This is an optimization exercise on Yosys and OpenROAD, whose aim is small area and a short achievable clock period, not a production implementation.
The RTL was checked by simulation tests, not by an equivalence proof against the original design.
The series may have gaps, and a smaller design here may also do less where the tests do not look.
The flow treats the clock pin as an ideal source, which a real chip does not have.

==> flow/run.sh <==
#!/bin/bash
# synth_recipe.tcl (not shown) runs the flow's synth.tcl, then flattens the netlist and writes it again
# the make line also repeats each setting of config.mk as NAME=value (left out here)
make -C /OpenROAD-flow-scripts/flow DESIGN_CONFIG=/design/flow/config.mk WORK_HOME=/design/flow/orfs CLKGATE_MAP_FILE= SYNTH_SCRIPT=/design/flow/synth_recipe.tcl finish
==> flow/config.mk <==
export PLATFORM = sky130hd
export DESIGN_NAME = rotational_cordic
export DESIGN_NICKNAME = rotational_cordic
export VERILOG_FILES = /design/flow/design.v
export SDC_FILE = /design/flow/constraint.sdc
export NUM_CORES = 4
export LEC_CHECK = 0
export CAP_MARGIN = 20
export CORE_MARGIN = 2
export CORE_UTILIZATION = 40
export SLEW_MARGIN = 20
==> flow/constraint.sdc <==
create_clock -name core_clock -period 13.0 [get_ports {clk}]
set_input_delay 2.6000 -clock core_clock [delete_from_list [all_inputs] [get_ports {clk}]]
set_output_delay 2.6000 -clock core_clock [all_outputs]
set_load 0.01 [all_outputs]
==> flow/design.v <==
module rotational_cordic_stage #(parameter rot, i, n) (
  output logic signed [n:0] xprime, yprime,
  output logic signed [15:0] theta_out,
  input logic signed [n:0] x, y,
  input logic signed [15:0] theta
);
logic sigma;
assign sigma = theta[15] === 1;
assign theta_out = sigma ? theta + rot : theta - rot;
assign xprime = sigma ? x + (y >>> i) : x - (y >>> i);
assign yprime = sigma ? y - (x >>> i) : y + (x >>> i);
endmodule
module rotational_cordic (
  output logic data_out_rot,
  output logic [15:0] xprime,
  output logic [15:0] yprime,
  input logic [15:0] x,
  input logic [15:0] y,
  input logic [15:0] theta,
  input logic clk, reset, start
);
parameter logic [255:0] rot_lut = {
	16'd12868,	 
	16'd7596,	 
	16'd4014,	 
	16'd2037,	 
	16'd1023,	 
	16'd512,	 
	16'd256,	 
	16'd128,	 
	16'd64,		 
	16'd32,		 
	16'd16,		 
	16'd8,		 
	16'd4,		 
	16'd2,		 
	16'd1,		 
	16'd0		 
};
parameter k = 0.607252935;
parameter int k_scaled = 9949;	 
parameter stages = 16;
parameter n = 16;
logic signed [n:0] r_x[stages], r_y[stages];
logic signed [15:0] r_theta[stages];
logic r_data_out[stages];
assign r_x[0] = {x[15], x};
assign r_y[0] = {y[15], y};
assign r_theta[0] = theta;
assign r_data_out[0] = start;
logic signed [n:0] x_out[stages], y_out[stages];
logic signed [15:0] theta_out[stages];
assign data_out_rot = r_data_out[stages - 1];
logic signed [n:0] x_prime, y_prime;
assign x_prime = x_out[stages - 1] * k_scaled /  (1 << 14);
assign y_prime = y_out[stages - 1] * k_scaled /  (1 << 14);
assign xprime = {x_prime[n], x_prime[n - 2:0]};
assign yprime = {y_prime[n], y_prime[n - 2:0]};
genvar i;
generate
for (i = 0; i < stages - 1; i++)
begin: registers
	always_ff @(posedge clk, posedge reset)
		if (reset)
		begin
			r_x[i + 1] <= 0;
			r_y[i + 1] <= 0;
			r_theta[i + 1] <= 0;
			r_data_out[i + 1] <= 0;
		end
		else
		begin
			r_x[i + 1] <= x_out[i];
			r_y[i + 1] <= y_out[i];
			r_theta[i + 1] <= theta_out[i];
			r_data_out[i + 1] <= r_data_out[i];
		end
end
for (i = 0; i < stages; i++)
begin: calcStages
	rotational_cordic_stage #(.rot(rot_lut[16*(15-i) +: 16]), .i(i), .n(n)) s0 (
		.x(r_x[i]), .y(r_y[i]), .theta(r_theta[i]),
		.xprime(x_out[i]), .yprime(y_out[i]), .theta_out(theta_out[i]), .*
	);
end
endgenerate
endmodule
==> run_1/util_map.png <==
The bar under the picture is 100 µm long. 21 x 21 tiles, from dark purple (low) to yellow (high), 0 to 100% covered.
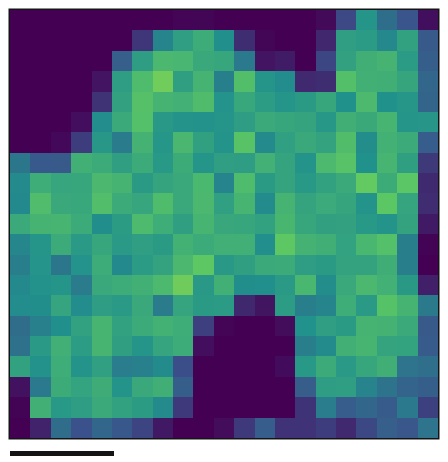
tiles over 75% full: 0.70%
emptiest ninth of the die: north-west
fullest tile: 78%
Core Area: 164600 µm²
post-layout util: 44.87%
Initial Util: 40.20%

==> run_1/routed.png <==
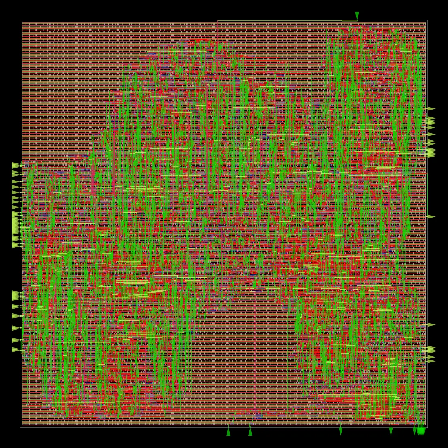
Metal-1 WL: 66840 µm
WL final: 153900 µm

==> impl_metrics.yaml, run 1 <==
worst_setup_path:
  cp.arrival_ps: 10000
  cp_slowest_cell: "fa_1"
  r2r.worst_path.cells: 12
  endpoint_kind: "output pin"
  critPathKind: "register to output pin"
  r2r_start: "r_theta[14][15]$_DFF_PP0_"
  critical_path_required_ps: 10400
  cp_max_fo: 7
  setup.worst_path.start_class: "register"
hold_path:
  min_path_type: "register to register"
  holdPathEnd: "r_data_out[8]$_DFF_PP0_"
  hold_start: "r_data_out[7]$_DFF_PP0_"
  holdPathStages: 0
drt:
  wl_met2_um: 77790
  wl_met3_um: 4738
  topRoutingLayerUsed: "met4"
  vias: 49132
  avgViaCountPerCell: 5.179
  wire_per_inst_um: 16.22
  drc: 0
  antenna_left: 0
global_route:
  grt_overflow_total: 0
  grt_pass1_vias: 49757
  antenna_found_initial: 0
  grt_pass1_wl_um: 253400
  grt_max_degree: 181
  grt.total_usage_pct: 18.23
timing:
  min_period_over_period_pct: 96.94
  report.final.slew_viol_count: 0
  period_needed_ps: 12600
  max_clock_freq_ghz: 0.07935
  final_hold_viol_count: 0
  tightest_slew_ps: 1072
  rsz0062_at_grt: "yes"
  slew_headroom_pct: 28.51
  timing.setup.tns_ps: 0
  skew_ps: 42.51
die:
  die_w_um: 410.7
  die_area_um2: 168700
  die_y_um: 410.7
  io_pins: 84
clock_tree:
  clock-sinks: 749
  cts_buffer_depth: 3
  cts-htree-levels: 3
  cts_made_buffers: 89
  clockRootBuffer: "clkbuf_16"
  cts_tree: "built"
  clk_latency_ps: 730
  path_clk_slew_ps: 60
finish:
  drive_above_1_share_pct: 5.647
  nFillCells: 15642
  fin_area_um2: 73870
  seq_area_um2: 18740
  largestRegisters: "r_y x255, r_x x254, r_theta x225"
synthesis:
  synth_commonest_cells: "ha_1, inv_1, dfrtp_1"
  synth_edf_count: 0
  synth_area_um2: 66180
  yosys_register_bits: 749
  synth.avg_cell_area_um2: 9.395
  synth_top_family_by_area: "adder cells"
  post-synth-top-count-cell: "ha_1"
  synthDistinctLibCells: 89
  synth_top_area_share_pct: 28.32
  yosys_warnings: 12
  synth_simple_gate_area_share_pct: 10.42
  synthAdderAreaFrac_pct: 25.90
  synth_compound_area_share_pct: 16.88
  synthFlopType: "dfrtp_1"
  synthTopCellsByArea: "dfrtp_1, ha_1, xnor2_1"
  synth_area_leader_cell: "dfrtp_1"
  synth_xor_xnor_area_share_pct: 12.27
  synthCells: 7044
  async_flop_share_pct: 100.0
placement:
  place_hpwl_um: 125800
  buffer_ports.inserted: 83
  globalplace.congestion: 0.9204
flow_run:
  maxCapViolCount: 0
status:
  status: "complete, no violations"
==> run_1/class_map.png <==
The bar under the picture is 100 µm long. Fill, decap, tap and diode cells in gray.
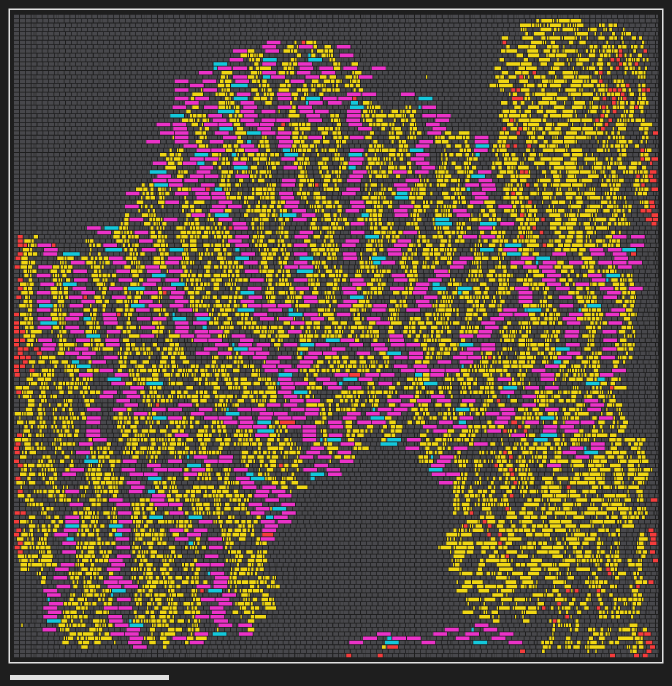
| color | class | cells | share of their area |
|---|---|---|---|
| magenta | sequential cells | 749 | 26% |
| cyan | clock drivers and dummy loads | 166 | 4.6% |
| yellow | remaining logic cells | 6188 | 67% |
| red | remaining buffers and delay cells | 193 | 2.5% |

[run 1: worst max path at each step]
| stage | to | slack, ps | cells after the start |
|---|---|---|---|
| floorplan | r_data_out[10]$_DFF_PP0_ | 130 | 1 |
| global placement | xprime[15] | 580 | 38 |
| detailed placement | yprime[15] | 430 | 37 |
| CTS | xprime[15] | 8 | 38 |
| global route | xprime[15] | -80 | 40 |
| finish | xprime[15] | 400 | 39 |
[run 1: cell type report]
class                           instances  share of cell area [%]
Clock buffer                          116                   3.452
Timing Repair Buffer                  193                   2.371
Inverter                              789                   4.021
Multi-Input combinational cell       5399                   60.11
Antenna cell                            1                0.003388
Sequential cell                       749                   25.37
Clock inverter                         50                  0.9604
Tap cell                             2189                   3.708
[run 1: cell usage in the layout, fill, tap and decap left out, types with 44 or more instances in the layout]
cell type and count:
o21a_1 64, xor2_1 229, o41ai_1 57, a21oi_1 602, fa_1 251, xnor2_1 681
o21bai_1 185, a21o_1 223, a21boi_0 44, mux2i_1 46, o21ai_0 271, clkbuf_16 90
clkdlybuf4s50_1 70, dfrtp_1 749, nand2_1 321, nor2_1 478, nand3_1 59, buf_4 104
nor3_1 186, inv_1 776, nor2b_1 84, ha_1 947
[run 1: repair_timing]
| action | in CTS | in global routing |
|---|---|---|
| endpoints found under the setup margin | 25 | 28 |
| hold endpoints to repair | 0 | 0 |
| pin swaps | 6 | 20 |
| gates resized for setup | 20 | 72 |
| buffers inserted | 4 | 18 |
[run 1: routing by layer]
layer,vias to the layer above,track usage (%)
li1,24717,-
met1,23435,22.36
met2,749,33.35
met3,231,1.988
met4,0,5.458
met5,-,0
[run 1: stage by stage]
stage,worst slack [ps],hold WS [ps],std cells
5_1_grt,-76.49,351.6,9485
4_1_cts,7.541,346.9,9466
2_1_floorplan,132.6,331.2,7044
3_5_place_dp,432.1,334.7,9296
6_report,398.2,345.1,9486
3_3_place_gp,583.5,332.1,9296
[run 1: worst max-delay path: cells and delay by family, from the launching register on]
kind	cells	cell delay, ps
xor gates and xnor gates	3	490
muxes	1	240
DFF	1	380
and+or+nand+nor	6	1700
adders and majority gates	10	3490
buffers and inverters	9	1120
AOI/OAI and AO/OA	10	1870
==> run 2: too many edits to list; what changed since run 1 <==
flow/design.v: 87 -> 4422 lines; modules unchanged: 0
  rotational_cordic: edited, 75 -> 4422 lines
  removed: rotational_cordic_stage
==> run_2/m1.png <==
The bar under the picture is 100 µm long. Supply wires on this layer in gray. Cells faint in the background.
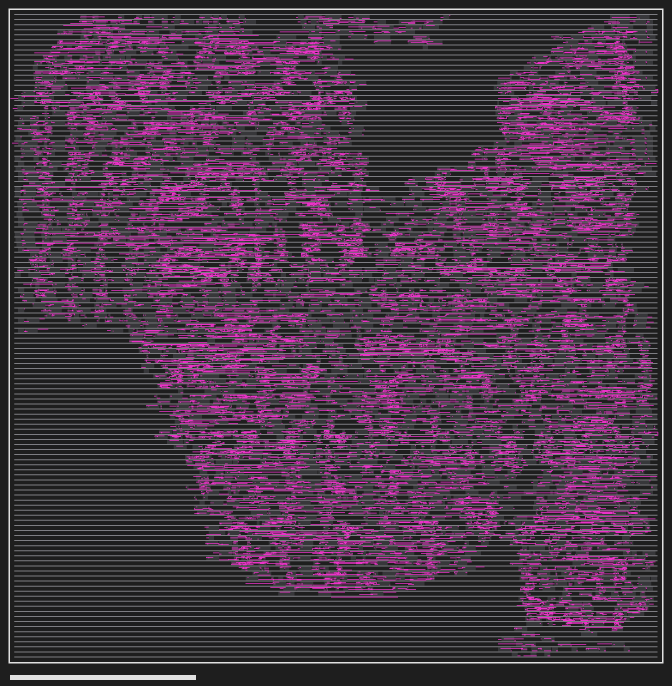
nets with wire on the layer: 5501
share of all routed wire: 44%
main direction: horizontal
wire length on this layer: 38.0 mm
longest straight run: 62.1 µm
WL final: 86910 µm
DR vias: 29907
met1 GRT Util: 17.16%

==> run_2/util_map.png <==
The bar under the picture is 100 µm long. 35 x 35 tiles, from dark purple (low) to yellow (high), 0 to 100% covered.
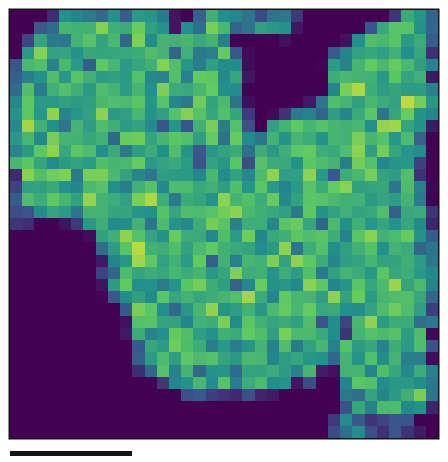
mean over tiles: 43%
tiles over 75% full: 7.4%
nearly empty tiles: 23%
emptiest ninth of the die: south-west
fullest tile: 90%
Core Area: 119500 µm²
Initial Util: 40.21%
post-layout util: 45.53%

==> impl_metrics.yaml, run 2 <==
synthesis:
  synth_top_area_share_pct: 34.33
  synthTopCellsByArea: "dfxtp_1, ha_1, fa_1"
  synth_edf_count: 0
  async_flop_share_pct: 2.254
  synth_area_leader_cell: "dfxtp_1"
  yosys_warnings: 1
  synth_commonest_cells: "dfxtp_1, ha_1, inv_1"
  synth_area_um2: 48050
  yosys_register_bits: 843
  post-synth-top-count-cell: "dfxtp_1"
  synthDistinctLibCells: 65
  synth_seq_area_share_pct: 35.32
  synth.avg_cell_area_um2: 10.44
  synthCells: 4601
  synthFlopType: "dfxtp_1"
clock_tree:
  post_cts_buffers: 0
  clockRootBuffer: "clkbuf_16"
  ctsHoldBuffers: 0
  path_clk_slew_ps: 60
  clock-sinks: 843
  clk_latency_ps: 680
  cts_made_buffers: 96
  cts_tree: "built"
  cts_buffer_depth: 3
  cts-htree-levels: 3
  cts_resized: 0
finish:
  seq_area_um2: 16980
  antenna_cells: 0
  final_common_cell: "dfxtp_1"
  drive_above_1_share_pct: 4.418
  instances_no_fill: 6456
  multi_input_area_um2: 28740
  final_cell_mix: "dfxtp_1, ha_1, inv_1"
  area_growth_pct: 13.21
  layout.nets: 5741
  nFillCells: 11268
timing:
  rsz0062_at_grt: "no"
  min_period_over_period_pct: 31.64
  report.final.slew_viol_count: 0
  max_clock_freq_ghz: 0.2431
  tightest_slew_ps: 1004
  period_needed_ps: 4113
  final_hold_viol_count: 0
  timing.setup.tns_ps: 0
  slew_headroom_pct: 32.60
  hold_ws_ps: 320.8
  skew_ps: 26.99
  setup_viol: 0
  setup_ws_ps: 8887
placement:
  buffer_ports.inserted: 83
  dp.cells: 6279
  place_hpwl_um: 70480
  globalplace.congestion: 0.8270
  dp_slack_ps: 9415
worst_setup_path:
  critical_path_required_ps: 10400
  critPathMaxStageDelay_ps: 530
  cp_max_fo: 1
  endpoint_kind: "output pin"
  cp_slowest_cell: "clkdlybuf4s50_1"
  worstPathCellList: "clkdlybuf4s50_1"
  cp.arrival_ps: 1510
  path_buf_inv: 1
  setup.worst_path.start_class: "register"
  critPathKind: "register to output pin"
  cp_top_family: "buffers and inverters"
status:
  status: "complete, no violations"
die:
  die_y_um: 350.6
  io_pins: 84
  row_count: 127
  die_w_um: 350.6
  die_area_um2: 122900
drt:
  wire_per_inst_um: 13.46
  first_iter_violations: 852
  antenna_left: 0
  drc: 0
  avgViaCountPerCell: 4.632
  first_pass_iters: 4
global_route:
  grt.total_usage_pct: 14.50
  grt_overflow_total: 0
  grt_pass1_wl_um: 146500
  grt_max_degree: 41
  antenna_found_initial: 0
  grt_pass1_vias: 30670
flow_run:
  maxCapViolCount: 0
hold_path:
  min_path_type: "register to register"
==> run 2: cell types whose count changed in the layout (fill, tap and decap cells not counted), sizes merged, moves of 251 or more <==
cell | previous run | this run
dfrtp | 749 | 19
nor2 | 480 | 181
dfxtp | 0 | 824
ha | 966 | 679
a21oi | 612 | 355
nand2 | 322 | 71
==> run 2: kinds of logic after synthesis <==
kind of cell / count (synthesis) / share of synthesized area [%]
adder cells (fa/ha/maj): 926 / 27.95
flip-flops: 843 / 35.32
XOR/XNOR: 830 / 15.13
AO/OA/AOI/OAI: 799 / 10.45
buffers and inverters: 628 / 4.905
AND/OR/NAND/NOR: 552 / 5.778
multiplexers: 22 / 0.4609
other: 1 / 0.007804
==> run 2: area by class of cell <==
type | count | area share (%)
clock buffer | 128 | 5.065
clock inverter | 49 | 1.309
inverter | 588 | 4.057
multi-input combinational | 3131 | 52.82
sequential | 843 | 31.21
tap | 1612 | 3.708
timing repair buffer | 105 | 1.831
==> run 2: layer usage <==
| layer | track usage, % | routed length [µm] |
|---|---|---|
| met5 | 0 | 0 |
| met4 | 4.117 | 1980 |
| met3 | 2.306 | 2243 |
| met2 | 26.84 | 44700 |
| met1 | 17.16 | 37990 |
==> run 2: per-stage QoR <==
step	utilization [%]	area (µm²)
5_1_grt	45.53	54400
4_1_cts	45.53	54400
3_3_place_gp	42.62	50930
2_1_floorplan	-	48060
3_5_place_dp	42.62	50930
6_report	45.53	54400
==> run 2: path summary, 6_finish.rpt <==
kind	cells past startpoint	slack, ps	start	end
setup / recovery	1	8890	xo18[3]$_DFF_P_	xprime[3]
hold reg to reg	0	320	t6[6]$_DFF_P_	t7[6]$_DFF_P_
max in group asynchronous	2	10230	reset	v18$_DFF_PP0_
hold / removal	0	320	t6[6]$_DFF_P_	t7[6]$_DFF_P_
setup reg to reg	10	9430	t4[15]$_DFF_P_	t5[7]$_DFF_P_
min in group asynchronous	2	2320	reset	v2$_DFF_PP0_
==> inputs of run 3 (changes only) <==
==> flow/flow/run.sh (new file) <==
#!/bin/bash
set -euo pipefail
export BUFFER_PORTS_ARGS="-buffer_cell sky130_fd_sc_hd__buf_2"
export SETUP_SLACK_MARGIN=9.4
bash standard.sh finish > standard.log 2>&1
==> flow/standard.sh (new file) <==
#!/bin/bash
# synth_recipe.tcl (not shown) runs the flow's synth.tcl, then flattens the netlist and writes it again
# the make line also repeats each setting of config.mk as NAME=value (left out here)
make -C /OpenROAD-flow-scripts/flow DESIGN_CONFIG=/design/flow/config.mk WORK_HOME=/design/flow/orfs CLKGATE_MAP_FILE= SYNTH_SCRIPT=/design/flow/synth_recipe.tcl "${@:-finish}"
--- a/flow/config.mk
+++ b/flow/config.mk
@@ -9,3 +9,3 @@
 export CORE_MARGIN = 2
-export CORE_UTILIZATION = 40
+export CORE_UTILIZATION = 65
 export SLEW_MARGIN = 20
removed: flow/run.sh
==> run_3/m2.png <==
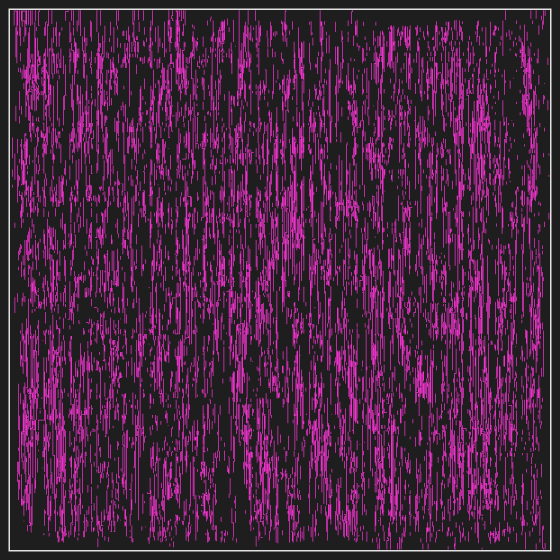
share of all routed wire: 48%
main direction: vertical
wire length on this layer: 41.9 mm
WL final: 86690 µm
DR vias: 30209

==> run_3/routed.png <==
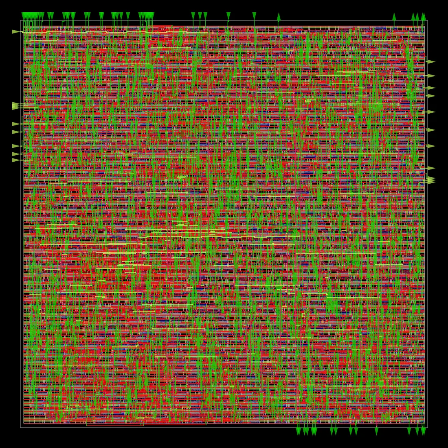
met3 wire len: 2538 µm
All-Layer GR Usage: 23.42%

==> impl_metrics.yaml, run 3 <==
die:
  die_w_um: 275.9
  die_area_um2: 76120
  die_y_um: 275.9
  row_count: 99
  core_um2: 73080
  io_pins: 84
  initial_core_util_pct: 65.75
worst_setup_path:
  cp.arrival_ps: 1120
  worstPathCellList: "buf_6"
  setup.worst_path.start_class: "register"
  cp_slowest_cell: "dfrtp_1"
  critical_path_required_ps: 10400
  endpoint_kind: "output pin"
  path_buf_inv: 1
  cp_top_family: "flip-flops"
  critPathKind: "register to output pin"
  critPathMaxStageDelay_ps: 370
  cp_max_fo: 1
synthesis:
  synthCells: 4601
  synthTopCellsByArea: "dfxtp_1, ha_1, fa_1"
  synthDistinctLibCells: 65
  async_flop_share_pct: 2.254
  synth_area_leader_cell: "dfxtp_1"
  synth.avg_cell_area_um2: 10.44
  synth_seq_area_share_pct: 35.32
  post-synth-top-count-cell: "dfxtp_1"
  synth_top_area_share_pct: 34.33
  yosys_warnings: 1
  synth_edf_count: 0
  yosys_register_bits: 843
  synth_area_um2: 48050
  synthFlopType: "dfxtp_1"
  synth_commonest_cells: "dfxtp_1, ha_1, inv_1"
finish:
  multi_input_area_um2: 28770
  layout.nets: 5724
  area_growth_pct: 10.62
  nFillCells: 5566
  drive_above_1_share_pct: 6.302
  antenna_cells: 0
  fin_area_um2: 53150
  instances_no_fill: 5783
  final_cell_mix: "dfxtp_1, ha_1, inv_1"
  final_common_cell: "dfxtp_1"
  seq_area_um2: 17010
drt:
  first_pass_iters: 15
  drc: 0
  antenna_left: 0
  avgViaCountPerCell: 5.224
  first_iter_violations: 1211
  wire_per_inst_um: 14.99
timing:
  report.final.slew_viol_count: 0
  rsz0062_at_grt: "yes"
  period_needed_ps: 3719
  max_clock_freq_ghz: 0.2689
  slew_headroom_pct: 27.68
  skew_ps: 18.38
  tightest_slew_ps: 1085
  hold_ws_ps: 322.9
  setup_viol: 0
  timing.setup.tns_ps: 0
  min_period_over_period_pct: 28.61
  final_hold_viol_count: 0
placement:
  globalplace.congestion: 0.8512
  place_hpwl_um: 69050
  placed_area_um2: 49610
  buffer_ports.inserted: 83
  dp.cells: 5615
global_route:
  grt_pass1_wl_um: 146400
  grt_overflow_total: 0
  antenna_found_initial: 1
  grt_pass1_vias: 30970
  grt_max_degree: 41
clock_tree:
  cts_tree: "built"
  clk_latency_ps: 640
  path_clk_slew_ps: 60
  cts-htree-levels: 3
  cts_made_buffers: 90
  cts_buffer_depth: 3
  clockRootBuffer: "clkbuf_16"
  clock-sinks: 843
  ctsHoldBuffers: 0
flow_run:
  maxCapViolCount: 0
status:
  status: "complete, no violations"
hold_path:
  min_path_type: "register to register"
## run 3: cell counts after synthesis
No cell type changed its count.
## run 3: kinds of logic (layout without fill, tap and decap cells)
group | after synthesis | count (layout) | share of synthesized area (%)
and+or+nand+nor | 552 | 552 | 5.778
other | 1 | 2 | 0.007804
AOI/OAI and AO/OA | 799 | 799 | 10.45
buffers and inverters | 628 | 850 | 4.905
xor gates and xnor gates | 830 | 830 | 15.13
muxes | 22 | 22 | 0.4609
DFF | 843 | 843 | 35.32
adders and majority gates | 926 | 926 | 27.95
## run 3: worst paths after layout
path	start	to	cells past startpoint	slack, ps
worst max register to register	y16[7]$_DFF_P_	yk17$_DFF_P_	12	9620
min in group asynchronous	reset	v2$_DFF_PP0_	2	2060
worst min-delay path	t6[2]$_DFF_P_	t7[2]$_DFF_P_	0	320
max in group asynchronous	reset	v15$_DFF_PP0_	2	10520
worst max-delay path	v18$_DFF_PP0_	data_out_rot	1	9280
worst min register to register	t6[2]$_DFF_P_	t7[2]$_DFF_P_	0	320
## run 3: per-layer routing
layer	wire [µm]	vias to the layer above	GRT usage, %
met3	2538	134	3.156
li1	-	15512	-
met2	41860	316	40.66
met1	40310	14247	30.58
met5	0	-	0
met4	1985	0	6.636
## run 3: repair_timing
item	in CTS	in global routing
setup buffers	0	0
setup endpoints to repair	42	54
gates resized for setup	3	48
## run 3: cell type report
cell class,instances,share of cell area (%)
inverters,588,4.152
clock inverters,53,1.539
flip-flops and latches,843,32.01
well taps,959,2.257
multi-input cells,3131,54.12
repair buffers,94,1.191
clock buffers,115,4.736
## run 3: per-stage QoR
| stage | util (%) | worst slack, ps |
|---|---|---|
| 3_5_place_dp | 67.88 | 9373 |
| 4_1_cts | 72.46 | 9236 |
| 5_1_grt | 72.73 | 9245 |
| 6_report | 72.73 | 9281 |
| 3_3_place_gp | 67.87 | 9490 |
| 2_1_floorplan | - | 9513 |
==> inputs of run 4 (changes only) <==
--- a/flow/config.mk
+++ b/flow/config.mk
@@ -10,2 +10,4 @@
 export CORE_UTILIZATION = 65
+export CTS_CLUSTER_DIAMETER = 45
+export CTS_CLUSTER_SIZE = 32
 export SLEW_MARGIN = 20
==> run_4/routed.png <==
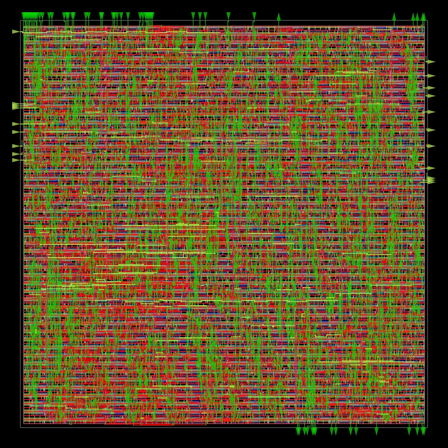
DR WL/cell: 15.04 µm
All-Layer GR Usage: 23.58%
WL final: 87280 µm

==> run_4/m1.png <==
The bar under the picture is 100 µm long. Supply wires on this layer in gray. Cells faint in the background.
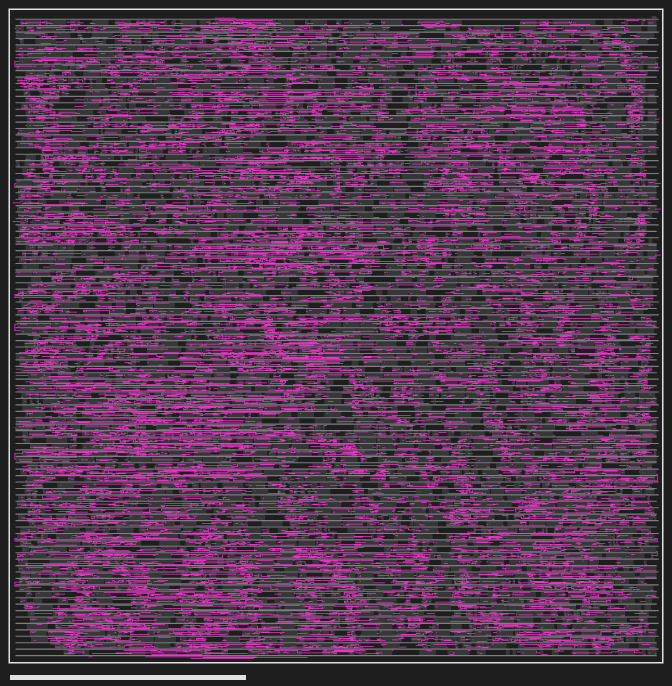
main direction: horizontal
wire length on this layer: 40.3 mm
share of all routed wire: 46%
met1 GRT Util: 30.76%
DR vias: 30358

==> impl_metrics.yaml, run 4 <==
global_route:
  grt-busiest-layer: "met2"
  grt_max_degree: 41
  grt_overflow_total: 0
  grt_pass1_wl_um: 147500
  met3_usage_pct: 3.650
  grt_use_met2_pct: 40.83
  antenna_found_initial: 1
  grt_pass1_vias: 31135
synthesis:
  yosys_register_bits: 843
  synth_commonest_cells: "dfxtp_1, ha_1, inv_1"
  async_flop_share_pct: 2.254
  synthCells: 4601
  synth_area_um2: 48050
  synthDistinctLibCells: 65
  synthFlopType: "dfxtp_1"
  synth_seq_area_share_pct: 35.32
  synthTopCellsByArea: "dfxtp_1, ha_1, fa_1"
  synth_top_area_share_pct: 34.33
  synth_edf_count: 0
  synth_area_leader_cell: "dfxtp_1"
  synth.avg_cell_area_um2: 10.44
  post-synth-top-count-cell: "dfxtp_1"
  yosys_warnings: 1
placement:
  dp_slack_ps: 9373
  globalplace.congestion: 0.8512
  dp.cells: 5615
  place_hpwl_um: 69050
  buffer_ports.inserted: 83
clock_tree:
  clockRootBuffer: "clkbuf_16"
  cts_made_buffers: 102
  post_cts_buffers: 0
  clock-sinks: 843
  path_clk_slew_ps: 70
  cts-htree-levels: 3
  cts_tree: "built"
  cts_buffer_depth: 3
  clk_latency_ps: 650
drt:
  antenna_left: 0
  avgViaCountPerCell: 5.230
  first_iter_violations: 1155
  drc: 0
  first_pass_iters: 16
worst_setup_path:
  worstPathCellList: "buf_6"
  cp_top_family: "flip-flops"
  critPathMaxStageDelay_ps: 370
  setup.worst_path.start_class: "register"
  worstSetupPathDepth: 1
  rr_endpoint: "yk17$_DFF_P_"
  path_buf_inv: 1
  cp.arrival_ps: 1140
  cp_max_fo: 1
  critical_path_required_ps: 10400
  r2r_start: "y16[4]$_DFF_P_"
  r2r.worst_path.cells: 12
  critPathKind: "register to output pin"
  reg2reg_slack_ps: 9640
  endpoint_kind: "output pin"
  cp_slowest_cell: "dfrtp_1"
die:
  die_area_um2: 76120
  initial_core_util_pct: 65.75
  die_w_um: 275.9
  io_pins: 84
  die_y_um: 275.9
  core_um2: 73080
  row_count: 99
finish:
  nFillCells: 5525
  drive_above_1_share_pct: 6.934
  seq_area_um2: 17020
  final_cell_mix: "dfxtp_1, ha_1, inv_1"
  instances_no_fill: 5805
  final_common_cell: "dfxtp_1"
  layout.nets: 5736
  multi_input_area_um2: 28770
  antenna_cells: 0
  area_growth_pct: 11.30
timing:
  setup_ws_ps: 9262
  max_clock_freq_ghz: 0.2675
  tightest_slew_ps: 1077
  rsz0062_at_grt: "yes"
  period_needed_ps: 3738
  min_period_over_period_pct: 28.75
  report.final.slew_viol_count: 0
  final_hold_viol_count: 0
  slew_headroom_pct: 28.22
  setup_viol: 0
  skew_ps: 25.99
  timing.setup.tns_ps: 0
status:
  status: "complete, no violations"
hold_path:
  hold_start: "t8[2]$_DFF_P_"
  min_path_type: "register to register"
  holdPathStages: 0
  holdPathEnd: "t9[2]$_DFF_P_"
flow_run:
  maxCapViolCount: 0
## run 4: worst max path at each step
stage	from	to
4_1_cts	v18$_DFF_PP0_	data_out_rot
6_report	v18$_DFF_PP0_	data_out_rot
3_5_place_dp	t4[15]$_DFF_P_	t5[6]$_DFF_P_
3_3_place_gp	t4[15]$_DFF_P_	t5[4]$_DFF_P_
5_1_grt	v18$_DFF_PP0_	data_out_rot
2_1_floorplan	t4[15]$_DFF_P_	t5[4]$_DFF_P_
## run 4: what timing repair did
action,4_1_cts,5_1_grt
resized for setup,5,47
hold buffers,0,0
gates cloned,0,0
hold endpoints to repair,0,0
endpoints found under the setup margin,42,54
## run 4: logic make-up after synthesis
| family | count (synthesis) | synth area share [%] |
|---|---|---|
| mux | 22 | 0.4609 |
| xor+xnor | 830 | 15.13 |
| flops | 843 | 35.32 |
| compound gates | 799 | 10.45 |
| other cells | 1 | 0.007804 |
| buf+inv | 628 | 4.905 |
| fa+ha+maj | 926 | 27.95 |
| simple gates | 552 | 5.778 |
## run 4: layout make-up
cell class	instances	area share [%]
timing repair buffer	94	1.184
inverter	588	4.127
clock buffer	109	4.957
clock inverter	81	1.893
sequential	843	31.81
multi-input combinational	3131	53.78
tap	959	2.243
## run 4: metal layers
layer / routed length [µm] / vias to the layer above
met5: 0 / -
met4: 1956 / 0
met3: 2587 / 130
met2: 42480 / 313
met1: 40260 / 14341
li1: - / 15574
## run 4: through the flow
stage | util [%] | instance area, µm² | hold slack [ps]
CTS | 72.92 | 53290 | 320.3
finish | 73.18 | 53480 | 320.3
global route | 73.18 | 53480 | 331.1
floorplan | - | 48060 | 309.6
detailed placement | 67.88 | 49610 | 312.1
global placement | 67.87 | 49600 | 310.2
==> inputs of run 5 (changes only) <==
--- a/flow/config.mk
+++ b/flow/config.mk
@@ -10,4 +10,4 @@
 export CORE_UTILIZATION = 65
-export CTS_CLUSTER_DIAMETER = 45
-export CTS_CLUSTER_SIZE = 32
+export CTS_CLUSTER_DIAMETER = 60
+export CTS_CLUSTER_SIZE = 25
 export SLEW_MARGIN = 20
==> run_5/class_map.png <==
The bar under the picture is 100 µm long. Fill, decap, tap and diode cells in gray.
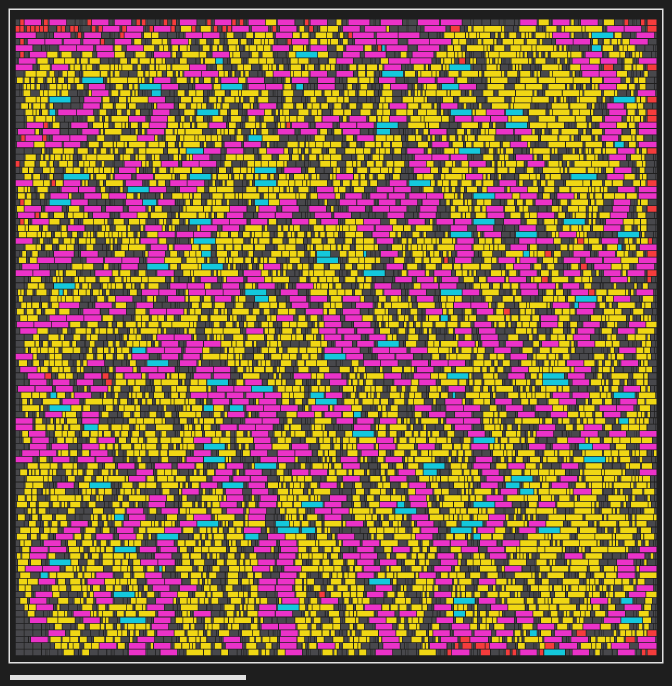
| color | class | cells | share of their area |
|---|---|---|---|
| yellow | remaining logic cells | 3719 | 61% |
| red | remaining buffers and delay cells | 95 | 1.3% |
| cyan | clock drivers and dummy loads | 124 | 4.9% |
| magenta | sequential cells | 843 | 33% |

==> run_5/util_map.png <==
The bar under the picture is 100 µm long. 28 x 28 tiles, from dark purple (low) to yellow (high), 0 to 100% covered.
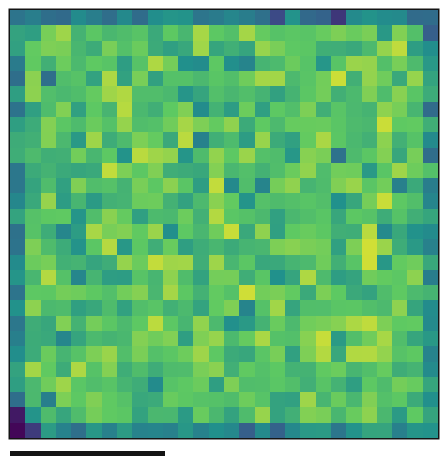
tiles over 75% full: 31%
fullest tile: 93%
nearly empty tiles: 0.10%
Initial Util: 65.75%
post-layout util: 71.62%
Core Area: 73080 µm²

==> impl_metrics.yaml, run 5 <==
status:
  status: "complete, no violations"
timing:
  min_period_over_period_pct: 28.54
  period_needed_ps: 3711
  report.final.slew_viol_count: 0
  final_hold_viol_count: 0
  slew_headroom_pct: 28.09
  max_clock_freq_ghz: 0.2695
  tightest_slew_ps: 1071
  timing.setup.tns_ps: 0
  skew_ps: 30.41
  setup_viol: 0
  hold_ws_ps: 311.7
  rsz0062_at_grt: "yes"
drt:
  wire_per_inst_um: 14.96
  avgViaCountPerCell: 5.232
  first_pass_iters: 16
  routed_wl_um: 85900
  first_iter_violations: 1149
  vias: 30032
  drc: 0
  antenna_left: 0
worst_setup_path:
  cp_top_family: "flip-flops"
  critical_path_required_ps: 10400
  setup.worst_path.start_class: "register"
  path_buf_inv: 1
  critPathKind: "register to output pin"
  cp_max_fo: 1
  cp.arrival_ps: 1110
  critPathMaxStageDelay_ps: 380
  worstPathCellList: "buf_6"
  endpoint_kind: "output pin"
  cp_slowest_cell: "dfrtp_1"
finish:
  multi_input_area_um2: 28760
  drive_above_1_share_pct: 5.647
  area_growth_pct: 8.918
  seq_area_um2: 17020
  final_common_cell: "dfxtp_1"
  antenna_cells: 0
  nFillCells: 5666
  final_cell_mix: "dfxtp_1, ha_1, inv_1"
  layout.nets: 5703
synthesis:
  synth_seq_area_share_pct: 35.32
  synth_area_um2: 48050
  synthFlopType: "dfxtp_1"
  post-synth-top-count-cell: "dfxtp_1"
  synth_edf_count: 0
  async_flop_share_pct: 2.254
  synthDistinctLibCells: 65
  synthTopCellsByArea: "dfxtp_1, ha_1, fa_1"
  synthCells: 4601
  yosys_warnings: 1
  synth.avg_cell_area_um2: 10.44
  yosys_register_bits: 843
  synth_top_area_share_pct: 34.33
  synth_area_leader_cell: "dfxtp_1"
  synth_commonest_cells: "dfxtp_1, ha_1, inv_1"
global_route:
  grt_pass1_wl_um: 145100
  antenna_found_initial: 1
  grt_max_degree: 41
  grt.total_usage_pct: 23.22
  grt_pass1_vias: 30630
  grt_overflow_total: 0
clock_tree:
  cts_buffer_depth: 3
  cts_made_buffers: 68
  cts-htree-levels: 3
  clockRootBuffer: "clkbuf_16"
  path_clk_slew_ps: 90
  ctsHoldBuffers: 0
  clk_latency_ps: 620
  clock-sinks: 843
  cts_tree: "built"
die:
  die_y_um: 275.9
  row_count: 99
  die_area_um2: 76120
  die_w_um: 275.9
  io_pins: 84
flow_run:
  maxCapViolCount: 0
placement:
  buffer_ports.inserted: 83
  place_hpwl_um: 69050
  globalplace.congestion: 0.8512
hold_path:
  min_path_type: "register to register"
[run 5: cell counts after synthesis]
Identical to the previous run, type by type.
[run 5: layout make-up]
| cell class | count | share of cell area, % |
|---|---|---|
| multi-input combinational | 3131 | 54.95 |
| clock inverter | 45 | 1.229 |
| tap | 959 | 2.293 |
| sequential | 843 | 32.51 |
| clock buffer | 79 | 3.572 |
| timing repair buffer | 95 | 1.224 |
| inverter | 588 | 4.224 |
[run 5: worst paths after layout]
kind | start | endpoint | slack, ps | depth (start not counted)
max in group asynchronous | reset | v18$_DFF_PP0_ | 10510 | 2
hold / removal | t8[1]$_DFF_P_ | t9[1]$_DFF_P_ | 310 | 0
min in group asynchronous | reset | v1$_DFF_PP0_ | 2060 | 2
setup reg to reg | y16[4]$_DFF_P_ | yk17$_DFF_P_ | 9640 | 12
hold reg to reg | t8[1]$_DFF_P_ | t9[1]$_DFF_P_ | 310 | 0
setup / recovery | v18$_DFF_PP0_ | data_out_rot | 9290 | 1
[run 5: per-layer routing]
metal  part of all wire, %  GRT usage [%]
met5                     0              0
met4                   2.0          6.282
met3                   3.0          2.905
met2                    48          40.33
met1                    47          30.57
[run 5: what timing repair did]
item,4_1_cts,5_1_grt
resized for setup,3,50
hold endpoints to repair,0,0
endpoints found under the setup margin,42,52
buffers inserted,0,1
[run 5: metrics by stage]
step	utilization (%)	setup slack (ps)	instance area, µm²	cells
after floorplan	-	9513	48060	4602
after global routing	71.62	9262	52340	5740
after CTS	71.33	9245	52130	5739
final	71.62	9289	52340	5740
after global placement	67.87	9490	49600	5614
after detailed placement	67.88	9373	49610	5615
[run 5: kinds of logic (layout without fill, tap and decap cells)]
logic type,count (synthesis),after routing,share of synthesized area [%]
AND/OR/NAND/NOR,552,552,5.778
buffers and inverters,628,807,4.905
flip-flops,843,843,35.32
multiplexers,22,22,0.4609
XOR/XNOR,830,830,15.13
other,1,2,0.007804
adder cells (fa/ha/maj),926,926,27.95
AO/OA/AOI/OAI,799,799,10.45
==> inputs of run 6 (changes only) <==
--- a/flow/config.mk
+++ b/flow/config.mk
@@ -9,5 +9,3 @@
 export CORE_MARGIN = 2
-export CORE_UTILIZATION = 65
-export CTS_CLUSTER_DIAMETER = 60
-export CTS_CLUSTER_SIZE = 25
+export CORE_UTILIZATION = 40
 export SLEW_MARGIN = 20
==> run_6/routed.png <==
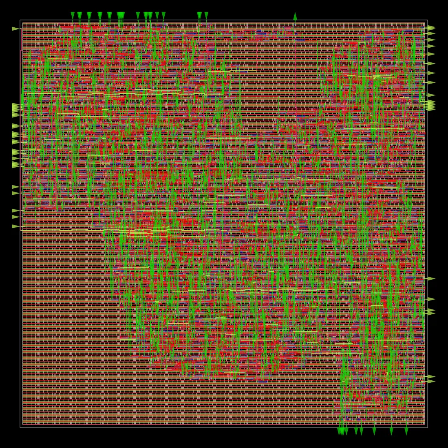
WL final: 87700 µm
DR WL/cell: 13.59 µm
DR vias: 30020
Met2 Wirelength: 44000 µm

==> run_6/class_map.png <==
The bar under the picture is 100 µm long. Fill, decap, tap and diode cells in gray.
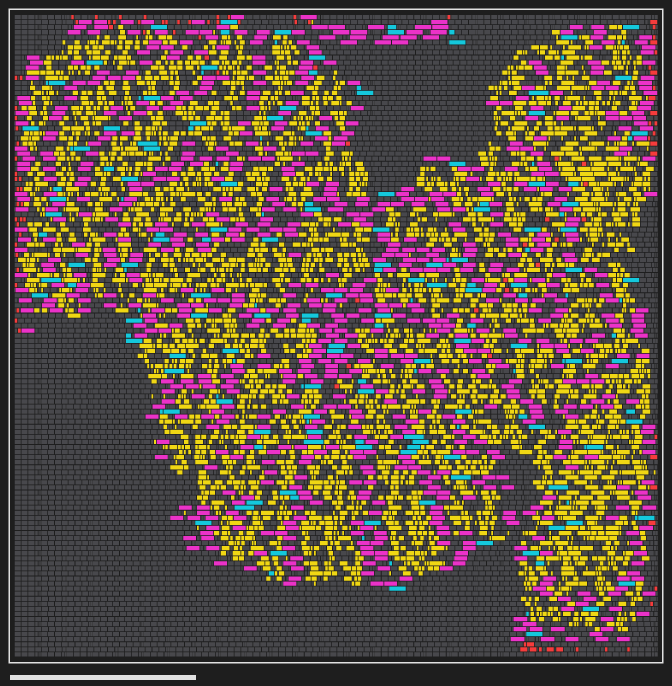
| color | class | cells | share of their area |
|---|---|---|---|
| cyan | clock drivers and dummy loads | 178 | 6.5% |
| yellow | remaining logic cells | 3719 | 60% |
| magenta | sequential cells | 843 | 33% |
| red | remaining buffers and delay cells | 102 | 1.3% |

==> impl_metrics.yaml, run 6 <==
finish:
  multi_input_area_um2: 28760
  seq_area_um2: 17010
  antenna_cells: 0
  layout.nets: 5739
  nFillCells: 11318
  final_cell_mix: "dfxtp_1, ha_1, inv_1"
  drive_above_1_share_pct: 6.568
  final_common_cell: "dfxtp_1"
  area_growth_pct: 12.39
  fin_area_um2: 54010
worst_setup_path:
  startpoint: "v18$_DFF_PP0_"
  critPathKind: "register to output pin"
  critical_path_required_ps: 10400
  cp_slowest_cell: "dfrtp_1"
  endpoint_kind: "output pin"
  cp_max_fo: 1
  worstPathCellList: "buf_2"
  cp.arrival_ps: 1150
  setup.worst_path.start_class: "register"
  r2r_start: "x16[4]$_DFF_P_"
  cp_top_family: "flip-flops"
  path_buf_inv: 1
  critPathMaxStageDelay_ps: 350
die:
  die_w_um: 350.6
  die_y_um: 350.6
  initial_core_util_pct: 40.21
  io_pins: 84
  die_area_um2: 122900
  row_count: 127
  core_um2: 119500
synthesis:
  synthCells: 4601
  yosys_warnings: 1
  synthTopCellsByArea: "dfxtp_1, ha_1, fa_1"
  synth_commonest_cells: "dfxtp_1, ha_1, inv_1"
  yosys_register_bits: 843
  synthDistinctLibCells: 65
  post-synth-top-count-cell: "dfxtp_1"
  synth.avg_cell_area_um2: 10.44
  synthFlopType: "dfxtp_1"
  synth_edf_count: 0
  async_flop_share_pct: 2.254
  synth_top_area_share_pct: 34.33
  synth_area_um2: 48050
  synth_area_leader_cell: "dfxtp_1"
  synth_seq_area_share_pct: 35.32
timing:
  max_clock_freq_ghz: 0.2669
  skew_ps: 50.48
  min_period_over_period_pct: 28.82
  hold_ws_ps: 288.6
  slew_headroom_pct: 26.66
  report.final.slew_viol_count: 0
  rsz0062_at_grt: "yes"
  final_hold_viol_count: 0
  setup_ws_ps: 9253
  tightest_slew_ps: 1092
  period_needed_ps: 3747
  setup_viol: 0
  timing.setup.tns_ps: 0
global_route:
  grt_overflow_total: 0
  antenna_found_initial: 1
  grt_pass1_vias: 30795
  grt_pass1_wl_um: 147200
  grt_max_degree: 41
  grt.total_usage_pct: 14.62
clock_tree:
  cts_buffer_depth: 3
  clk_latency_ps: 720
  clockRootBuffer: "clkbuf_16"
  cts_made_buffers: 97
  path_clk_slew_ps: 60
  clock-sinks: 843
  cts-htree-levels: 3
  cts_tree: "built"
  ctsHoldBuffers: 0
flow_run:
  maxCapViolCount: 0
placement:
  dp_slack_ps: 9439
  globalplace.congestion: 0.8346
  placed_area_um2: 50470
  buffer_ports.inserted: 83
  place_hpwl_um: 70420
drt:
  avgViaCountPerCell: 4.651
  first_pass_iters: 6
  drc: 0
  antenna_left: 0
  first_iter_violations: 946
hold_path:
  min_path_type: "register to register"
  hold_start: "t8[1]$_DFF_P_"
status:
  status: "complete, no violations"
-- run 6: cells by family (layout without fill, tap and decap cells) --
kind of cell	count (synthesis)	count (layout)	synth area share [%]
AND/OR/NAND/NOR	552	552	5.778
adder cells (fa/ha/maj)	926	926	27.95
buffers and inverters	628	868	4.905
flip-flops	843	843	35.32
XOR/XNOR	830	830	15.13
AO/OA/AOI/OAI	799	799	10.45
other	1	2	0.007804
multiplexers	22	22	0.4609
-- run 6: metal layers --
metal | vias up | GRT usage (%) | part of all wire (%)
li1 | 15599 | - | -
met1 | 13984 | 17.26 | 44
met2 | 276 | 26.72 | 50
met3 | 161 | 2.492 | 2.8
met4 | 0 | 4.686 | 2.8
met5 | - | 0 | 0
-- run 6: cell type report --
class                           instances  share of cell area [%]
Clock inverter                         45                   1.047
Clock buffer                          133                   5.171
Multi-Input combinational cell       3131                   53.26
Sequential cell                       843                   31.49
Tap cell                             1612                   3.735
Timing Repair Buffer                  102                   1.207
Inverter                              588                   4.094
-- run 6: final timing paths --
| path | endpoint | slack, ps | cells after the start |
|---|---|---|---|
| worst max-delay path | data_out_rot | 9250 | 1 |
| worst min-delay path | t9[1]$_DFF_P_ | 290 | 0 |
| worst max register to register | xk17$_DFF_P_ | 9680 | 12 |
| worst min register to register | t9[1]$_DFF_P_ | 290 | 0 |
| max in group asynchronous | v17$_DFF_PP0_ | 10560 | 2 |
| min in group asynchronous | v4$_DFF_PP0_ | 1970 | 2 |
-- run 6: metrics by stage --
stage | util (%) | std cells
final | 45.20 | 6454
after global routing | 45.20 | 6454
after CTS | 45.08 | 6451
after detailed placement | 42.23 | 6273
after global placement | 42.23 | 6273
after floorplan | - | 4602
-- run 6: repair_timing --
item,CTS,global route
buffers inserted,0,3
endpoints found under the setup margin,41,39
cloned,0,0
gates resized for setup,14,29
==> inputs of run 7 (changes only) <==
==> flow/flow/run.sh (replaced) <==
#!/bin/bash
set -euo pipefail
export BUFFER_PORTS_ARGS="-buffer_cell sky130_fd_sc_hd__buf_2"
bash standard.sh finish > standard.log 2>&1
==> run_7/routed.png <==
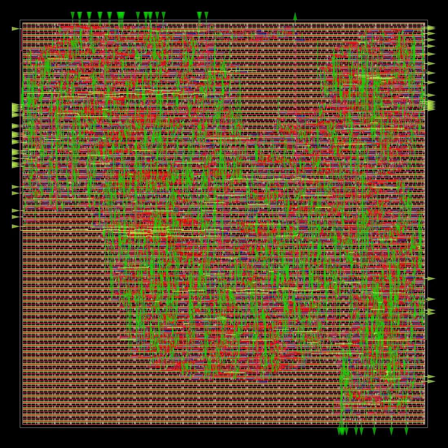
WL final: 87730 µm
Metal-1 WL: 38790 µm
All-Layer GR Usage: 14.61%
met3 wire len: 2484 µm

==> run_7/class_map.png <==
The bar under the picture is 100 µm long. Fill, decap, tap and diode cells in gray.
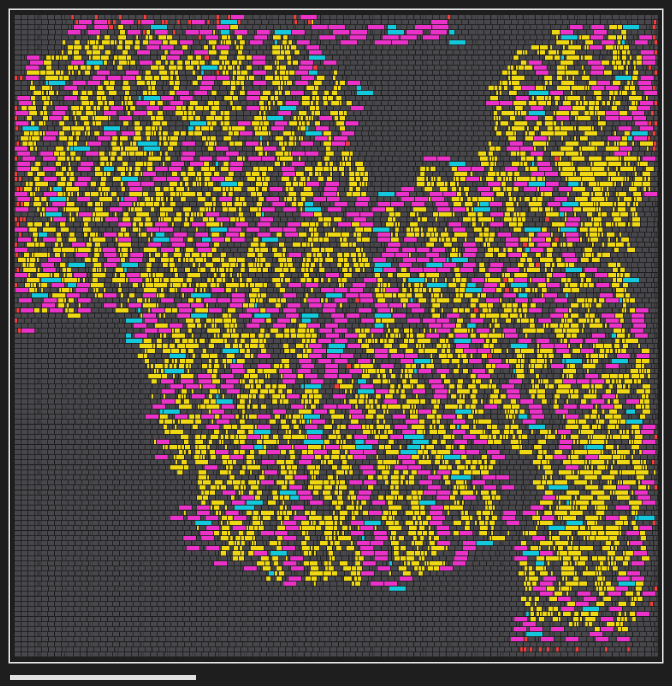
| color | class | cells | share of their area |
|---|---|---|---|
| yellow | remaining logic cells | 3719 | 60% |
| cyan | clock drivers and dummy loads | 178 | 6.5% |
| magenta | sequential cells | 843 | 33% |
| red | remaining buffers and delay cells | 99 | 1.0% |
Core Area: 119500 µm²
Seq/total area: 31.54%

==> impl_metrics.yaml, run 7 <==
die:
  die_y_um: 350.6
  die_w_um: 350.6
  die_area_um2: 122900
  io_pins: 84
synthesis:
  synth_area_um2: 48050
  synth.avg_cell_area_um2: 10.44
  yosys_register_bits: 843
  synth_edf_count: 0
  synth_commonest_cells: "dfxtp_1, ha_1, inv_1"
  synth_area_leader_cell: "dfxtp_1"
  synthTopCellsByArea: "dfxtp_1, ha_1, fa_1"
  synth_seq_area_share_pct: 35.32
hold_path:
  min_path_type: "register to register"
  holdPathStages: 0
worst_setup_path:
  critical_path_required_ps: 10400
  endpoint_kind: "output pin"
  cp_top_family: "flip-flops"
  worstPathCellList: "buf_2"
  setup.worst_path.start_class: "register"
  r2r.worst_path.cells: 10
  worstSetupPathDepth: 1
  cp_slowest_cell: "dfxtp_1"
  critPathMaxStageDelay_ps: 330
  cp_max_fo: 1
  path_buf_inv: 1
clock_tree:
  cts_made_buffers: 97
  post_cts_buffers: 0
  clk_latency_ps: 720
finish:
  antenna_cells: 0
  layout.nets: 5736
  nFillCells: 11339
  final_cell_mix: "dfxtp_1, ha_1, inv_1"
  area_growth_pct: 12.01
drt:
  drc: 0
  first_iter_violations: 882
  vias: 30009
  wire_per_inst_um: 13.60
  first_pass_iters: 6
timing:
  timing.setup.tns_ps: 0
  skew_ps: 50.47
  setup_ws_ps: 9230
  tightest_slew_ps: 1093
  final_hold_viol_count: 0
  slew_headroom_pct: 26.63
  hold_ws_ps: 288.5
  min_period_over_period_pct: 29.00
  max_clock_freq_ghz: 0.2653
  setup_viol: 0
  report.final.slew_viol_count: 0
placement:
  globalplace.congestion: 0.8346
  place_hpwl_um: 70420
  buffer_ports.inserted: 83
  dp_slack_ps: 9439
global_route:
  antenna_found_initial: 1
  grt_pass1_wl_um: 147100
  grt_overflow_total: 0
  grt_pass1_vias: 30782
flow_run:
  maxCapViolCount: 0
status:
  status: "complete, no violations"
## run 7: cell counts after synthesis
No cell type changed its count.
## run 7: cells by family (layout without fill, tap and decap cells)
logic type | count (synthesis) | count (layout) | synth area share, %
flip-flops | 843 | 843 | 35.32
multiplexers | 22 | 22 | 0.4609
buffers and inverters | 628 | 865 | 4.905
AND/OR/NAND/NOR | 552 | 552 | 5.778
adder cells (fa/ha/maj) | 926 | 926 | 27.95
XOR/XNOR | 830 | 830 | 15.13
other | 1 | 2 | 0.007804
AO/OA/AOI/OAI | 799 | 799 | 10.45
## run 7: through the flow
stage               instance area, µm²  std cells
floorplan                        48060       4602
global placement                 50470       6273
detailed placement               50470       6273
CTS                              53820       6451
global route                     53820       6451
finish                           53820       6451
## run 7: layer usage
metal | up-vias | track usage (%) | part of all wire (%)
li1 | 15591 | - | -
met3 | 162 | 2.492 | 2.8
met1 | 13975 | 17.26 | 44
met4 | 0 | 4.686 | 2.8
met5 | - | 0 | 0
met2 | 281 | 26.71 | 50
## run 7: path summary, 6_finish.rpt
| kind | end | from | slack (ps) |
|---|---|---|---|
| setup / recovery | yprime[0] | yo18[0]$_DFF_P_ | 9230 |
| hold / removal | t9[1]$_DFF_P_ | t8[1]$_DFF_P_ | 290 |
| setup reg to reg | t5[6]$_DFF_P_ | t4[15]$_DFF_P_ | 9410 |
| hold reg to reg | t9[1]$_DFF_P_ | t8[1]$_DFF_P_ | 290 |
| max in group asynchronous | v17$_DFF_PP0_ | reset | 10560 |
| min in group asynchronous | v4$_DFF_PP0_ | reset | 1970 |
## run 7: area by class of cell
class | count | area [µm²] | share of cell area (%)
multi-input cells | 3131 | 28730 | 53.38
flip-flops and latches | 843 | 16980 | 31.54
clock buffers | 133 | 2793 | 5.189
inverters | 588 | 2207 | 4.101
well taps | 1612 | 2017 | 3.747
clock inverters | 45 | 565.5 | 1.051
repair buffers | 99 | 535.5 | 0.9949
--- run 8: outline of the changes from run 7 ---
flow/design.v: 4422 -> 4934 lines; modules unchanged: 0
  rotational_cordic: edited, 4422 -> 4934 lines
==> flow/flow/run.sh (replaced) <==
#!/bin/bash
set -euo pipefail
export BUFFER_PORTS_ARGS="-buffer_cell sky130_fd_sc_hd__buf_2"
export SETUP_SLACK_MARGIN=9.4
export POST_CTS_TCL="$PWD/flow/recover.tcl"
bash standard.sh finish > standard.log 2>&1
==> flow/flow/recover.tcl (new file) <==
# Downsize cells that have timing slack beyond the setup margin (area/power recovery).
log_cmd estimate_parasitics -placement
log_cmd repair_timing -recover_power 100 -setup_margin $::env(SETUP_SLACK_MARGIN)
set result [catch { detailed_placement } msg]
if { $result != 0 } { error "Detailed placement failed after power recovery: $msg" }
check_placement -verbose
--- a/flow/config.mk
+++ b/flow/config.mk
@@ -8,4 +8,6 @@
 export CAP_MARGIN = 20
 export CORE_MARGIN = 2
-export CORE_UTILIZATION = 40
+export CORE_UTILIZATION = 65
+export CTS_CLUSTER_DIAMETER = 60
+export CTS_CLUSTER_SIZE = 25
 export SLEW_MARGIN = 20
==> run_8/class_map.png <==
The bar under the picture is 100 µm long. Fill, decap, tap and diode cells in gray.
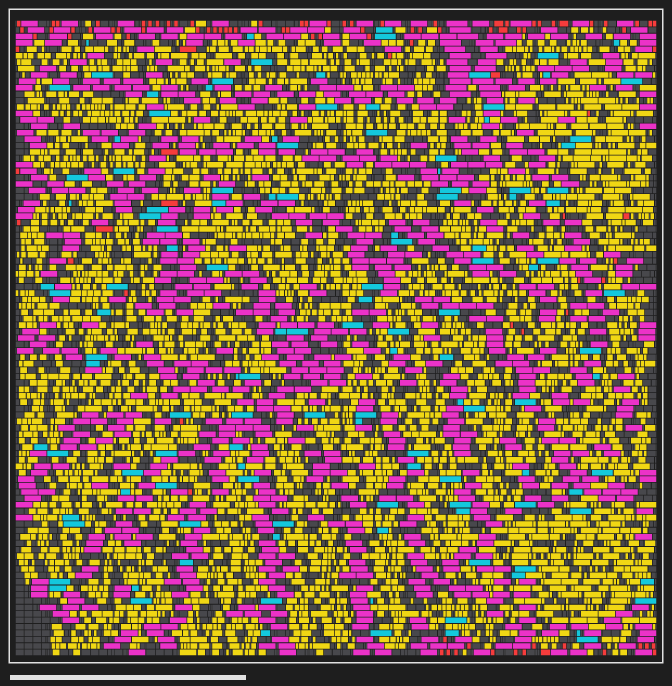
| color | class | cells | share of their area |
|---|---|---|---|
| magenta | sequential cells | 835 | 33% |
| yellow | remaining logic cells | 3903 | 61% |
| red | remaining buffers and delay cells | 100 | 1.2% |
| cyan | clock drivers and dummy loads | 125 | 4.7% |

==> run_8/routed.png <==
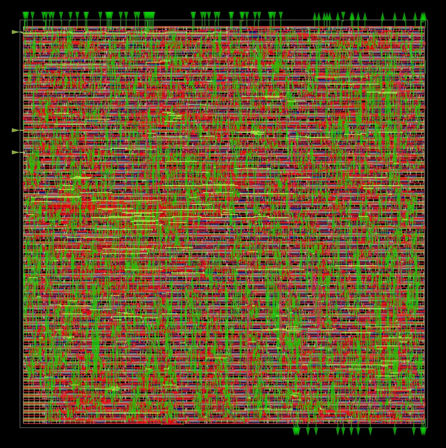
DR vias: 31661
Metal-1 WL: 41420 µm

==> impl_metrics.yaml, run 8 <==
finish:
  multi_input_area_um2: 28820
  area_growth_pct: 8.378
  final_common_cell: "dfxtp_1"
  nFillCells: 5643
  seq_area_um2: 16830
  drive_above_1_share_pct: 4.997
  instances_no_fill: 5923
  layout.nets: 5841
synthesis:
  synth_area_um2: 48240
  post-synth-top-count-cell: "dfxtp_1"
  synth_compound_area_share_pct: 10.12
  async_flop_share_pct: 2.275
  synth_commonest_cells: "dfxtp_1, inv_1, ha_1"
  synth_edf_count: 0
  synth_simple_gate_area_share_pct: 9.376
  yosys_register_bits: 835
  synthDistinctLibCells: 65
  synth_top_family_by_area: "adder cells"
  synthAdderAreaFrac_pct: 26.88
  synth.avg_cell_area_um2: 10.06
  synth_area_leader_cell: "dfxtp_1"
  yosys_warnings: 1
  synthCells: 4793
  synth_xor_xnor_area_share_pct: 12.89
global_route:
  grt_overflow_total: 0
  grt.total_usage_pct: 23.52
  grt_pass1_vias: 31435
timing:
  max_clock_freq_ghz: 0.2704
  timing.setup.tns_ps: 0
  final_hold_viol_count: 0
  hold_ws_ps: 312.9
  rsz0062_at_grt: "yes"
  setup_ws_ps: 9302
  tightest_slew_ps: 1032
  min_period_over_period_pct: 28.45
  slew_headroom_pct: 30.70
  period_needed_ps: 3698
placement:
  globalplace.congestion: 0.9052
  dp.cells: 5789
  buffer_ports.inserted: 83
  place_hpwl_um: 70710
worst_setup_path:
  cp.arrival_ps: 1100
  cp_slowest_cell: "dfrtp_1"
  worstPathCellList: "clkbuf_2"
  critPathKind: "register to output pin"
  endpoint_kind: "output pin"
  critPathMaxStageDelay_ps: 360
  cp_max_fo: 1
  worstSetupPathDepth: 1
  startpoint: "v18$_DFF_PP0_"
  reg2reg_slack_ps: 9650
  setup.worst_path.start_class: "register"
  r2r.worst_path.cells: 10
  setup.worst_path.end: "data_out_rot"
die:
  initial_core_util_pct: 65.90
  die_w_um: 276.4
  core_um2: 73210
  io_pins: 84
clock_tree:
  clock-sinks: 835
  path_clk_slew_ps: 90
drt:
  avgViaCountPerCell: 5.345
  antenna_left: 0
  first_pass_iters: 7
  wire_per_inst_um: 15.02
status:
  status: "complete, no violations"
hold_path:
  min_path_type: "register to register"
[run 8: cell count changes after synthesis, moves of 45 or more]
cell      before  now
ha_1         679  625
nand3_1        7   88
a211oi_1       4   79
o21a_1       111   54
nor3_1        43   88
nor2b_1      106   47
o21ai_0       28  117
a31oi_1       10   64
xor2_1       383  282
inv_1        586  643
o21ai_1       64    6
nand2_1       71  213
a21oi_1      354  184
[run 8: stage by stage]
stage	util [%]
floorplan	-
global placement	67.91
detailed placement	67.91
global route	71.41
finish	71.42
[run 8: cells by family (layout without fill, tap and decap cells)]
logic type / after synthesis / count (layout)
xor+xnor: 710 / 710
mux: 21 / 21
flops: 835 / 835
other cells: 0 / 1
fa+ha+maj: 882 / 882
compound gates: 728 / 728
simple gates: 919 / 919
buf+inv: 698 / 868
[run 8: area by class of cell]
| cell class | count | share of cell area, % |
|---|---|---|
| antenna | 1 | 0.004786 |
| timing repair buffer | 100 | 1.127 |
| clock inverter | 46 | 1.096 |
| tap | 959 | 2.295 |
| multi-input combinational | 3260 | 55.13 |
| clock buffer | 79 | 3.532 |
| sequential | 835 | 32.19 |
| inverter | 643 | 4.619 |
[run 8: routing by layer]
layer	vias to the layer above	share of wire [%]	track usage, %
li1	16344	-	-
met1	14855	47	31.21
met2	332	48	40.72
met3	130	2.8	2.679
met4	0	2.2	6.445
met5	-	0	0
[run 8: worst min-delay path by stage]
stage / start / end / slack, ps / cells after the start
after global placement: t2[0]$_DFF_P_ / t3[0]$_DFF_P_ / 310 / 0
after floorplan: t9[0]$_DFF_P_ / t10[0]$_DFF_P_ / 310 / 0
final: t11[2]$_DFF_P_ / t12[2]$_DFF_P_ / 310 / 0
after global routing: t5[8]$_DFF_P_ / t6[8]$_DFF_P_ / 310 / 0
after detailed placement: t5[3]$_DFF_P_ / t6[3]$_DFF_P_ / 310 / 0
==> inputs of run 9 (changes only) <==
==> flow/flow/run.sh (replaced) <==
#!/bin/bash
set -euo pipefail
export BUFFER_PORTS_ARGS="-buffer_cell sky130_fd_sc_hd__buf_2"
export SETUP_SLACK_MARGIN=9.4
bash standard.sh finish > standard.log 2>&1
--- a/flow/config.mk
+++ b/flow/config.mk
@@ -9,3 +9,3 @@
 export CORE_MARGIN = 2
-export CORE_UTILIZATION = 65
+export CORE_UTILIZATION = 72
 export CTS_CLUSTER_DIAMETER = 60
removed: flow/flow/recover.tcl
==> run_9/routed.png <==
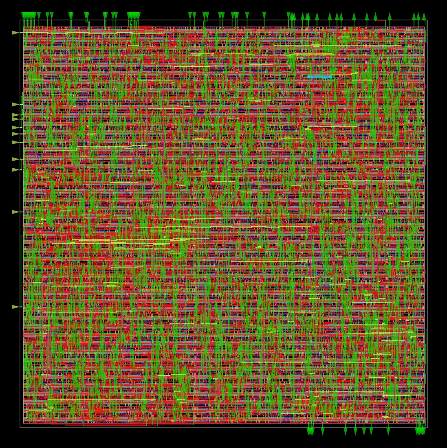
Metal-1 WL: 42380 µm
DR vias: 31883
All-Layer GR Usage: 26.27%

==> run_9/util_map.png <==
The bar under the picture is 100 µm long. 26 x 26 tiles, from dark purple (low) to yellow (high), 0 to 100% covered.
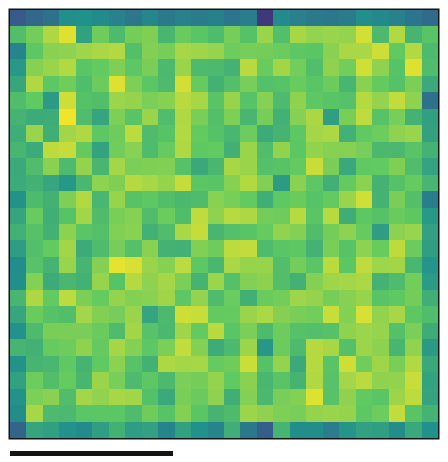
mean over tiles: 74%
fullest tile: 98%
tiles over 75% full: 53%
post-layout util: 78.55%
Initial Util: 72.98%
Core Area: 66100 µm²

==> impl_metrics.yaml, run 9 <==
status:
  status: "complete, no violations"
timing:
  rsz0062_at_grt: "yes"
  skew_ps: 22.45
  period_needed_ps: 3729
  min_period_over_period_pct: 28.68
  final_hold_viol_count: 0
  max_clock_freq_ghz: 0.2682
  report.final.slew_viol_count: 0
  timing.setup.tns_ps: 0
  hold_ws_ps: 328.6
  setup_viol: 0
  tightest_slew_ps: 1053
  slew_headroom_pct: 29.82
  setup_ws_ps: 9271
synthesis:
  synth_top_area_share_pct: 33.86
  synthDistinctLibCells: 65
  synth.avg_cell_area_um2: 10.06
  async_flop_share_pct: 2.275
  yosys_warnings: 1
  synthTopCellsByArea: "dfxtp_1, ha_1, fa_1"
  yosys_register_bits: 835
  synthCells: 4793
  synth_area_um2: 48240
  post-synth-top-count-cell: "dfxtp_1"
  synth_edf_count: 0
  synth_area_leader_cell: "dfxtp_1"
  synth_commonest_cells: "dfxtp_1, inv_1, ha_1"
  synthFlopType: "dfxtp_1"
  synth_seq_area_share_pct: 34.85
drt:
  drc: 0
  routed_wl_um: 90010
  first_iter_violations: 1540
  first_pass_iters: 5
  antenna_left: 0
  avgViaCountPerCell: 5.493
  wire_per_inst_um: 15.51
worst_setup_path:
  cp_top_family: "flip-flops"
  cp_max_fo: 1
  critPathMaxStageDelay_ps: 360
  setup.worst_path.start_class: "register"
  worstPathCellList: "buf_2"
  cp.arrival_ps: 1130
  path_buf_inv: 1
  critPathKind: "register to output pin"
  critical_path_required_ps: 10400
  endpoint_kind: "output pin"
  cp_slowest_cell: "dfrtp_1"
die:
  row_count: 94
  io_pins: 84
  die_w_um: 262.8
  die_y_um: 262.8
  die_area_um2: 69090
clock_tree:
  cts_tree: "built"
  clk_latency_ps: 650
  cts_made_buffers: 59
  post_cts_buffers: 0
  clock-sinks: 835
  path_clk_slew_ps: 90
  clockRootBuffer: "clkbuf_16"
  ctsHoldBuffers: 0
  cts_buffer_depth: 3
  cts-htree-levels: 2
global_route:
  grt_max_degree: 42
  grt_pass1_vias: 32163
  antenna_found_initial: 1
  grt_pass1_wl_um: 152100
  grt_overflow_total: 0
placement:
  buffer_ports.inserted: 83
  globalplace.congestion: 0.9154
  dp.cells: 5693
  place_hpwl_um: 71530
  placed_area_um2: 49590
  dp_slack_ps: 9397
finish:
  final_common_cell: "dfxtp_1"
  layout.nets: 5823
  final_cell_mix: "dfxtp_1, inv_1, ha_1"
  area_growth_pct: 7.623
  instances_no_fill: 5804
  drive_above_1_share_pct: 4.798
  nFillCells: 4572
  fin_area_um2: 51920
  antenna_cells: 0
flow_run:
  maxCapViolCount: 0
hold_path:
  min_path_type: "register to register"
run 9: changes by cell type in the layout (fill, tap and decap cells not counted), sizes merged:
cell	previous run	this run
buf	87	91
diode	1	0
clkinvlp	5	1
bufinv	0	2
clkbuf	92	62
inv	665	669
clkinv	19	20
run 9: per-layer routing:
layer / global-route usage [%] / up-vias / share of wire [%]
met2: 45.49 / 360 / 48
met3: 2.895 / 132 / 2.7
met4: 5.884 / 2 / 2.0
met1: 35.56 / 15140 / 47
met5: 0 / - / 0.014
li1: - / 16249 / -
run 9: timing repair:
| item | CTS | global route |
|---|---|---|
| endpoints found under the setup margin | 34 | 52 |
| hold endpoints to repair | 0 | 0 |
| resized for setup | 3 | 20 |
run 9: worst paths after layout:
check	from	cells after the start	slack, ps	endpoint
max in group asynchronous	reset	2	10550	v6$_DFF_PP0_
min	t5[2]$_DFF_P_	0	330	t6[2]$_DFF_P_
min reg2reg	t5[2]$_DFF_P_	0	330	t6[2]$_DFF_P_
min in group asynchronous	reset	2	2020	v5$_DFF_PP0_
max	v18$_DFF_PP0_	1	9270	data_out_rot
max reg2reg	t9[6]$_DFF_P_	8	9630	x10[16]$_DFF_P_
run 9: cell type report:
type	count	area (µm²)	share of cell area (%)
Multi-Input combinational cell	3260	28840	55.56
Sequential cell	835	16840	32.43
Inverter	643	2414	4.649
Clock buffer	62	1530	2.947
Tap cell	864	1081	2.082
Clock inverter	49	691.9	1.333
Timing Repair Buffer	91	519.2	1.000
run 9: logic make-up after synthesis:
| kind of cell | share of synthesized area [%] |
|---|---|
| compound gates | 10.12 |
| xor+xnor | 12.89 |
| fa+ha+maj | 26.88 |
| buf+inv | 5.455 |
| flops | 34.85 |
| mux | 0.4383 |
| simple gates | 9.376 |
==> inputs of run 10 (changes only) <==
--- a/flow/config.mk
+++ b/flow/config.mk
@@ -9,3 +9,3 @@
 export CORE_MARGIN = 2
-export CORE_UTILIZATION = 72
+export CORE_UTILIZATION = 65
 export CTS_CLUSTER_DIAMETER = 60
==> run_10/m1.png <==
The bar under the picture is 100 µm long. Supply wires on this layer in gray. Cells faint in the background.
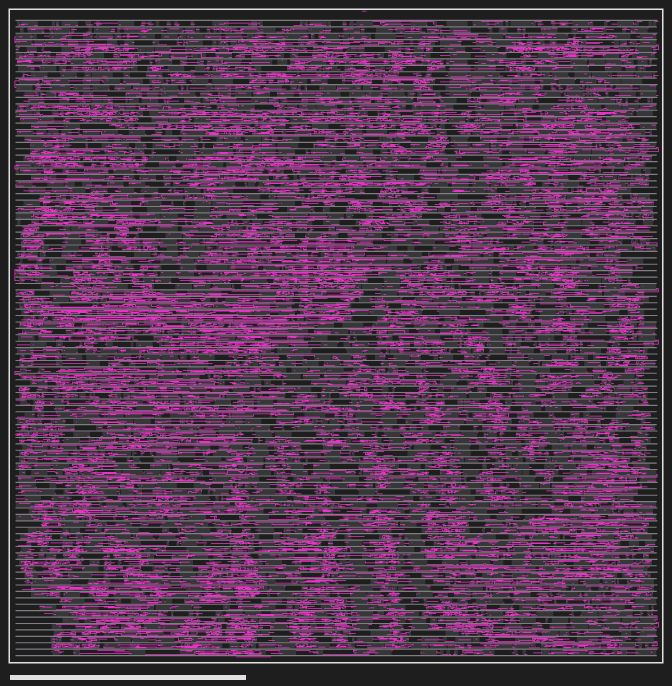
DR vias: 31615
met1 GRT Util: 31.19%
WL final: 88810 µm

==> run_10/m2.png <==
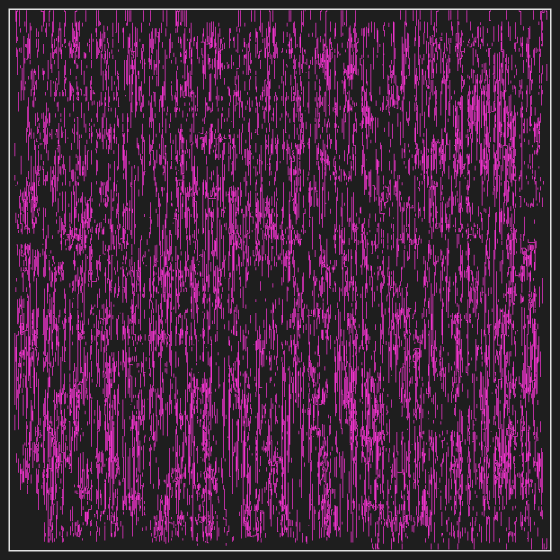
M2 GR Usage: 40.72%

==> impl_metrics.yaml, run 10 <==
synthesis:
  synthTopCellsByArea: "dfxtp_1, ha_1, fa_1"
  yosys_register_bits: 835
  synthDistinctLibCells: 65
  synth_area_leader_cell: "dfxtp_1"
  async_flop_share_pct: 2.275
  synth_commonest_cells: "dfxtp_1, inv_1, ha_1"
  synth.avg_cell_area_um2: 10.06
  synthCells: 4793
  synth_edf_count: 0
  synth_seq_area_share_pct: 34.85
  synthFlopType: "dfxtp_1"
  synth_area_um2: 48240
  post-synth-top-count-cell: "dfxtp_1"
  synth_top_area_share_pct: 33.86
  yosys_warnings: 1
clock_tree:
  cts_tree: "built"
  cts_buffer_depth: 3
  cts_made_buffers: 68
  clock-sinks: 835
  path_clk_slew_ps: 90
  cts-htree-levels: 3
  clockRootBuffer: "clkbuf_16"
  clk_latency_ps: 640
drt:
  topRoutingLayerUsed: "met4"
  first_iter_violations: 1342
  wl_met2_um: 42840
  wire_per_inst_um: 15.01
  drc: 0
  first_pass_iters: 7
  antenna_left: 0
  wl_met3_um: 2439
  avgViaCountPerCell: 5.342
  wl_met1_um: 41510
timing:
  max_clock_freq_ghz: 0.2699
  timing.setup.tns_ps: 0
  min_period_over_period_pct: 28.50
  skew_ps: 38.50
  slew_headroom_pct: 30.50
  final_hold_viol_count: 0
  report.final.slew_viol_count: 0
  period_needed_ps: 3705
  tightest_slew_ps: 1035
  setup_viol: 0
  rsz0062_at_grt: "yes"
finish:
  final_util_pct: 71.37
  final_cell_mix: "dfxtp_1, inv_1, ha_1"
  final_common_cell: "dfxtp_1"
  seq_area_um2: 16830
  nFillCells: 5643
  multi_input_area_um2: 28840
  drive_above_1_share_pct: 5.022
  area_growth_pct: 8.302
  layout.nets: 5836
worst_setup_path:
  cp.arrival_ps: 1110
  cp_max_fo: 1
  critPathMaxStageDelay_ps: 360
  worstPathCellList: "buf_2"
  path_buf_inv: 1
  setup.worst_path.start_class: "register"
  critical_path_required_ps: 10400
  endpoint_kind: "output pin"
  critPathKind: "register to output pin"
  cp_slowest_cell: "dfrtp_1"
  cp_top_family: "flip-flops"
flow_run:
  maxCapViolCount: 0
die:
  io_pins: 84
  core_um2: 73210
  row_count: 99
  die_area_um2: 76410
  initial_core_util_pct: 65.90
  die_y_um: 276.4
  die_w_um: 276.4
global_route:
  grt.total_usage_pct: 23.52
  grt_pass1_wl_um: 149700
  grt_pass1_vias: 31426
  grt_overflow_total: 0
  grt_max_degree: 42
  antenna_found_initial: 1
placement:
  buffer_ports.inserted: 83
  place_hpwl_um: 70710
  globalplace.congestion: 0.9052
hold_path:
  min_path_type: "register to register"
status:
  status: "complete, no violations"
run 10: cell counts after synthesis:
Identical to the previous run, type by type.
run 10: metrics by stage:
| step | instance area (µm²) | hold WS, ps | worst slack [ps] | instances |
|---|---|---|---|---|
| after floorplan | 48240 | 309.6 | 9790 | 4793 |
| after global placement | 49710 | 310.2 | 9385 | 5789 |
| after detailed placement | 49710 | 312.1 | 9297 | 5789 |
| after CTS | 52170 | 304.2 | 9251 | 5917 |
| after global routing | 52240 | 306.7 | 9240 | 5917 |
| final | 52250 | 313.2 | 9295 | 5918 |
run 10: logic make-up after synthesis:
| logic type | Yosys count | synth area share (%) |
|---|---|---|
| AOI/OAI and AO/OA | 728 | 10.12 |
| xor gates and xnor gates | 710 | 12.89 |
| adders and majority gates | 882 | 26.88 |
| buffers and inverters | 698 | 5.455 |
| DFF | 835 | 34.85 |
| muxes | 21 | 0.4383 |
| and+or+nand+nor | 919 | 9.376 |
run 10: area by class of cell:
type | count | share of cell area, %
flip-flops and latches | 835 | 32.22
clock inverters | 46 | 1.097
clock buffers | 79 | 3.535
diodes | 1 | 0.004790
repair buffers | 95 | 1.027
well taps | 959 | 2.297
inverters | 643 | 4.627
multi-input cells | 3260 | 55.19
run 10: path summary, 6_finish.rpt:
check	startpoint	end	depth (start not counted)	slack [ps]
worst min register to register	t11[2]$_DFF_P_	t12[2]$_DFF_P_	0	310
worst max-delay path	v18$_DFF_PP0_	data_out_rot	1	9290
worst min-delay path	t11[2]$_DFF_P_	t12[2]$_DFF_P_	0	310
min in group asynchronous	reset	v17$_DFF_PP0_	2	2040
worst max register to register	t0[15]$_DFF_P_	y1[8]$_DFF_P_	8	9640
max in group asynchronous	reset	v11$_DFF_PP0_	2	10520
run 10: layer usage:
layer  vias to the layer above  global-route usage [%]
met3                       133                   2.696
li1                      16337                       -
met2                       336                   40.72
met1                     14809                   31.19
met4                         0                   6.445
met5                         -                       0
run 10: what timing repair did:
action / in CTS / in global routing
hold buffers: 0 / 0
pin swaps: 0 / 0
gates resized for setup: 4 / 15
setup endpoints to repair: 35 / 44
setup buffers: 3 / 0
==> run 11: too many edits to list; what changed since run 10 <==
flow/design.v: 4934 -> 3474 lines; modules unchanged: 0
  rotational_cordic: edited, 4934 -> 3474 lines
--- a/flow/config.mk
+++ b/flow/config.mk
@@ -9,5 +9,5 @@
 export CORE_MARGIN = 2
 export CORE_UTILIZATION = 65
-export CTS_CLUSTER_DIAMETER = 60
-export CTS_CLUSTER_SIZE = 25
+export CTS_CLUSTER_DIAMETER = 50
+export CTS_CLUSTER_SIZE = 20
 export SLEW_MARGIN = 20
==> run_11/m1.png <==
The bar under the picture is 100 µm long. Supply wires on this layer in gray. Cells faint in the background.
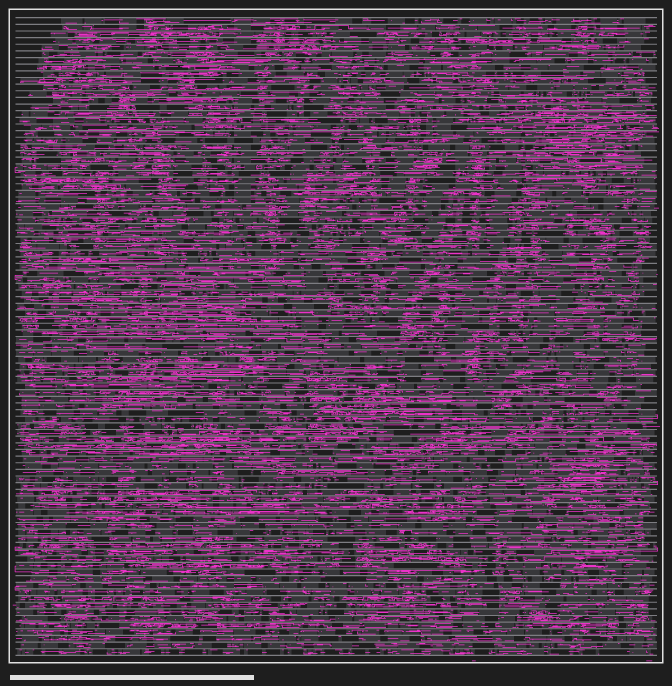
main direction: horizontal
wire length on this layer: 36.7 mm
share of all routed wire: 47%
WL final: 78380 µm
DR vias: 28379

==> run_11/class_map.png <==
The bar under the picture is 100 µm long. Fill, decap, tap and diode cells in gray.
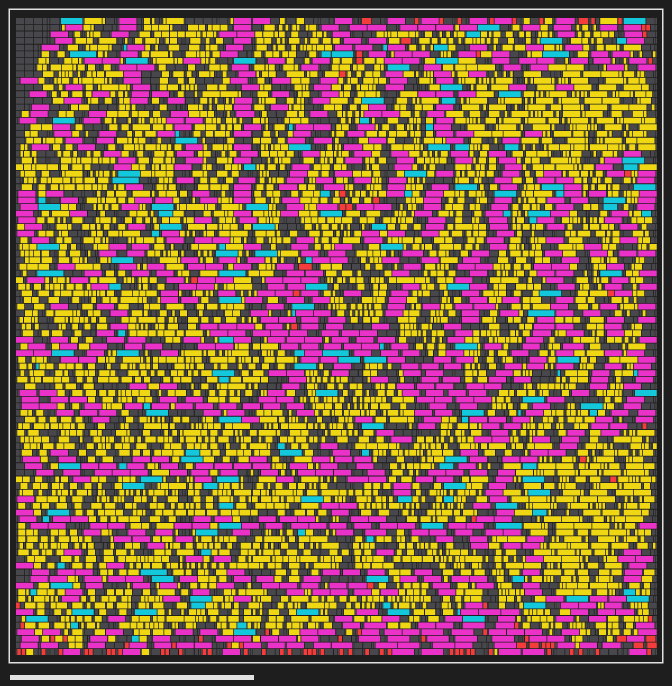
Core Area: 68590 µm²
FP Rows: 96
post-route cell area: 49920 µm²

==> impl_metrics.yaml, run 11 <==
status:
  status: "complete, no violations"
hold_path:
  hold_start: "t0[1]$_DFF_P_"
  min_path_type: "register to register"
global_route:
  grt_max_degree: 42
  grt_pass1_wl_um: 133300
  grt.total_usage_pct: 22.69
  grt_overflow_total: 0
  antenna_found_initial: 0
  grt_pass1_vias: 28603
clock_tree:
  clk_latency_ps: 640
  path_clk_slew_ps: 70
  clockRootBuffer: "clkbuf_16"
  cts-htree-levels: 3
  cts_made_buffers: 87
  cts_buffer_depth: 3
  cts_tree: "built"
  ctsHoldBuffers: 0
  clock-sinks: 835
finish:
  instances_no_fill: 5548
  final_common_cell: "dfxtp_1"
  final_cell_mix: "dfxtp_1, inv_1, ha_1"
  multi_input_area_um2: 26000
  area_growth_pct: 11.04
  antenna_cells: 0
  drive_above_1_share_pct: 7.559
  layout.nets: 5319
  seq_area_um2: 16880
  nFillCells: 5131
worst_setup_path:
  setup.worst_path.start_class: "register"
  worstPathCellList: "buf_2"
  endpoint_kind: "output pin"
  cp_max_fo: 1
  cp.arrival_ps: 1100
  critical_path_required_ps: 10400
  cp_top_family: "flip-flops"
  startpoint: "v18$_DFF_PP0_"
  r2r_start: "t14[1]$_DFF_P_"
  critPathKind: "register to output pin"
  path_buf_inv: 1
  cp_slowest_cell: "dfrtp_1"
  critPathMaxStageDelay_ps: 350
die:
  io_pins: 84
  initial_core_util_pct: 65.55
  die_w_um: 267.0
  die_y_um: 267.0
  die_area_um2: 71280
synthesis:
  synthCells: 4412
  synth_mux_area_share_pct: 0.6735
  synth_compound_area_share_pct: 9.574
  synth_seq_area_share_pct: 37.39
  post-synth-top-count-cell: "dfxtp_1"
  synth_simple_gate_area_share_pct: 8.166
  synth_top_family_by_area: "adder cells"
  synthTopCellsByArea: "dfxtp_1, ha_1, fa_1"
  synth.avg_cell_area_um2: 10.19
  synth_xor_xnor_area_share_pct: 15.27
  synthFlopType: "dfxtp_1"
  yosys_register_bits: 835
  synth_top_area_share_pct: 36.34
  async_flop_share_pct: 2.275
  synthDistinctLibCells: 69
  synth_area_leader_cell: "dfxtp_1"
  synth_area_um2: 44960
  synth_edf_count: 0
  synth_commonest_cells: "dfxtp_1, inv_1, ha_1"
  synthAdderAreaFrac_pct: 23.80
  yosys_warnings: 1
timing:
  rsz0062_at_grt: "yes"
  timing.setup.tns_ps: 0
  tightest_slew_ps: 1008
  final_hold_viol_count: 0
  hold_ws_ps: 319.9
  skew_ps: 28.08
  setup_viol: 0
  min_period_over_period_pct: 28.44
  slew_headroom_pct: 32.69
  max_clock_freq_ghz: 0.2704
  report.final.slew_viol_count: 0
  period_needed_ps: 3698
drt:
  first_iter_violations: 1008
  drc: 0
  avgViaCountPerCell: 5.115
  first_pass_iters: 5
  antenna_left: 0
  wire_per_inst_um: 14.13
placement:
  place_hpwl_um: 60980
  buffer_ports.inserted: 83
  dp.cells: 5374
  placed_area_um2: 46370
  globalplace.congestion: 0.8425
flow_run:
  maxCapViolCount: 0
## run 11: cell count changes in the layout (fill, tap and decap cells not counted), moves of 31 or more
| cell | before | now |
|---|---|---|
| ha_1 | 625 | 510 |
| nand2_1 | 213 | 124 |
| inv_1 | 642 | 555 |
| a211oi_1 | 79 | 13 |
| o21ai_1 | 6 | 59 |
| xor2_1 | 279 | 325 |
| fa_1 | 257 | 215 |
| nand3_1 | 88 | 48 |
| a31oi_1 | 64 | 30 |
| and3_1 | 50 | 19 |
| o21ai_0 | 117 | 86 |
## run 11: repair_timing
item / 4_1_cts / 5_1_grt
pin swaps: 0 / 3
gates resized for setup: 9 / 75
setup buffers: 2 / 8
endpoints found under the hold margin: 0 / 0
endpoints found under the setup margin: 46 / 95
## run 11: final timing paths
check	slack [ps]	depth (start not counted)	to
setup / recovery	9300	1	data_out_rot
hold / removal	320	0	t1[1]$_DFF_P_
setup reg to reg	9470	13	x15[16]$_DFF_P_
hold reg to reg	320	0	t1[1]$_DFF_P_
max in group asynchronous	10480	2	v16$_DFF_PP0_
min in group asynchronous	2060	2	v15$_DFF_PP0_
## run 11: metrics by stage
step                setup WS, ps  util, %
floorplan                   9445        -
global placement            9080    67.61
finish                      9302    72.78
global route                9250    72.78
CTS                         9260    72.33
detailed placement          9003    67.61
## run 11: routing by layer
| layer | global-route usage [%] | vias up | share of wire, % |
|---|---|---|---|
| met5 | 0 | - | 0 |
| met4 | 5.542 | 0 | 2.0 |
| met3 | 3.128 | 116 | 2.5 |
| met2 | 40.14 | 238 | 49 |
| met1 | 29.26 | 13307 | 47 |
| li1 | - | 14718 | - |
## run 11: cell type report
cell class | count | area share, %
clock buffers | 98 | 4.567
clock inverters | 66 | 1.810
inverters | 556 | 4.188
multi-input cells | 2963 | 52.09
flip-flops and latches | 835 | 33.81
well taps | 931 | 2.334
repair buffers | 99 | 1.201
## run 11: kinds of logic (layout without fill, tap and decap cells)
| group | count (synthesis) | after routing |
|---|---|---|
| AND/OR/NAND/NOR | 738 | 738 |
| buffers and inverters | 614 | 819 |
| flip-flops | 835 | 835 |
| multiplexers | 29 | 29 |
| adder cells (fa/ha/maj) | 726 | 726 |
| AO/OA/AOI/OAI | 687 | 687 |
| XOR/XNOR | 783 | 783 |
==> inputs of run 12 (changes only) <==
--- a/flow/config.mk
+++ b/flow/config.mk
@@ -10,4 +10,5 @@
 export CORE_UTILIZATION = 65
-export CTS_CLUSTER_DIAMETER = 50
-export CTS_CLUSTER_SIZE = 20
+export CTS_BUF_LIST = sky130_fd_sc_hd__clkbuf_8 sky130_fd_sc_hd__clkbuf_16
+export CTS_CLUSTER_DIAMETER = 60
+export CTS_CLUSTER_SIZE = 25
 export SLEW_MARGIN = 20
==> run_12/routed.png <==
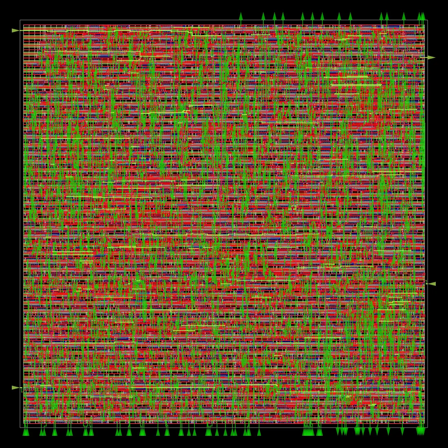
Met2 Wirelength: 37810 µm
uppermost routed layer: met4

==> run_12/m1.png <==
The bar under the picture is 100 µm long. Supply wires on this layer in gray. Cells faint in the background.
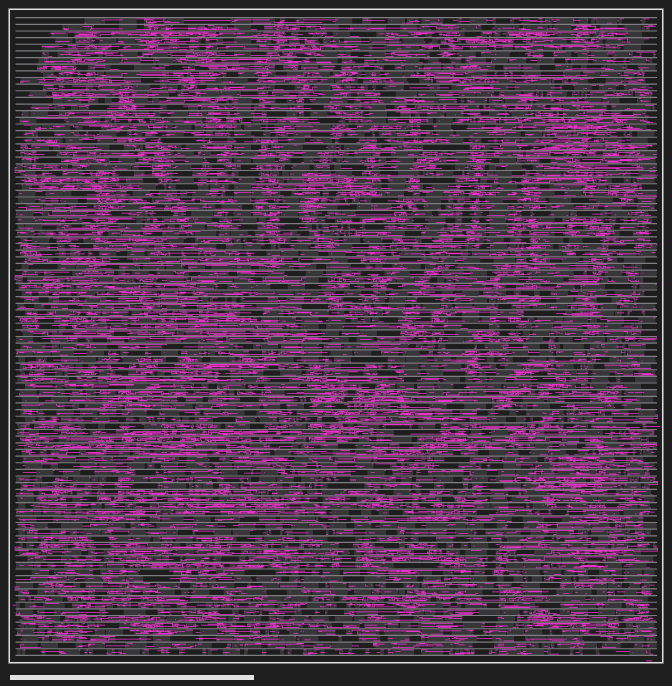
longest straight run: 49.2 µm
wire length on this layer: 36.6 mm
WL final: 77760 µm
met1 GRT Util: 29.30%

==> impl_metrics.yaml, run 12 <==
die:
  die_w_um: 267.0
  die_y_um: 267.0
  initial_core_util_pct: 65.55
  die_area_um2: 71280
  core_um2: 68590
  io_pins: 84
  row_count: 96
timing:
  rsz0062_at_grt: "yes"
  setup_viol: 0
  period_needed_ps: 3728
  skew_ps: 30.53
  timing.setup.tns_ps: 0
  slew_headroom_pct: 31.38
  min_period_over_period_pct: 28.68
  final_hold_viol_count: 0
  report.final.slew_viol_count: 0
  max_clock_freq_ghz: 0.2682
  tightest_slew_ps: 1029
  setup_ws_ps: 9272
finish:
  nFillCells: 5256
  final_cell_mix: "dfxtp_1, inv_1, ha_1"
  antenna_cells: 0
  drive_above_1_share_pct: 6.785
  final_common_cell: "dfxtp_1"
  layout.nets: 5293
  area_growth_pct: 9.129
synthesis:
  post-synth-top-count-cell: "dfxtp_1"
  synthDistinctLibCells: 69
  synth_commonest_cells: "dfxtp_1, inv_1, ha_1"
  synth_area_leader_cell: "dfxtp_1"
  yosys_warnings: 1
  async_flop_share_pct: 2.275
  synthFlopType: "dfxtp_1"
  synth.avg_cell_area_um2: 10.19
  yosys_register_bits: 835
  synth_edf_count: 0
  synthTopCellsByArea: "dfxtp_1, ha_1, fa_1"
  synth_seq_area_share_pct: 37.39
  synth_area_um2: 44960
  synthCells: 4412
  synth_top_area_share_pct: 36.34
drt:
  drc: 0
  wire_per_inst_um: 14.14
  first_iter_violations: 1004
  antenna_left: 0
  avgViaCountPerCell: 5.120
  first_pass_iters: 5
  vias: 28162
clock_tree:
  cts_made_buffers: 61
  cts_buffer_depth: 3
  ctsHoldBuffers: 0
  path_clk_slew_ps: 90
  cts_tree: "built"
  clock-sinks: 835
  clk_latency_ps: 650
  clockRootBuffer: "clkbuf_16"
  cts-htree-levels: 2
global_route:
  grt_pass1_wl_um: 132500
  grt_pass1_vias: 28207
  grt.total_usage_pct: 22.45
  grt_overflow_total: 0
  met3_usage_pct: 2.611
  antenna_found_initial: 0
  grt_use_met2_pct: 39.93
  grt-busiest-layer: "met2"
  grt_max_degree: 42
worst_setup_path:
  cp_top_family: "flip-flops"
  setup.worst_path.start_class: "register"
  critPathKind: "register to output pin"
  cp.arrival_ps: 1130
  critical_path_required_ps: 10400
  endpoint_kind: "output pin"
  worstPathCellList: "buf_2"
  cp_max_fo: 1
  path_buf_inv: 1
  critPathMaxStageDelay_ps: 360
  cp_slowest_cell: "dfrtp_1"
placement:
  buffer_ports.inserted: 83
  globalplace.congestion: 0.8425
  place_hpwl_um: 60980
  dp_slack_ps: 9003
flow_run:
  maxCapViolCount: 0
hold_path:
  min_path_type: "register to register"
status:
  status: "complete, no violations"
-- run 12: cell counts after synthesis --
Identical to the previous run, type by type.
-- run 12: path summary, 6_finish.rpt --
kind / from / end / slack, ps / cells after the start
worst max-delay path: v18$_DFF_PP0_ / data_out_rot / 9270 / 1
worst min-delay path: t8[5]$_DFF_P_ / t9[5]$_DFF_P_ / 320 / 0
worst max register to register: t14[1]$_DFF_P_ / x15[16]$_DFF_P_ / 9440 / 14
worst min register to register: t8[5]$_DFF_P_ / t9[5]$_DFF_P_ / 320 / 0
max in group asynchronous: reset / v0$_DFF_PP0_ / 10520 / 2
min in group asynchronous: reset / v18$_DFF_PP0_ / 2050 / 2
-- run 12: what timing repair did --
item	4_1_cts	5_1_grt
gates cloned	0	0
resized for setup	8	83
buffers inserted	7	3
endpoints found under the hold margin	0	0
pin swaps	0	4
endpoints found under the setup margin	48	95
-- run 12: cell families (layout without fill, tap and decap cells) --
group                    after synthesis  count (layout)  synth area share, %
XOR/XNOR                             783             783                15.27
AND/OR/NAND/NOR                      738             738                8.166
multiplexers                          29              29               0.6735
adder cells (fa/ha/maj)              726             726                23.80
AO/OA/AOI/OAI                        687             687                9.574
flip-flops                           835             835                37.39
buffers and inverters                614             771                5.126
-- run 12: layout make-up --
type	instances	area [µm²]	share of cell area, %
sequential	835	16870	34.38
inverter	556	2091	4.262
clock inverter	49	606.8	1.237
tap	931	1165	2.374
clock buffer	67	1643	3.349
multi-input combinational	2963	26080	53.17
timing repair buffer	99	604.3	1.232
-- run 12: metal layers --
| layer | wire (µm) | vias to the layer above |
|---|---|---|
| met5 | 0 | - |
| met1 | 36590 | 13210 |
| li1 | - | 14652 |
| met2 | 37810 | 213 |
| met3 | 2031 | 87 |
| met4 | 1324 | 0 |
-- run 12: per-stage QoR --
| stage | cells | hold WS, ps | cell area, µm² | util [%] |
|---|---|---|---|---|
| after detailed placement | 5374 | 313.8 | 46370 | 67.61 |
| after CTS | 5497 | 314.2 | 48700 | 71.00 |
| after global placement | 5374 | 310.1 | 46370 | 67.61 |
| final | 5500 | 320.8 | 49060 | 71.53 |
| after floorplan | 4412 | 309.6 | 44960 | - |
| after global routing | 5500 | 335.7 | 49060 | 71.53 |
==> inputs of run 13 (changes only) <==
--- a/flow/config.mk
+++ b/flow/config.mk
@@ -9,4 +9,3 @@
 export CORE_MARGIN = 2
-export CORE_UTILIZATION = 65
-export CTS_BUF_LIST = sky130_fd_sc_hd__clkbuf_8 sky130_fd_sc_hd__clkbuf_16
+export CORE_UTILIZATION = 75
 export CTS_CLUSTER_DIAMETER = 60
==> run_13/class_map.png <==
The bar under the picture is 50 µm long. Fill, decap, tap and diode cells in gray.
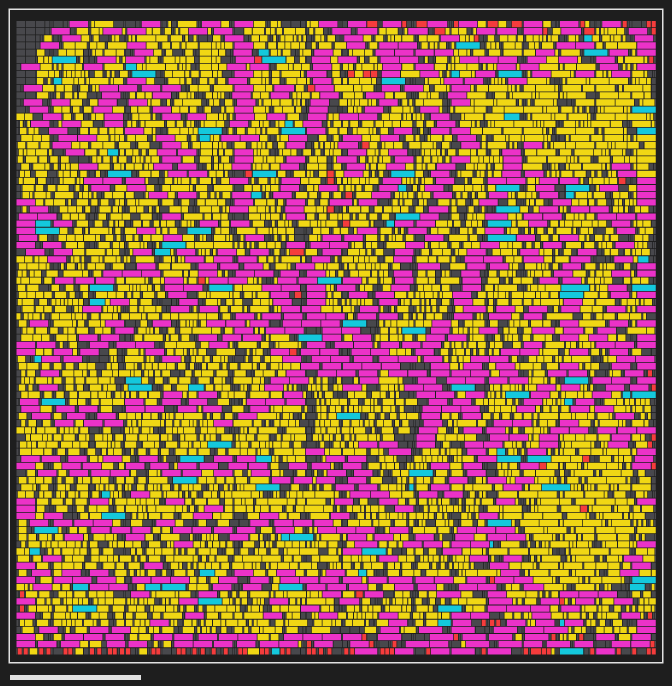
Seq/total area: 34.81%
post-route cell area: 48460 µm²
post-layout util: 81.96%

==> run_13/m1.png <==
The bar under the picture is 50 µm long. Supply wires on this layer in gray. Cells faint in the background.
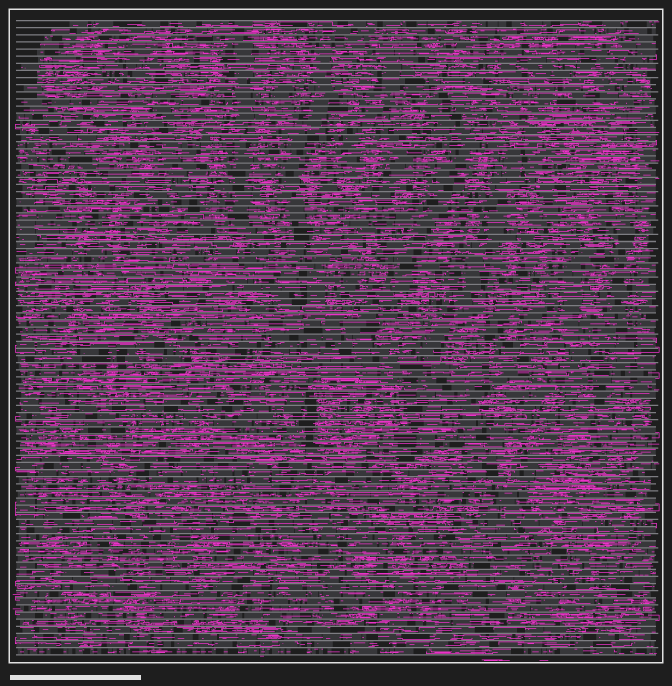
wire length on this layer: 36.1 mm
share of all routed wire: 45%
longest straight run: 53.4 µm

==> impl_metrics.yaml, run 13 <==
worst_setup_path:
  critical_path_required_ps: 10400
  cp_max_fo: 1
  cp_slowest_cell: "dfrtp_1"
  cp.arrival_ps: 1140
  path_buf_inv: 1
  critPathKind: "register to output pin"
  endpoint_kind: "output pin"
  worstPathCellList: "buf_2"
  reg2reg_slack_ps: 9430
  setup.worst_path.start_class: "register"
  cp_top_family: "flip-flops"
  critPathMaxStageDelay_ps: 380
synthesis:
  synth_area_um2: 44960
  post-synth-top-count-cell: "dfxtp_1"
  yosys_register_bits: 835
  synth_edf_count: 0
  synth_area_leader_cell: "dfxtp_1"
  synth_top_area_share_pct: 36.34
  synth_seq_area_share_pct: 37.39
  synth_commonest_cells: "dfxtp_1, inv_1, ha_1"
  synthTopCellsByArea: "dfxtp_1, ha_1, fa_1"
  synthDistinctLibCells: 69
  yosys_warnings: 1
  synthCells: 4412
  synth.avg_cell_area_um2: 10.19
  async_flop_share_pct: 2.275
  synthFlopType: "dfxtp_1"
global_route:
  grt_pass1_wl_um: 136500
  grt.total_usage_pct: 26.22
  grt_overflow_total: 0
  grt_pass1_vias: 29377
  antenna_found_initial: 0
  grt_max_degree: 42
timing:
  min_period_over_period_pct: 28.77
  rsz0062_at_grt: "yes"
  timing.setup.tns_ps: 0
  slew_headroom_pct: 32.83
  period_needed_ps: 3741
  final_hold_viol_count: 0
  skew_ps: 28.76
  setup_viol: 0
  max_clock_freq_ghz: 0.2673
  setup_ws_ps: 9259
  tightest_slew_ps: 1008
  report.final.slew_viol_count: 0
finish:
  final_common_cell: "dfxtp_1"
  layout.nets: 5290
  area_growth_pct: 7.801
  antenna_cells: 0
  drive_above_1_share_pct: 6.214
  final_cell_mix: "dfxtp_1, inv_1, ha_1"
drt:
  first_pass_iters: 5
  vias: 28778
  drc: 0
  antenna_left: 0
  wire_per_inst_um: 15.03
  avgViaCountPerCell: 5.402
  first_iter_violations: 1343
  routed_wl_um: 80070
clock_tree:
  path_clk_slew_ps: 90
  cts_tree: "built"
  clk_latency_ps: 630
  cts_made_buffers: 53
  cts-htree-levels: 2
  clockRootBuffer: "clkbuf_16"
  ctsHoldBuffers: 0
  cts_buffer_depth: 3
  clock-sinks: 835
die:
  die_area_um2: 61920
  initial_core_util_pct: 76.03
  io_pins: 84
  die_y_um: 248.8
  row_count: 89
  die_w_um: 248.8
  core_um2: 59130
placement:
  place_hpwl_um: 61720
  buffer_ports.inserted: 83
  placed_area_um2: 46170
  dp_slack_ps: 9008
  globalplace.congestion: 0.8926
hold_path:
  min_path_type: "register to register"
flow_run:
  maxCapViolCount: 0
status:
  status: "complete, no violations"
[run 13: layout make-up]
class | count | area [µm²]
clock buffers | 57 | 1394
clock inverters | 39 | 508.0
fillers | 3715 | 10670
inverters | 556 | 2091
multi-input cells | 2963 | 26010
flip-flops and latches | 835 | 16870
well taps | 773 | 967.2
repair buffers | 104 | 624.3
[run 13: metal layers]
| metal | wire length [µm] | up-vias | track usage, % |
|---|---|---|---|
| li1 | - | 14628 | - |
| met1 | 36150 | 13745 | 33.23 |
| met2 | 40430 | 291 | 48.03 |
| met3 | 1846 | 114 | 2.665 |
| met4 | 1648 | 0 | 6.355 |
| met5 | 0 | - | 0 |
[run 13: final timing paths]
path,start,to,depth (start not counted)
worst max-delay path,v18$_DFF_PP0_,data_out_rot,1
worst min-delay path,t11[2]$_DFF_P_,t12[2]$_DFF_P_,0
worst max register to register,t14[1]$_DFF_P_,x15[16]$_DFF_P_,14
worst min register to register,t11[2]$_DFF_P_,t12[2]$_DFF_P_,0
max in group asynchronous,reset,v1$_DFF_PP0_,2
min in group asynchronous,reset,v15$_DFF_PP0_,2
[run 13: timing repair]
item / in CTS / in global routing
buffers inserted: 3 / 12
gates resized for setup: 13 / 62
endpoints found under the setup margin: 50 / 94
pin swaps: 0 / 6
[run 13: cells by family after synthesis]
kind of cell | count (synthesis) | synth area share [%]
DFF | 835 | 37.39
xor gates and xnor gates | 783 | 15.27
and+or+nand+nor | 738 | 8.166
adders and majority gates | 726 | 23.80
AOI/OAI and AO/OA | 687 | 9.574
buffers and inverters | 614 | 5.126
muxes | 29 | 0.6735
[run 13: metrics by stage]
stage               cells  hold WS, ps  utilization, %
CTS                  5315        328.0           81.42
finish               5327        328.2           81.96
floorplan            4412        309.6               -
global route         5327        329.2           81.96
detailed placement   5216        312.1           78.09
global placement     5216        310.1           78.09
==> inputs of run 14 (changes only) <==
--- a/flow/config.mk
+++ b/flow/config.mk
@@ -9,5 +9,6 @@
 export CORE_MARGIN = 2
-export CORE_UTILIZATION = 75
+export CORE_UTILIZATION = 65
 export CTS_CLUSTER_DIAMETER = 60
 export CTS_CLUSTER_SIZE = 25
+export PLACE_DENSITY = 0.85
 export SLEW_MARGIN = 20
==> run_14/util_map.png <==
The bar under the picture is 100 µm long. 27 x 27 tiles, from dark purple (low) to yellow (high), 0 to 100% covered.
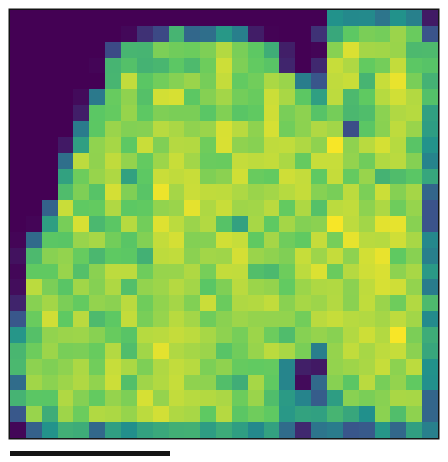
emptiest ninth of the die: north-west
fullest tile: 99%
mean over tiles: 67%
nearly empty tiles: 11%
Initial Util: 65.55%
post-layout util: 71.38%

==> run_14/class_map.png <==
The bar under the picture is 100 µm long. Fill, decap, tap and diode cells in gray.
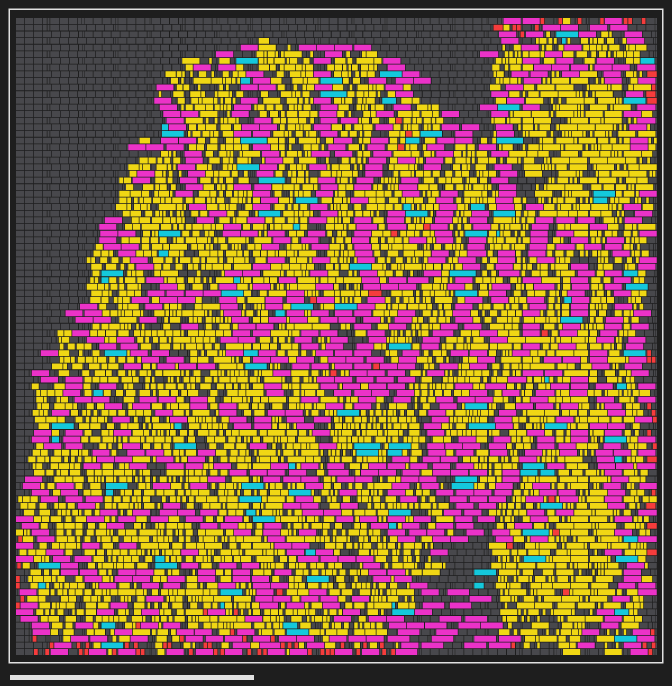
| color | class | cells | share of their area |
|---|---|---|---|
| yellow | remaining logic cells | 3519 | 59% |
| cyan | clock drivers and dummy loads | 106 | 4.5% |
| red | remaining buffers and delay cells | 98 | 1.2% |
| magenta | sequential cells | 835 | 35% |

==> impl_metrics.yaml, run 14 <==
global_route:
  antenna_found_initial: 0
  grt_pass1_vias: 30848
  grt.total_usage_pct: 23.36
  grt_pass1_wl_um: 139000
  grt_max_degree: 42
drt:
  first_iter_violations: 1475
  vias: 29145
  avgViaCountPerCell: 5.310
  antenna_left: 0
  drc: 0
timing:
  period_needed_ps: 3732
  hold_ws_ps: 308.5
  slew_headroom_pct: 34.35
  final_hold_viol_count: 0
  report.final.slew_viol_count: 0
  max_clock_freq_ghz: 0.2679
  skew_ps: 38.52
worst_setup_path:
  endpoint_kind: "output pin"
  cp.arrival_ps: 1130
  critPathKind: "register to output pin"
  cp_max_fo: 1
  cp_slowest_cell: "dfrtp_1"
  critPathMaxStageDelay_ps: 360
  setup.worst_path.start_class: "register"
  path_buf_inv: 1
  worstPathCellList: "buf_2"
  critical_path_required_ps: 10400
  cp_top_family: "flip-flops"
synthesis:
  synthFlopType: "dfxtp_1"
  synthDistinctLibCells: 69
  yosys_register_bits: 835
  yosys_warnings: 1
  synthCells: 4412
  synth_area_um2: 44960
  synthTopCellsByArea: "dfxtp_1, ha_1, fa_1"
  synth_top_area_share_pct: 36.34
finish:
  instances_no_fill: 5489
  final_common_cell: "dfxtp_1"
  nFillCells: 4694
  drive_above_1_share_pct: 6.692
  area_growth_pct: 8.892
  multi_input_area_um2: 26100
  seq_area_um2: 16880
  final_cell_mix: "dfxtp_1, inv_1, ha_1"
  layout.nets: 5287
die:
  die_area_um2: 71280
  core_um2: 68590
  io_pins: 84
  die_w_um: 267.0
  die_y_um: 267.0
flow_run:
  maxCapViolCount: 0
placement:
  globalplace.congestion: 0.8842
  buffer_ports.inserted: 83
  placed_area_um2: 46360
  dp.cells: 5373
clock_tree:
  clk_latency_ps: 660
  cts_buffer_depth: 3
  clock-sinks: 835
  cts_tree: "built"
status:
  status: "complete, no violations"
run 14: cell counts after synthesis:
Identical to the previous run, type by type.
run 14: path summary, 6_finish.rpt:
kind,depth (start not counted),slack [ps],endpoint,startpoint
worst max-delay path,1,9270,data_out_rot,v18$_DFF_PP0_
worst min-delay path,0,310,t8[7]$_DFF_P_,t7[7]$_DFF_P_
worst max register to register,14,9430,x15[16]$_DFF_P_,t14[1]$_DFF_P_
worst min register to register,0,310,t8[7]$_DFF_P_,t7[7]$_DFF_P_
max in group asynchronous,2,10520,v12$_DFF_PP0_,reset
min in group asynchronous,2,2030,v1$_DFF_PP0_,reset
run 14: cell type report:
cell class                      instances  area share, %
Sequential cell                       835          34.49
Tap cell                              931          2.379
Multi-Input combinational cell       2963          53.31
Timing Repair Buffer                   98          1.196
Clock buffer                           59          2.929
Clock inverter                         47          1.424
Inverter                              556          4.271
run 14: logic make-up (layout without fill, tap and decap cells):
| family | count (synthesis) | in the layout | share of synthesized area [%] |
|---|---|---|---|
| AO/OA/AOI/OAI | 687 | 687 | 9.574 |
| XOR/XNOR | 783 | 783 | 15.27 |
| adder cells (fa/ha/maj) | 726 | 726 | 23.80 |
| buffers and inverters | 614 | 760 | 5.126 |
| flip-flops | 835 | 835 | 37.39 |
| multiplexers | 29 | 29 | 0.6735 |
| AND/OR/NAND/NOR | 738 | 738 | 8.166 |
run 14: through the flow:
stage	setup slack (ps)	util, %
after floorplan	9445	-
after global placement	9111	67.60
after detailed placement	9023	67.60
after CTS	9228	70.88
after global routing	9205	71.38
final	9268	71.38
run 14: repair_timing:
action                                  4_1_cts  5_1_grt
resized for setup                            19       82
hold buffers                                  0        0
cloned                                        0        0
pin swaps                                     0        3
setup buffers                                 8        2
endpoints found under the setup margin       55       79
run 14: layer usage:
layer  GRT usage (%)  part of all wire, %  vias up
li1                -                    -    14639
met1           26.37                   41    13969
met2           45.37                   53      372
met3           2.897                  2.8      165
met4           7.045                  2.8        0
met5               0                    0        -
==> inputs of run 15 (changes only) <==
--- a/flow/config.mk
+++ b/flow/config.mk
@@ -12,3 +12,2 @@
 export CTS_CLUSTER_SIZE = 25
-export PLACE_DENSITY = 0.85
 export SLEW_MARGIN = 20
==> run_15/routed.png <==
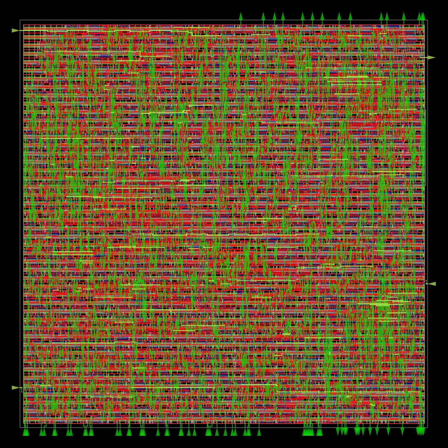
All-Layer GR Usage: 22.46%
Metal-1 WL: 36410 µm
Met2 Wirelength: 37810 µm
met3 wire len: 2156 µm
DR vias: 28182

==> run_15/class_map.png <==
The bar under the picture is 100 µm long. Fill, decap, tap and diode cells in gray.
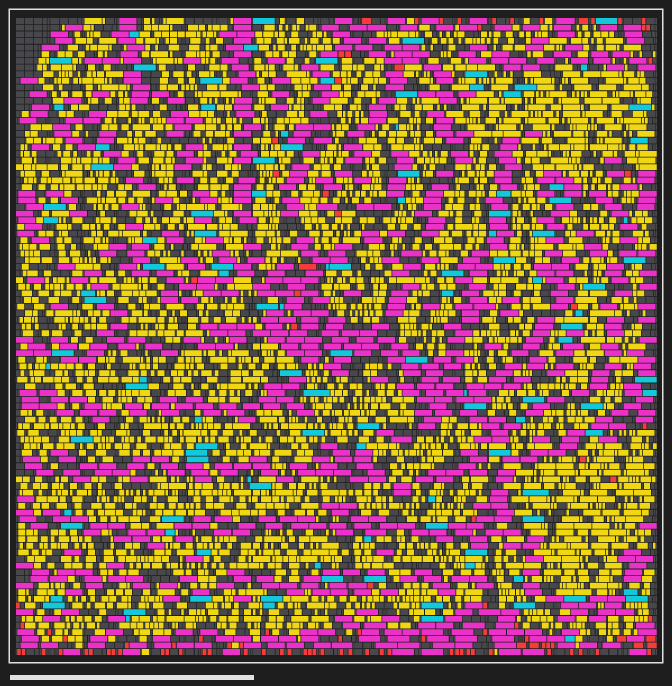
post-route cell area: 49060 µm²
post-layout util: 71.53%
Seq/total area: 34.38%

==> impl_metrics.yaml, run 15 <==
drt:
  drc: 0
  routed_wl_um: 77710
  avgViaCountPerCell: 5.124
  first_iter_violations: 1038
  wire_per_inst_um: 14.13
  first_pass_iters: 7
  antenna_left: 0
clock_tree:
  clock-sinks: 835
  cts_tree: "built"
  clockRootBuffer: "clkbuf_16"
  ctsHoldBuffers: 0
  cts_buffer_depth: 3
  cts-htree-levels: 2
  clk_latency_ps: 650
  path_clk_slew_ps: 90
  cts_made_buffers: 61
die:
  die_area_um2: 71280
  row_count: 96
  core_um2: 68590
  die_y_um: 267.0
  die_w_um: 267.0
  initial_core_util_pct: 65.55
  io_pins: 84
timing:
  period_needed_ps: 3728
  rsz0062_at_grt: "yes"
  timing.setup.tns_ps: 0
  report.final.slew_viol_count: 0
  max_clock_freq_ghz: 0.2682
  final_hold_viol_count: 0
  skew_ps: 30.27
  setup_viol: 0
  tightest_slew_ps: 1026
  slew_headroom_pct: 31.61
  min_period_over_period_pct: 28.68
finish:
  layout.nets: 5293
  drive_above_1_share_pct: 6.785
  final_common_cell: "dfxtp_1"
  instances_no_fill: 5500
  final_cell_mix: "dfxtp_1, inv_1, ha_1"
  antenna_cells: 0
  area_growth_pct: 9.129
global_route:
  grt_pass1_vias: 28205
  grt_pass1_wl_um: 132500
  antenna_found_initial: 0
  grt_max_degree: 42
  grt_overflow_total: 0
synthesis:
  synthCells: 4412
  synth_area_leader_cell: "dfxtp_1"
  yosys_warnings: 1
  synthTopCellsByArea: "dfxtp_1, ha_1, fa_1"
  synth_top_area_share_pct: 36.34
  yosys_register_bits: 835
  synth_area_um2: 44960
  post-synth-top-count-cell: "dfxtp_1"
  async_flop_share_pct: 2.275
  synth_commonest_cells: "dfxtp_1, inv_1, ha_1"
  synth_edf_count: 0
  synthDistinctLibCells: 69
  synth_seq_area_share_pct: 37.39
  synth.avg_cell_area_um2: 10.19
  synthFlopType: "dfxtp_1"
worst_setup_path:
  startpoint: "v18$_DFF_PP0_"
  setup.worst_path.end: "data_out_rot"
  cp_slowest_cell: "dfrtp_1"
  cp_top_family: "flip-flops"
  worstPathCellList: "buf_2"
  r2r.worst_path.cells: 14
  rr_endpoint: "x15[16]$_DFF_P_"
  critPathKind: "register to output pin"
  setup.worst_path.start_class: "register"
  endpoint_kind: "output pin"
  critPathMaxStageDelay_ps: 360
  r2r_start: "t14[1]$_DFF_P_"
  cp.arrival_ps: 1130
  path_buf_inv: 1
  cp_max_fo: 1
  worstSetupPathDepth: 1
  reg2reg_slack_ps: 9440
  critical_path_required_ps: 10400
placement:
  buffer_ports.inserted: 83
  globalplace.congestion: 0.8425
  dp.cells: 5374
  place_hpwl_um: 60980
status:
  status: "complete, no violations"
hold_path:
  min_path_type: "register to register"
  hold_start: "t8[5]$_DFF_P_"
flow_run:
  maxCapViolCount: 0
run 15: cell count changes in the layout (fill, tap and decap cells not counted), moves of 3 or more:
cell / before / now
clkbuf_8: 0 / 3
clkinv_8: 9 / 13
bufinv_16: 5 / 1
clkbuf_16: 57 / 64
dfxtp_1: 781 / 785
dfxtp_4: 11 / 7
run 15: stage by stage:
stage               hold WS [ps]  area (µm²)  setup slack (ps)  util [%]
floorplan                  309.6       44960              9445         -
global placement           310.1       46370              9080     67.61
detailed placement         313.8       46370              9003     67.61
CTS                        314.2       48700              9225     71.00
global route               335.7       49060              9216     71.53
finish                     320.6       49060              9272     71.53
run 15: cell families (layout without fill, tap and decap cells):
logic type | count (synthesis) | after routing | share of synthesized area (%)
AND/OR/NAND/NOR | 738 | 738 | 8.166
buffers and inverters | 614 | 771 | 5.126
XOR/XNOR | 783 | 783 | 15.27
adder cells (fa/ha/maj) | 726 | 726 | 23.80
AO/OA/AOI/OAI | 687 | 687 | 9.574
flip-flops | 835 | 835 | 37.39
multiplexers | 29 | 29 | 0.6735
run 15: timing repair:
action	4_1_cts	5_1_grt
endpoints found under the setup margin	48	95
buffers inserted	7	3
pin swaps	0	4
resized for setup	8	83
run 15: how the worst min path moves through the flow:
stage | to | slack (ps) | depth (start not counted)
2_1_floorplan | t10[0]$_DFF_P_ | 310 | 0
3_3_place_gp | t8[1]$_DFF_P_ | 310 | 0
3_5_place_dp | t13[2]$_DFF_P_ | 310 | 0
4_1_cts | t7[5]$_DFF_P_ | 310 | 0
5_1_grt | t9[5]$_DFF_P_ | 340 | 0
6_report | t9[5]$_DFF_P_ | 320 | 0
run 15: layout make-up:
| class | instances | area (µm²) |
|---|---|---|
| clock inverters | 46 | 595.6 |
| flip-flops and latches | 835 | 16870 |
| repair buffers | 99 | 604.3 |
| fillers | 5256 | 19530 |
| well taps | 931 | 1165 |
| clock buffers | 70 | 1654 |
| multi-input cells | 2963 | 26080 |
| inverters | 556 | 2091 |
run 15: metal layers:
metal	track usage [%]	routed length (µm)	up-vias
met5	0	0	-
met4	4.920	1324	0
met3	2.611	2156	87
met2	39.93	37810	234
met1	29.33	36410	13206
li1	-	-	14655

==> screenshots <==
Cell density map.
picture 1
The bar under the picture is 100 µm long. 27 x 27 tiles, from dark purple (low) to yellow (high), 0 to 100% covered.
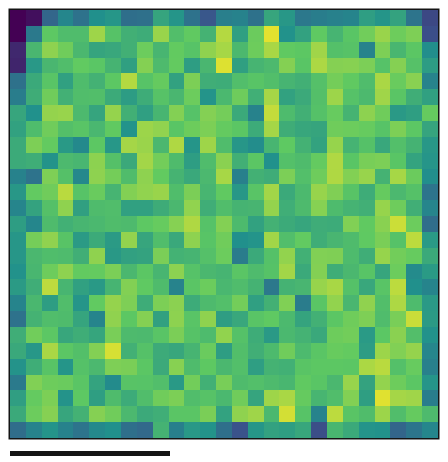
picture 2
The bar under the picture is 100 µm long. 35 x 35 tiles, from dark purple (low) to yellow (high), 0 to 100% covered.
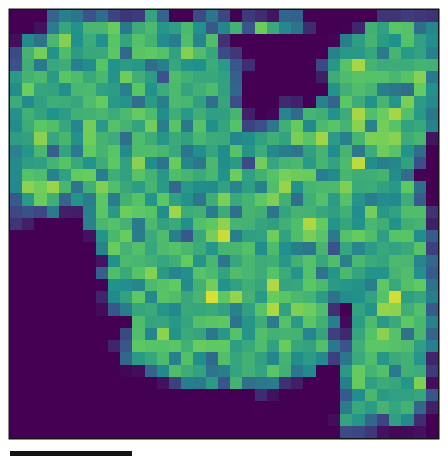
picture 3
The bar under the picture is 100 µm long. 28 x 28 tiles, from dark purple (low) to yellow (high), 0 to 100% covered.
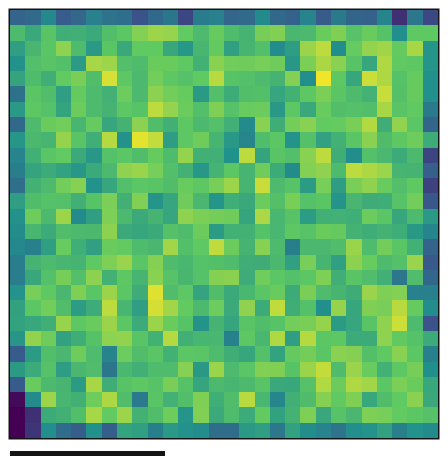
picture 4
The bar under the picture is 50 µm long. 25 x 25 tiles, from dark purple (low) to yellow (high), 0 to 100% covered.
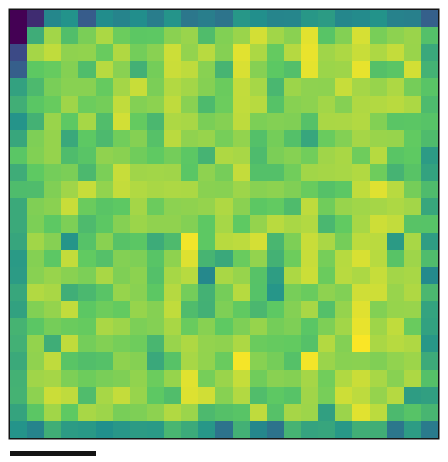
picture 5
The bar under the picture is 100 µm long. 28 x 28 tiles, from dark purple (low) to yellow (high), 0 to 100% covered.
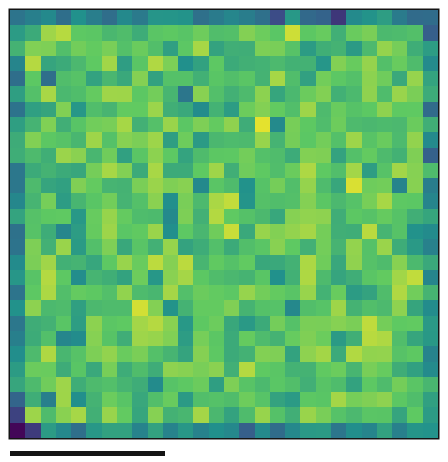
Of these, smallest die: picture 4
Of these, lowest utilization: picture 2
- picture 2 = run 6
- picture 4 = run 13
- picture 1 = run 15
- picture 3 = run 10
- picture 5 = run 3


## Gallery

Wires after detailed routing.
image #1
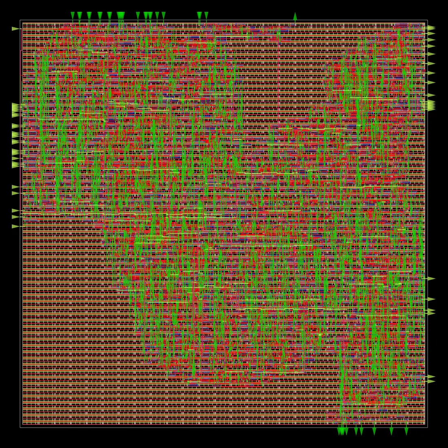
image #2
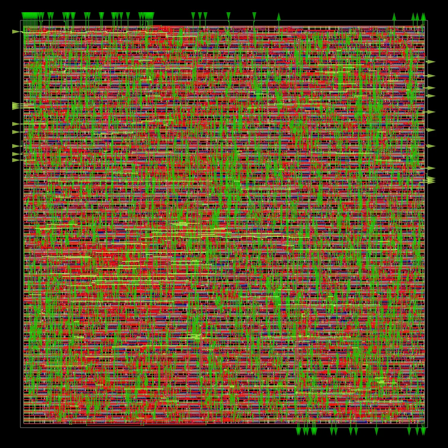
image #3
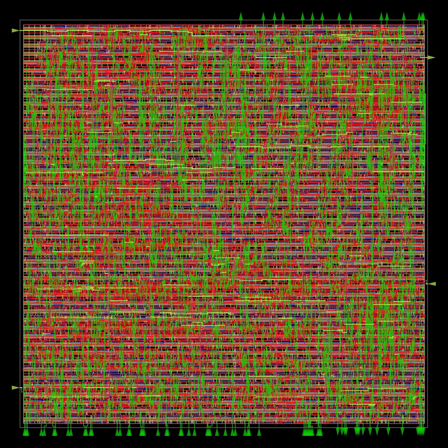
image #4
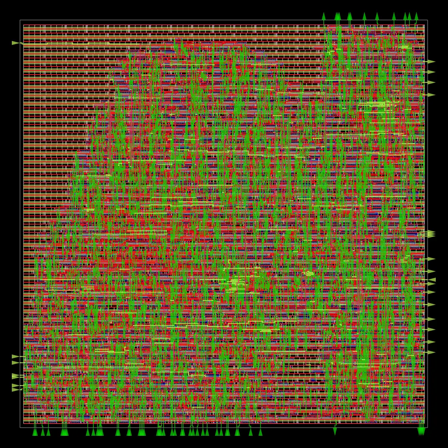
image #5
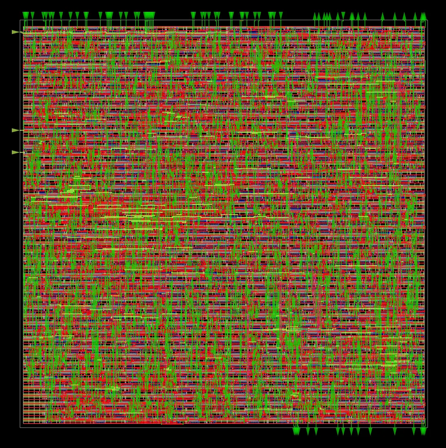
image #2 -> run 5
image #5 -> run 10
image #3 -> run 11
image #1 -> run 2
image #4 -> run 14

[afterwards: timing with drivers on the ports]
Ports are ideal in the flow. The routed layouts listed here were re-timed in OpenROAD. Step 1 assumes that a clkbuf_16 drives the clock port and a buf_2 every other input. Step 2 adds t to the input delays and takes it off the output delays; t is the mean of the earliest and latest rising clock arrival at the registers after step 1. Input paths then give back, and output paths get back, about the clock's delay inside the block. a / b / c = no drivers / after step 1 / after step 2; a / b = the first two.
run | t, ns | setup slack, ns | worst data-port slew with drivers (ns)
run 1 | 0.769 | 0.398 / 0.325 / 1.094 | 0.04
run 2 | 0.737 | 8.887 / 8.819 / 9.426 | 0.04
run 3 | 0.697 | 9.281 / 9.211 / 9.617 | 0.06
run 4 | 0.706 | 9.262 / 9.195 / 9.639 | 0.06
run 5 | 0.672 | 9.289 / 9.221 / 9.636 | 0.06
run 6 | 0.764 | 9.253 / 9.183 / 9.682 | 0.05
run 7 | 0.764 | 9.230 / 9.159 / 9.414 | 0.05
run 8 | 0.686 | 9.302 / 9.236 / 9.653 | 0.04
run 9 | 0.706 | 9.271 / 9.205 / 9.632 | 0.04
run 10 | 0.686 | 9.295 / 9.229 / 9.645 | 0.04
run 11 | 0.694 | 9.302 / 9.236 / 9.469 | 0.06
run 12 | 0.708 | 9.272 / 9.203 / 9.438 | 0.06
run 13 | 0.681 | 9.259 / 9.195 / 9.430 | 0.05
run 14 | 0.701 | 9.268 / 9.208 / 9.427 | 0.04
run 15 | 0.708 | 9.272 / 9.203 / 9.438 | 0.06
After both steps every run listed still meets setup and hold.
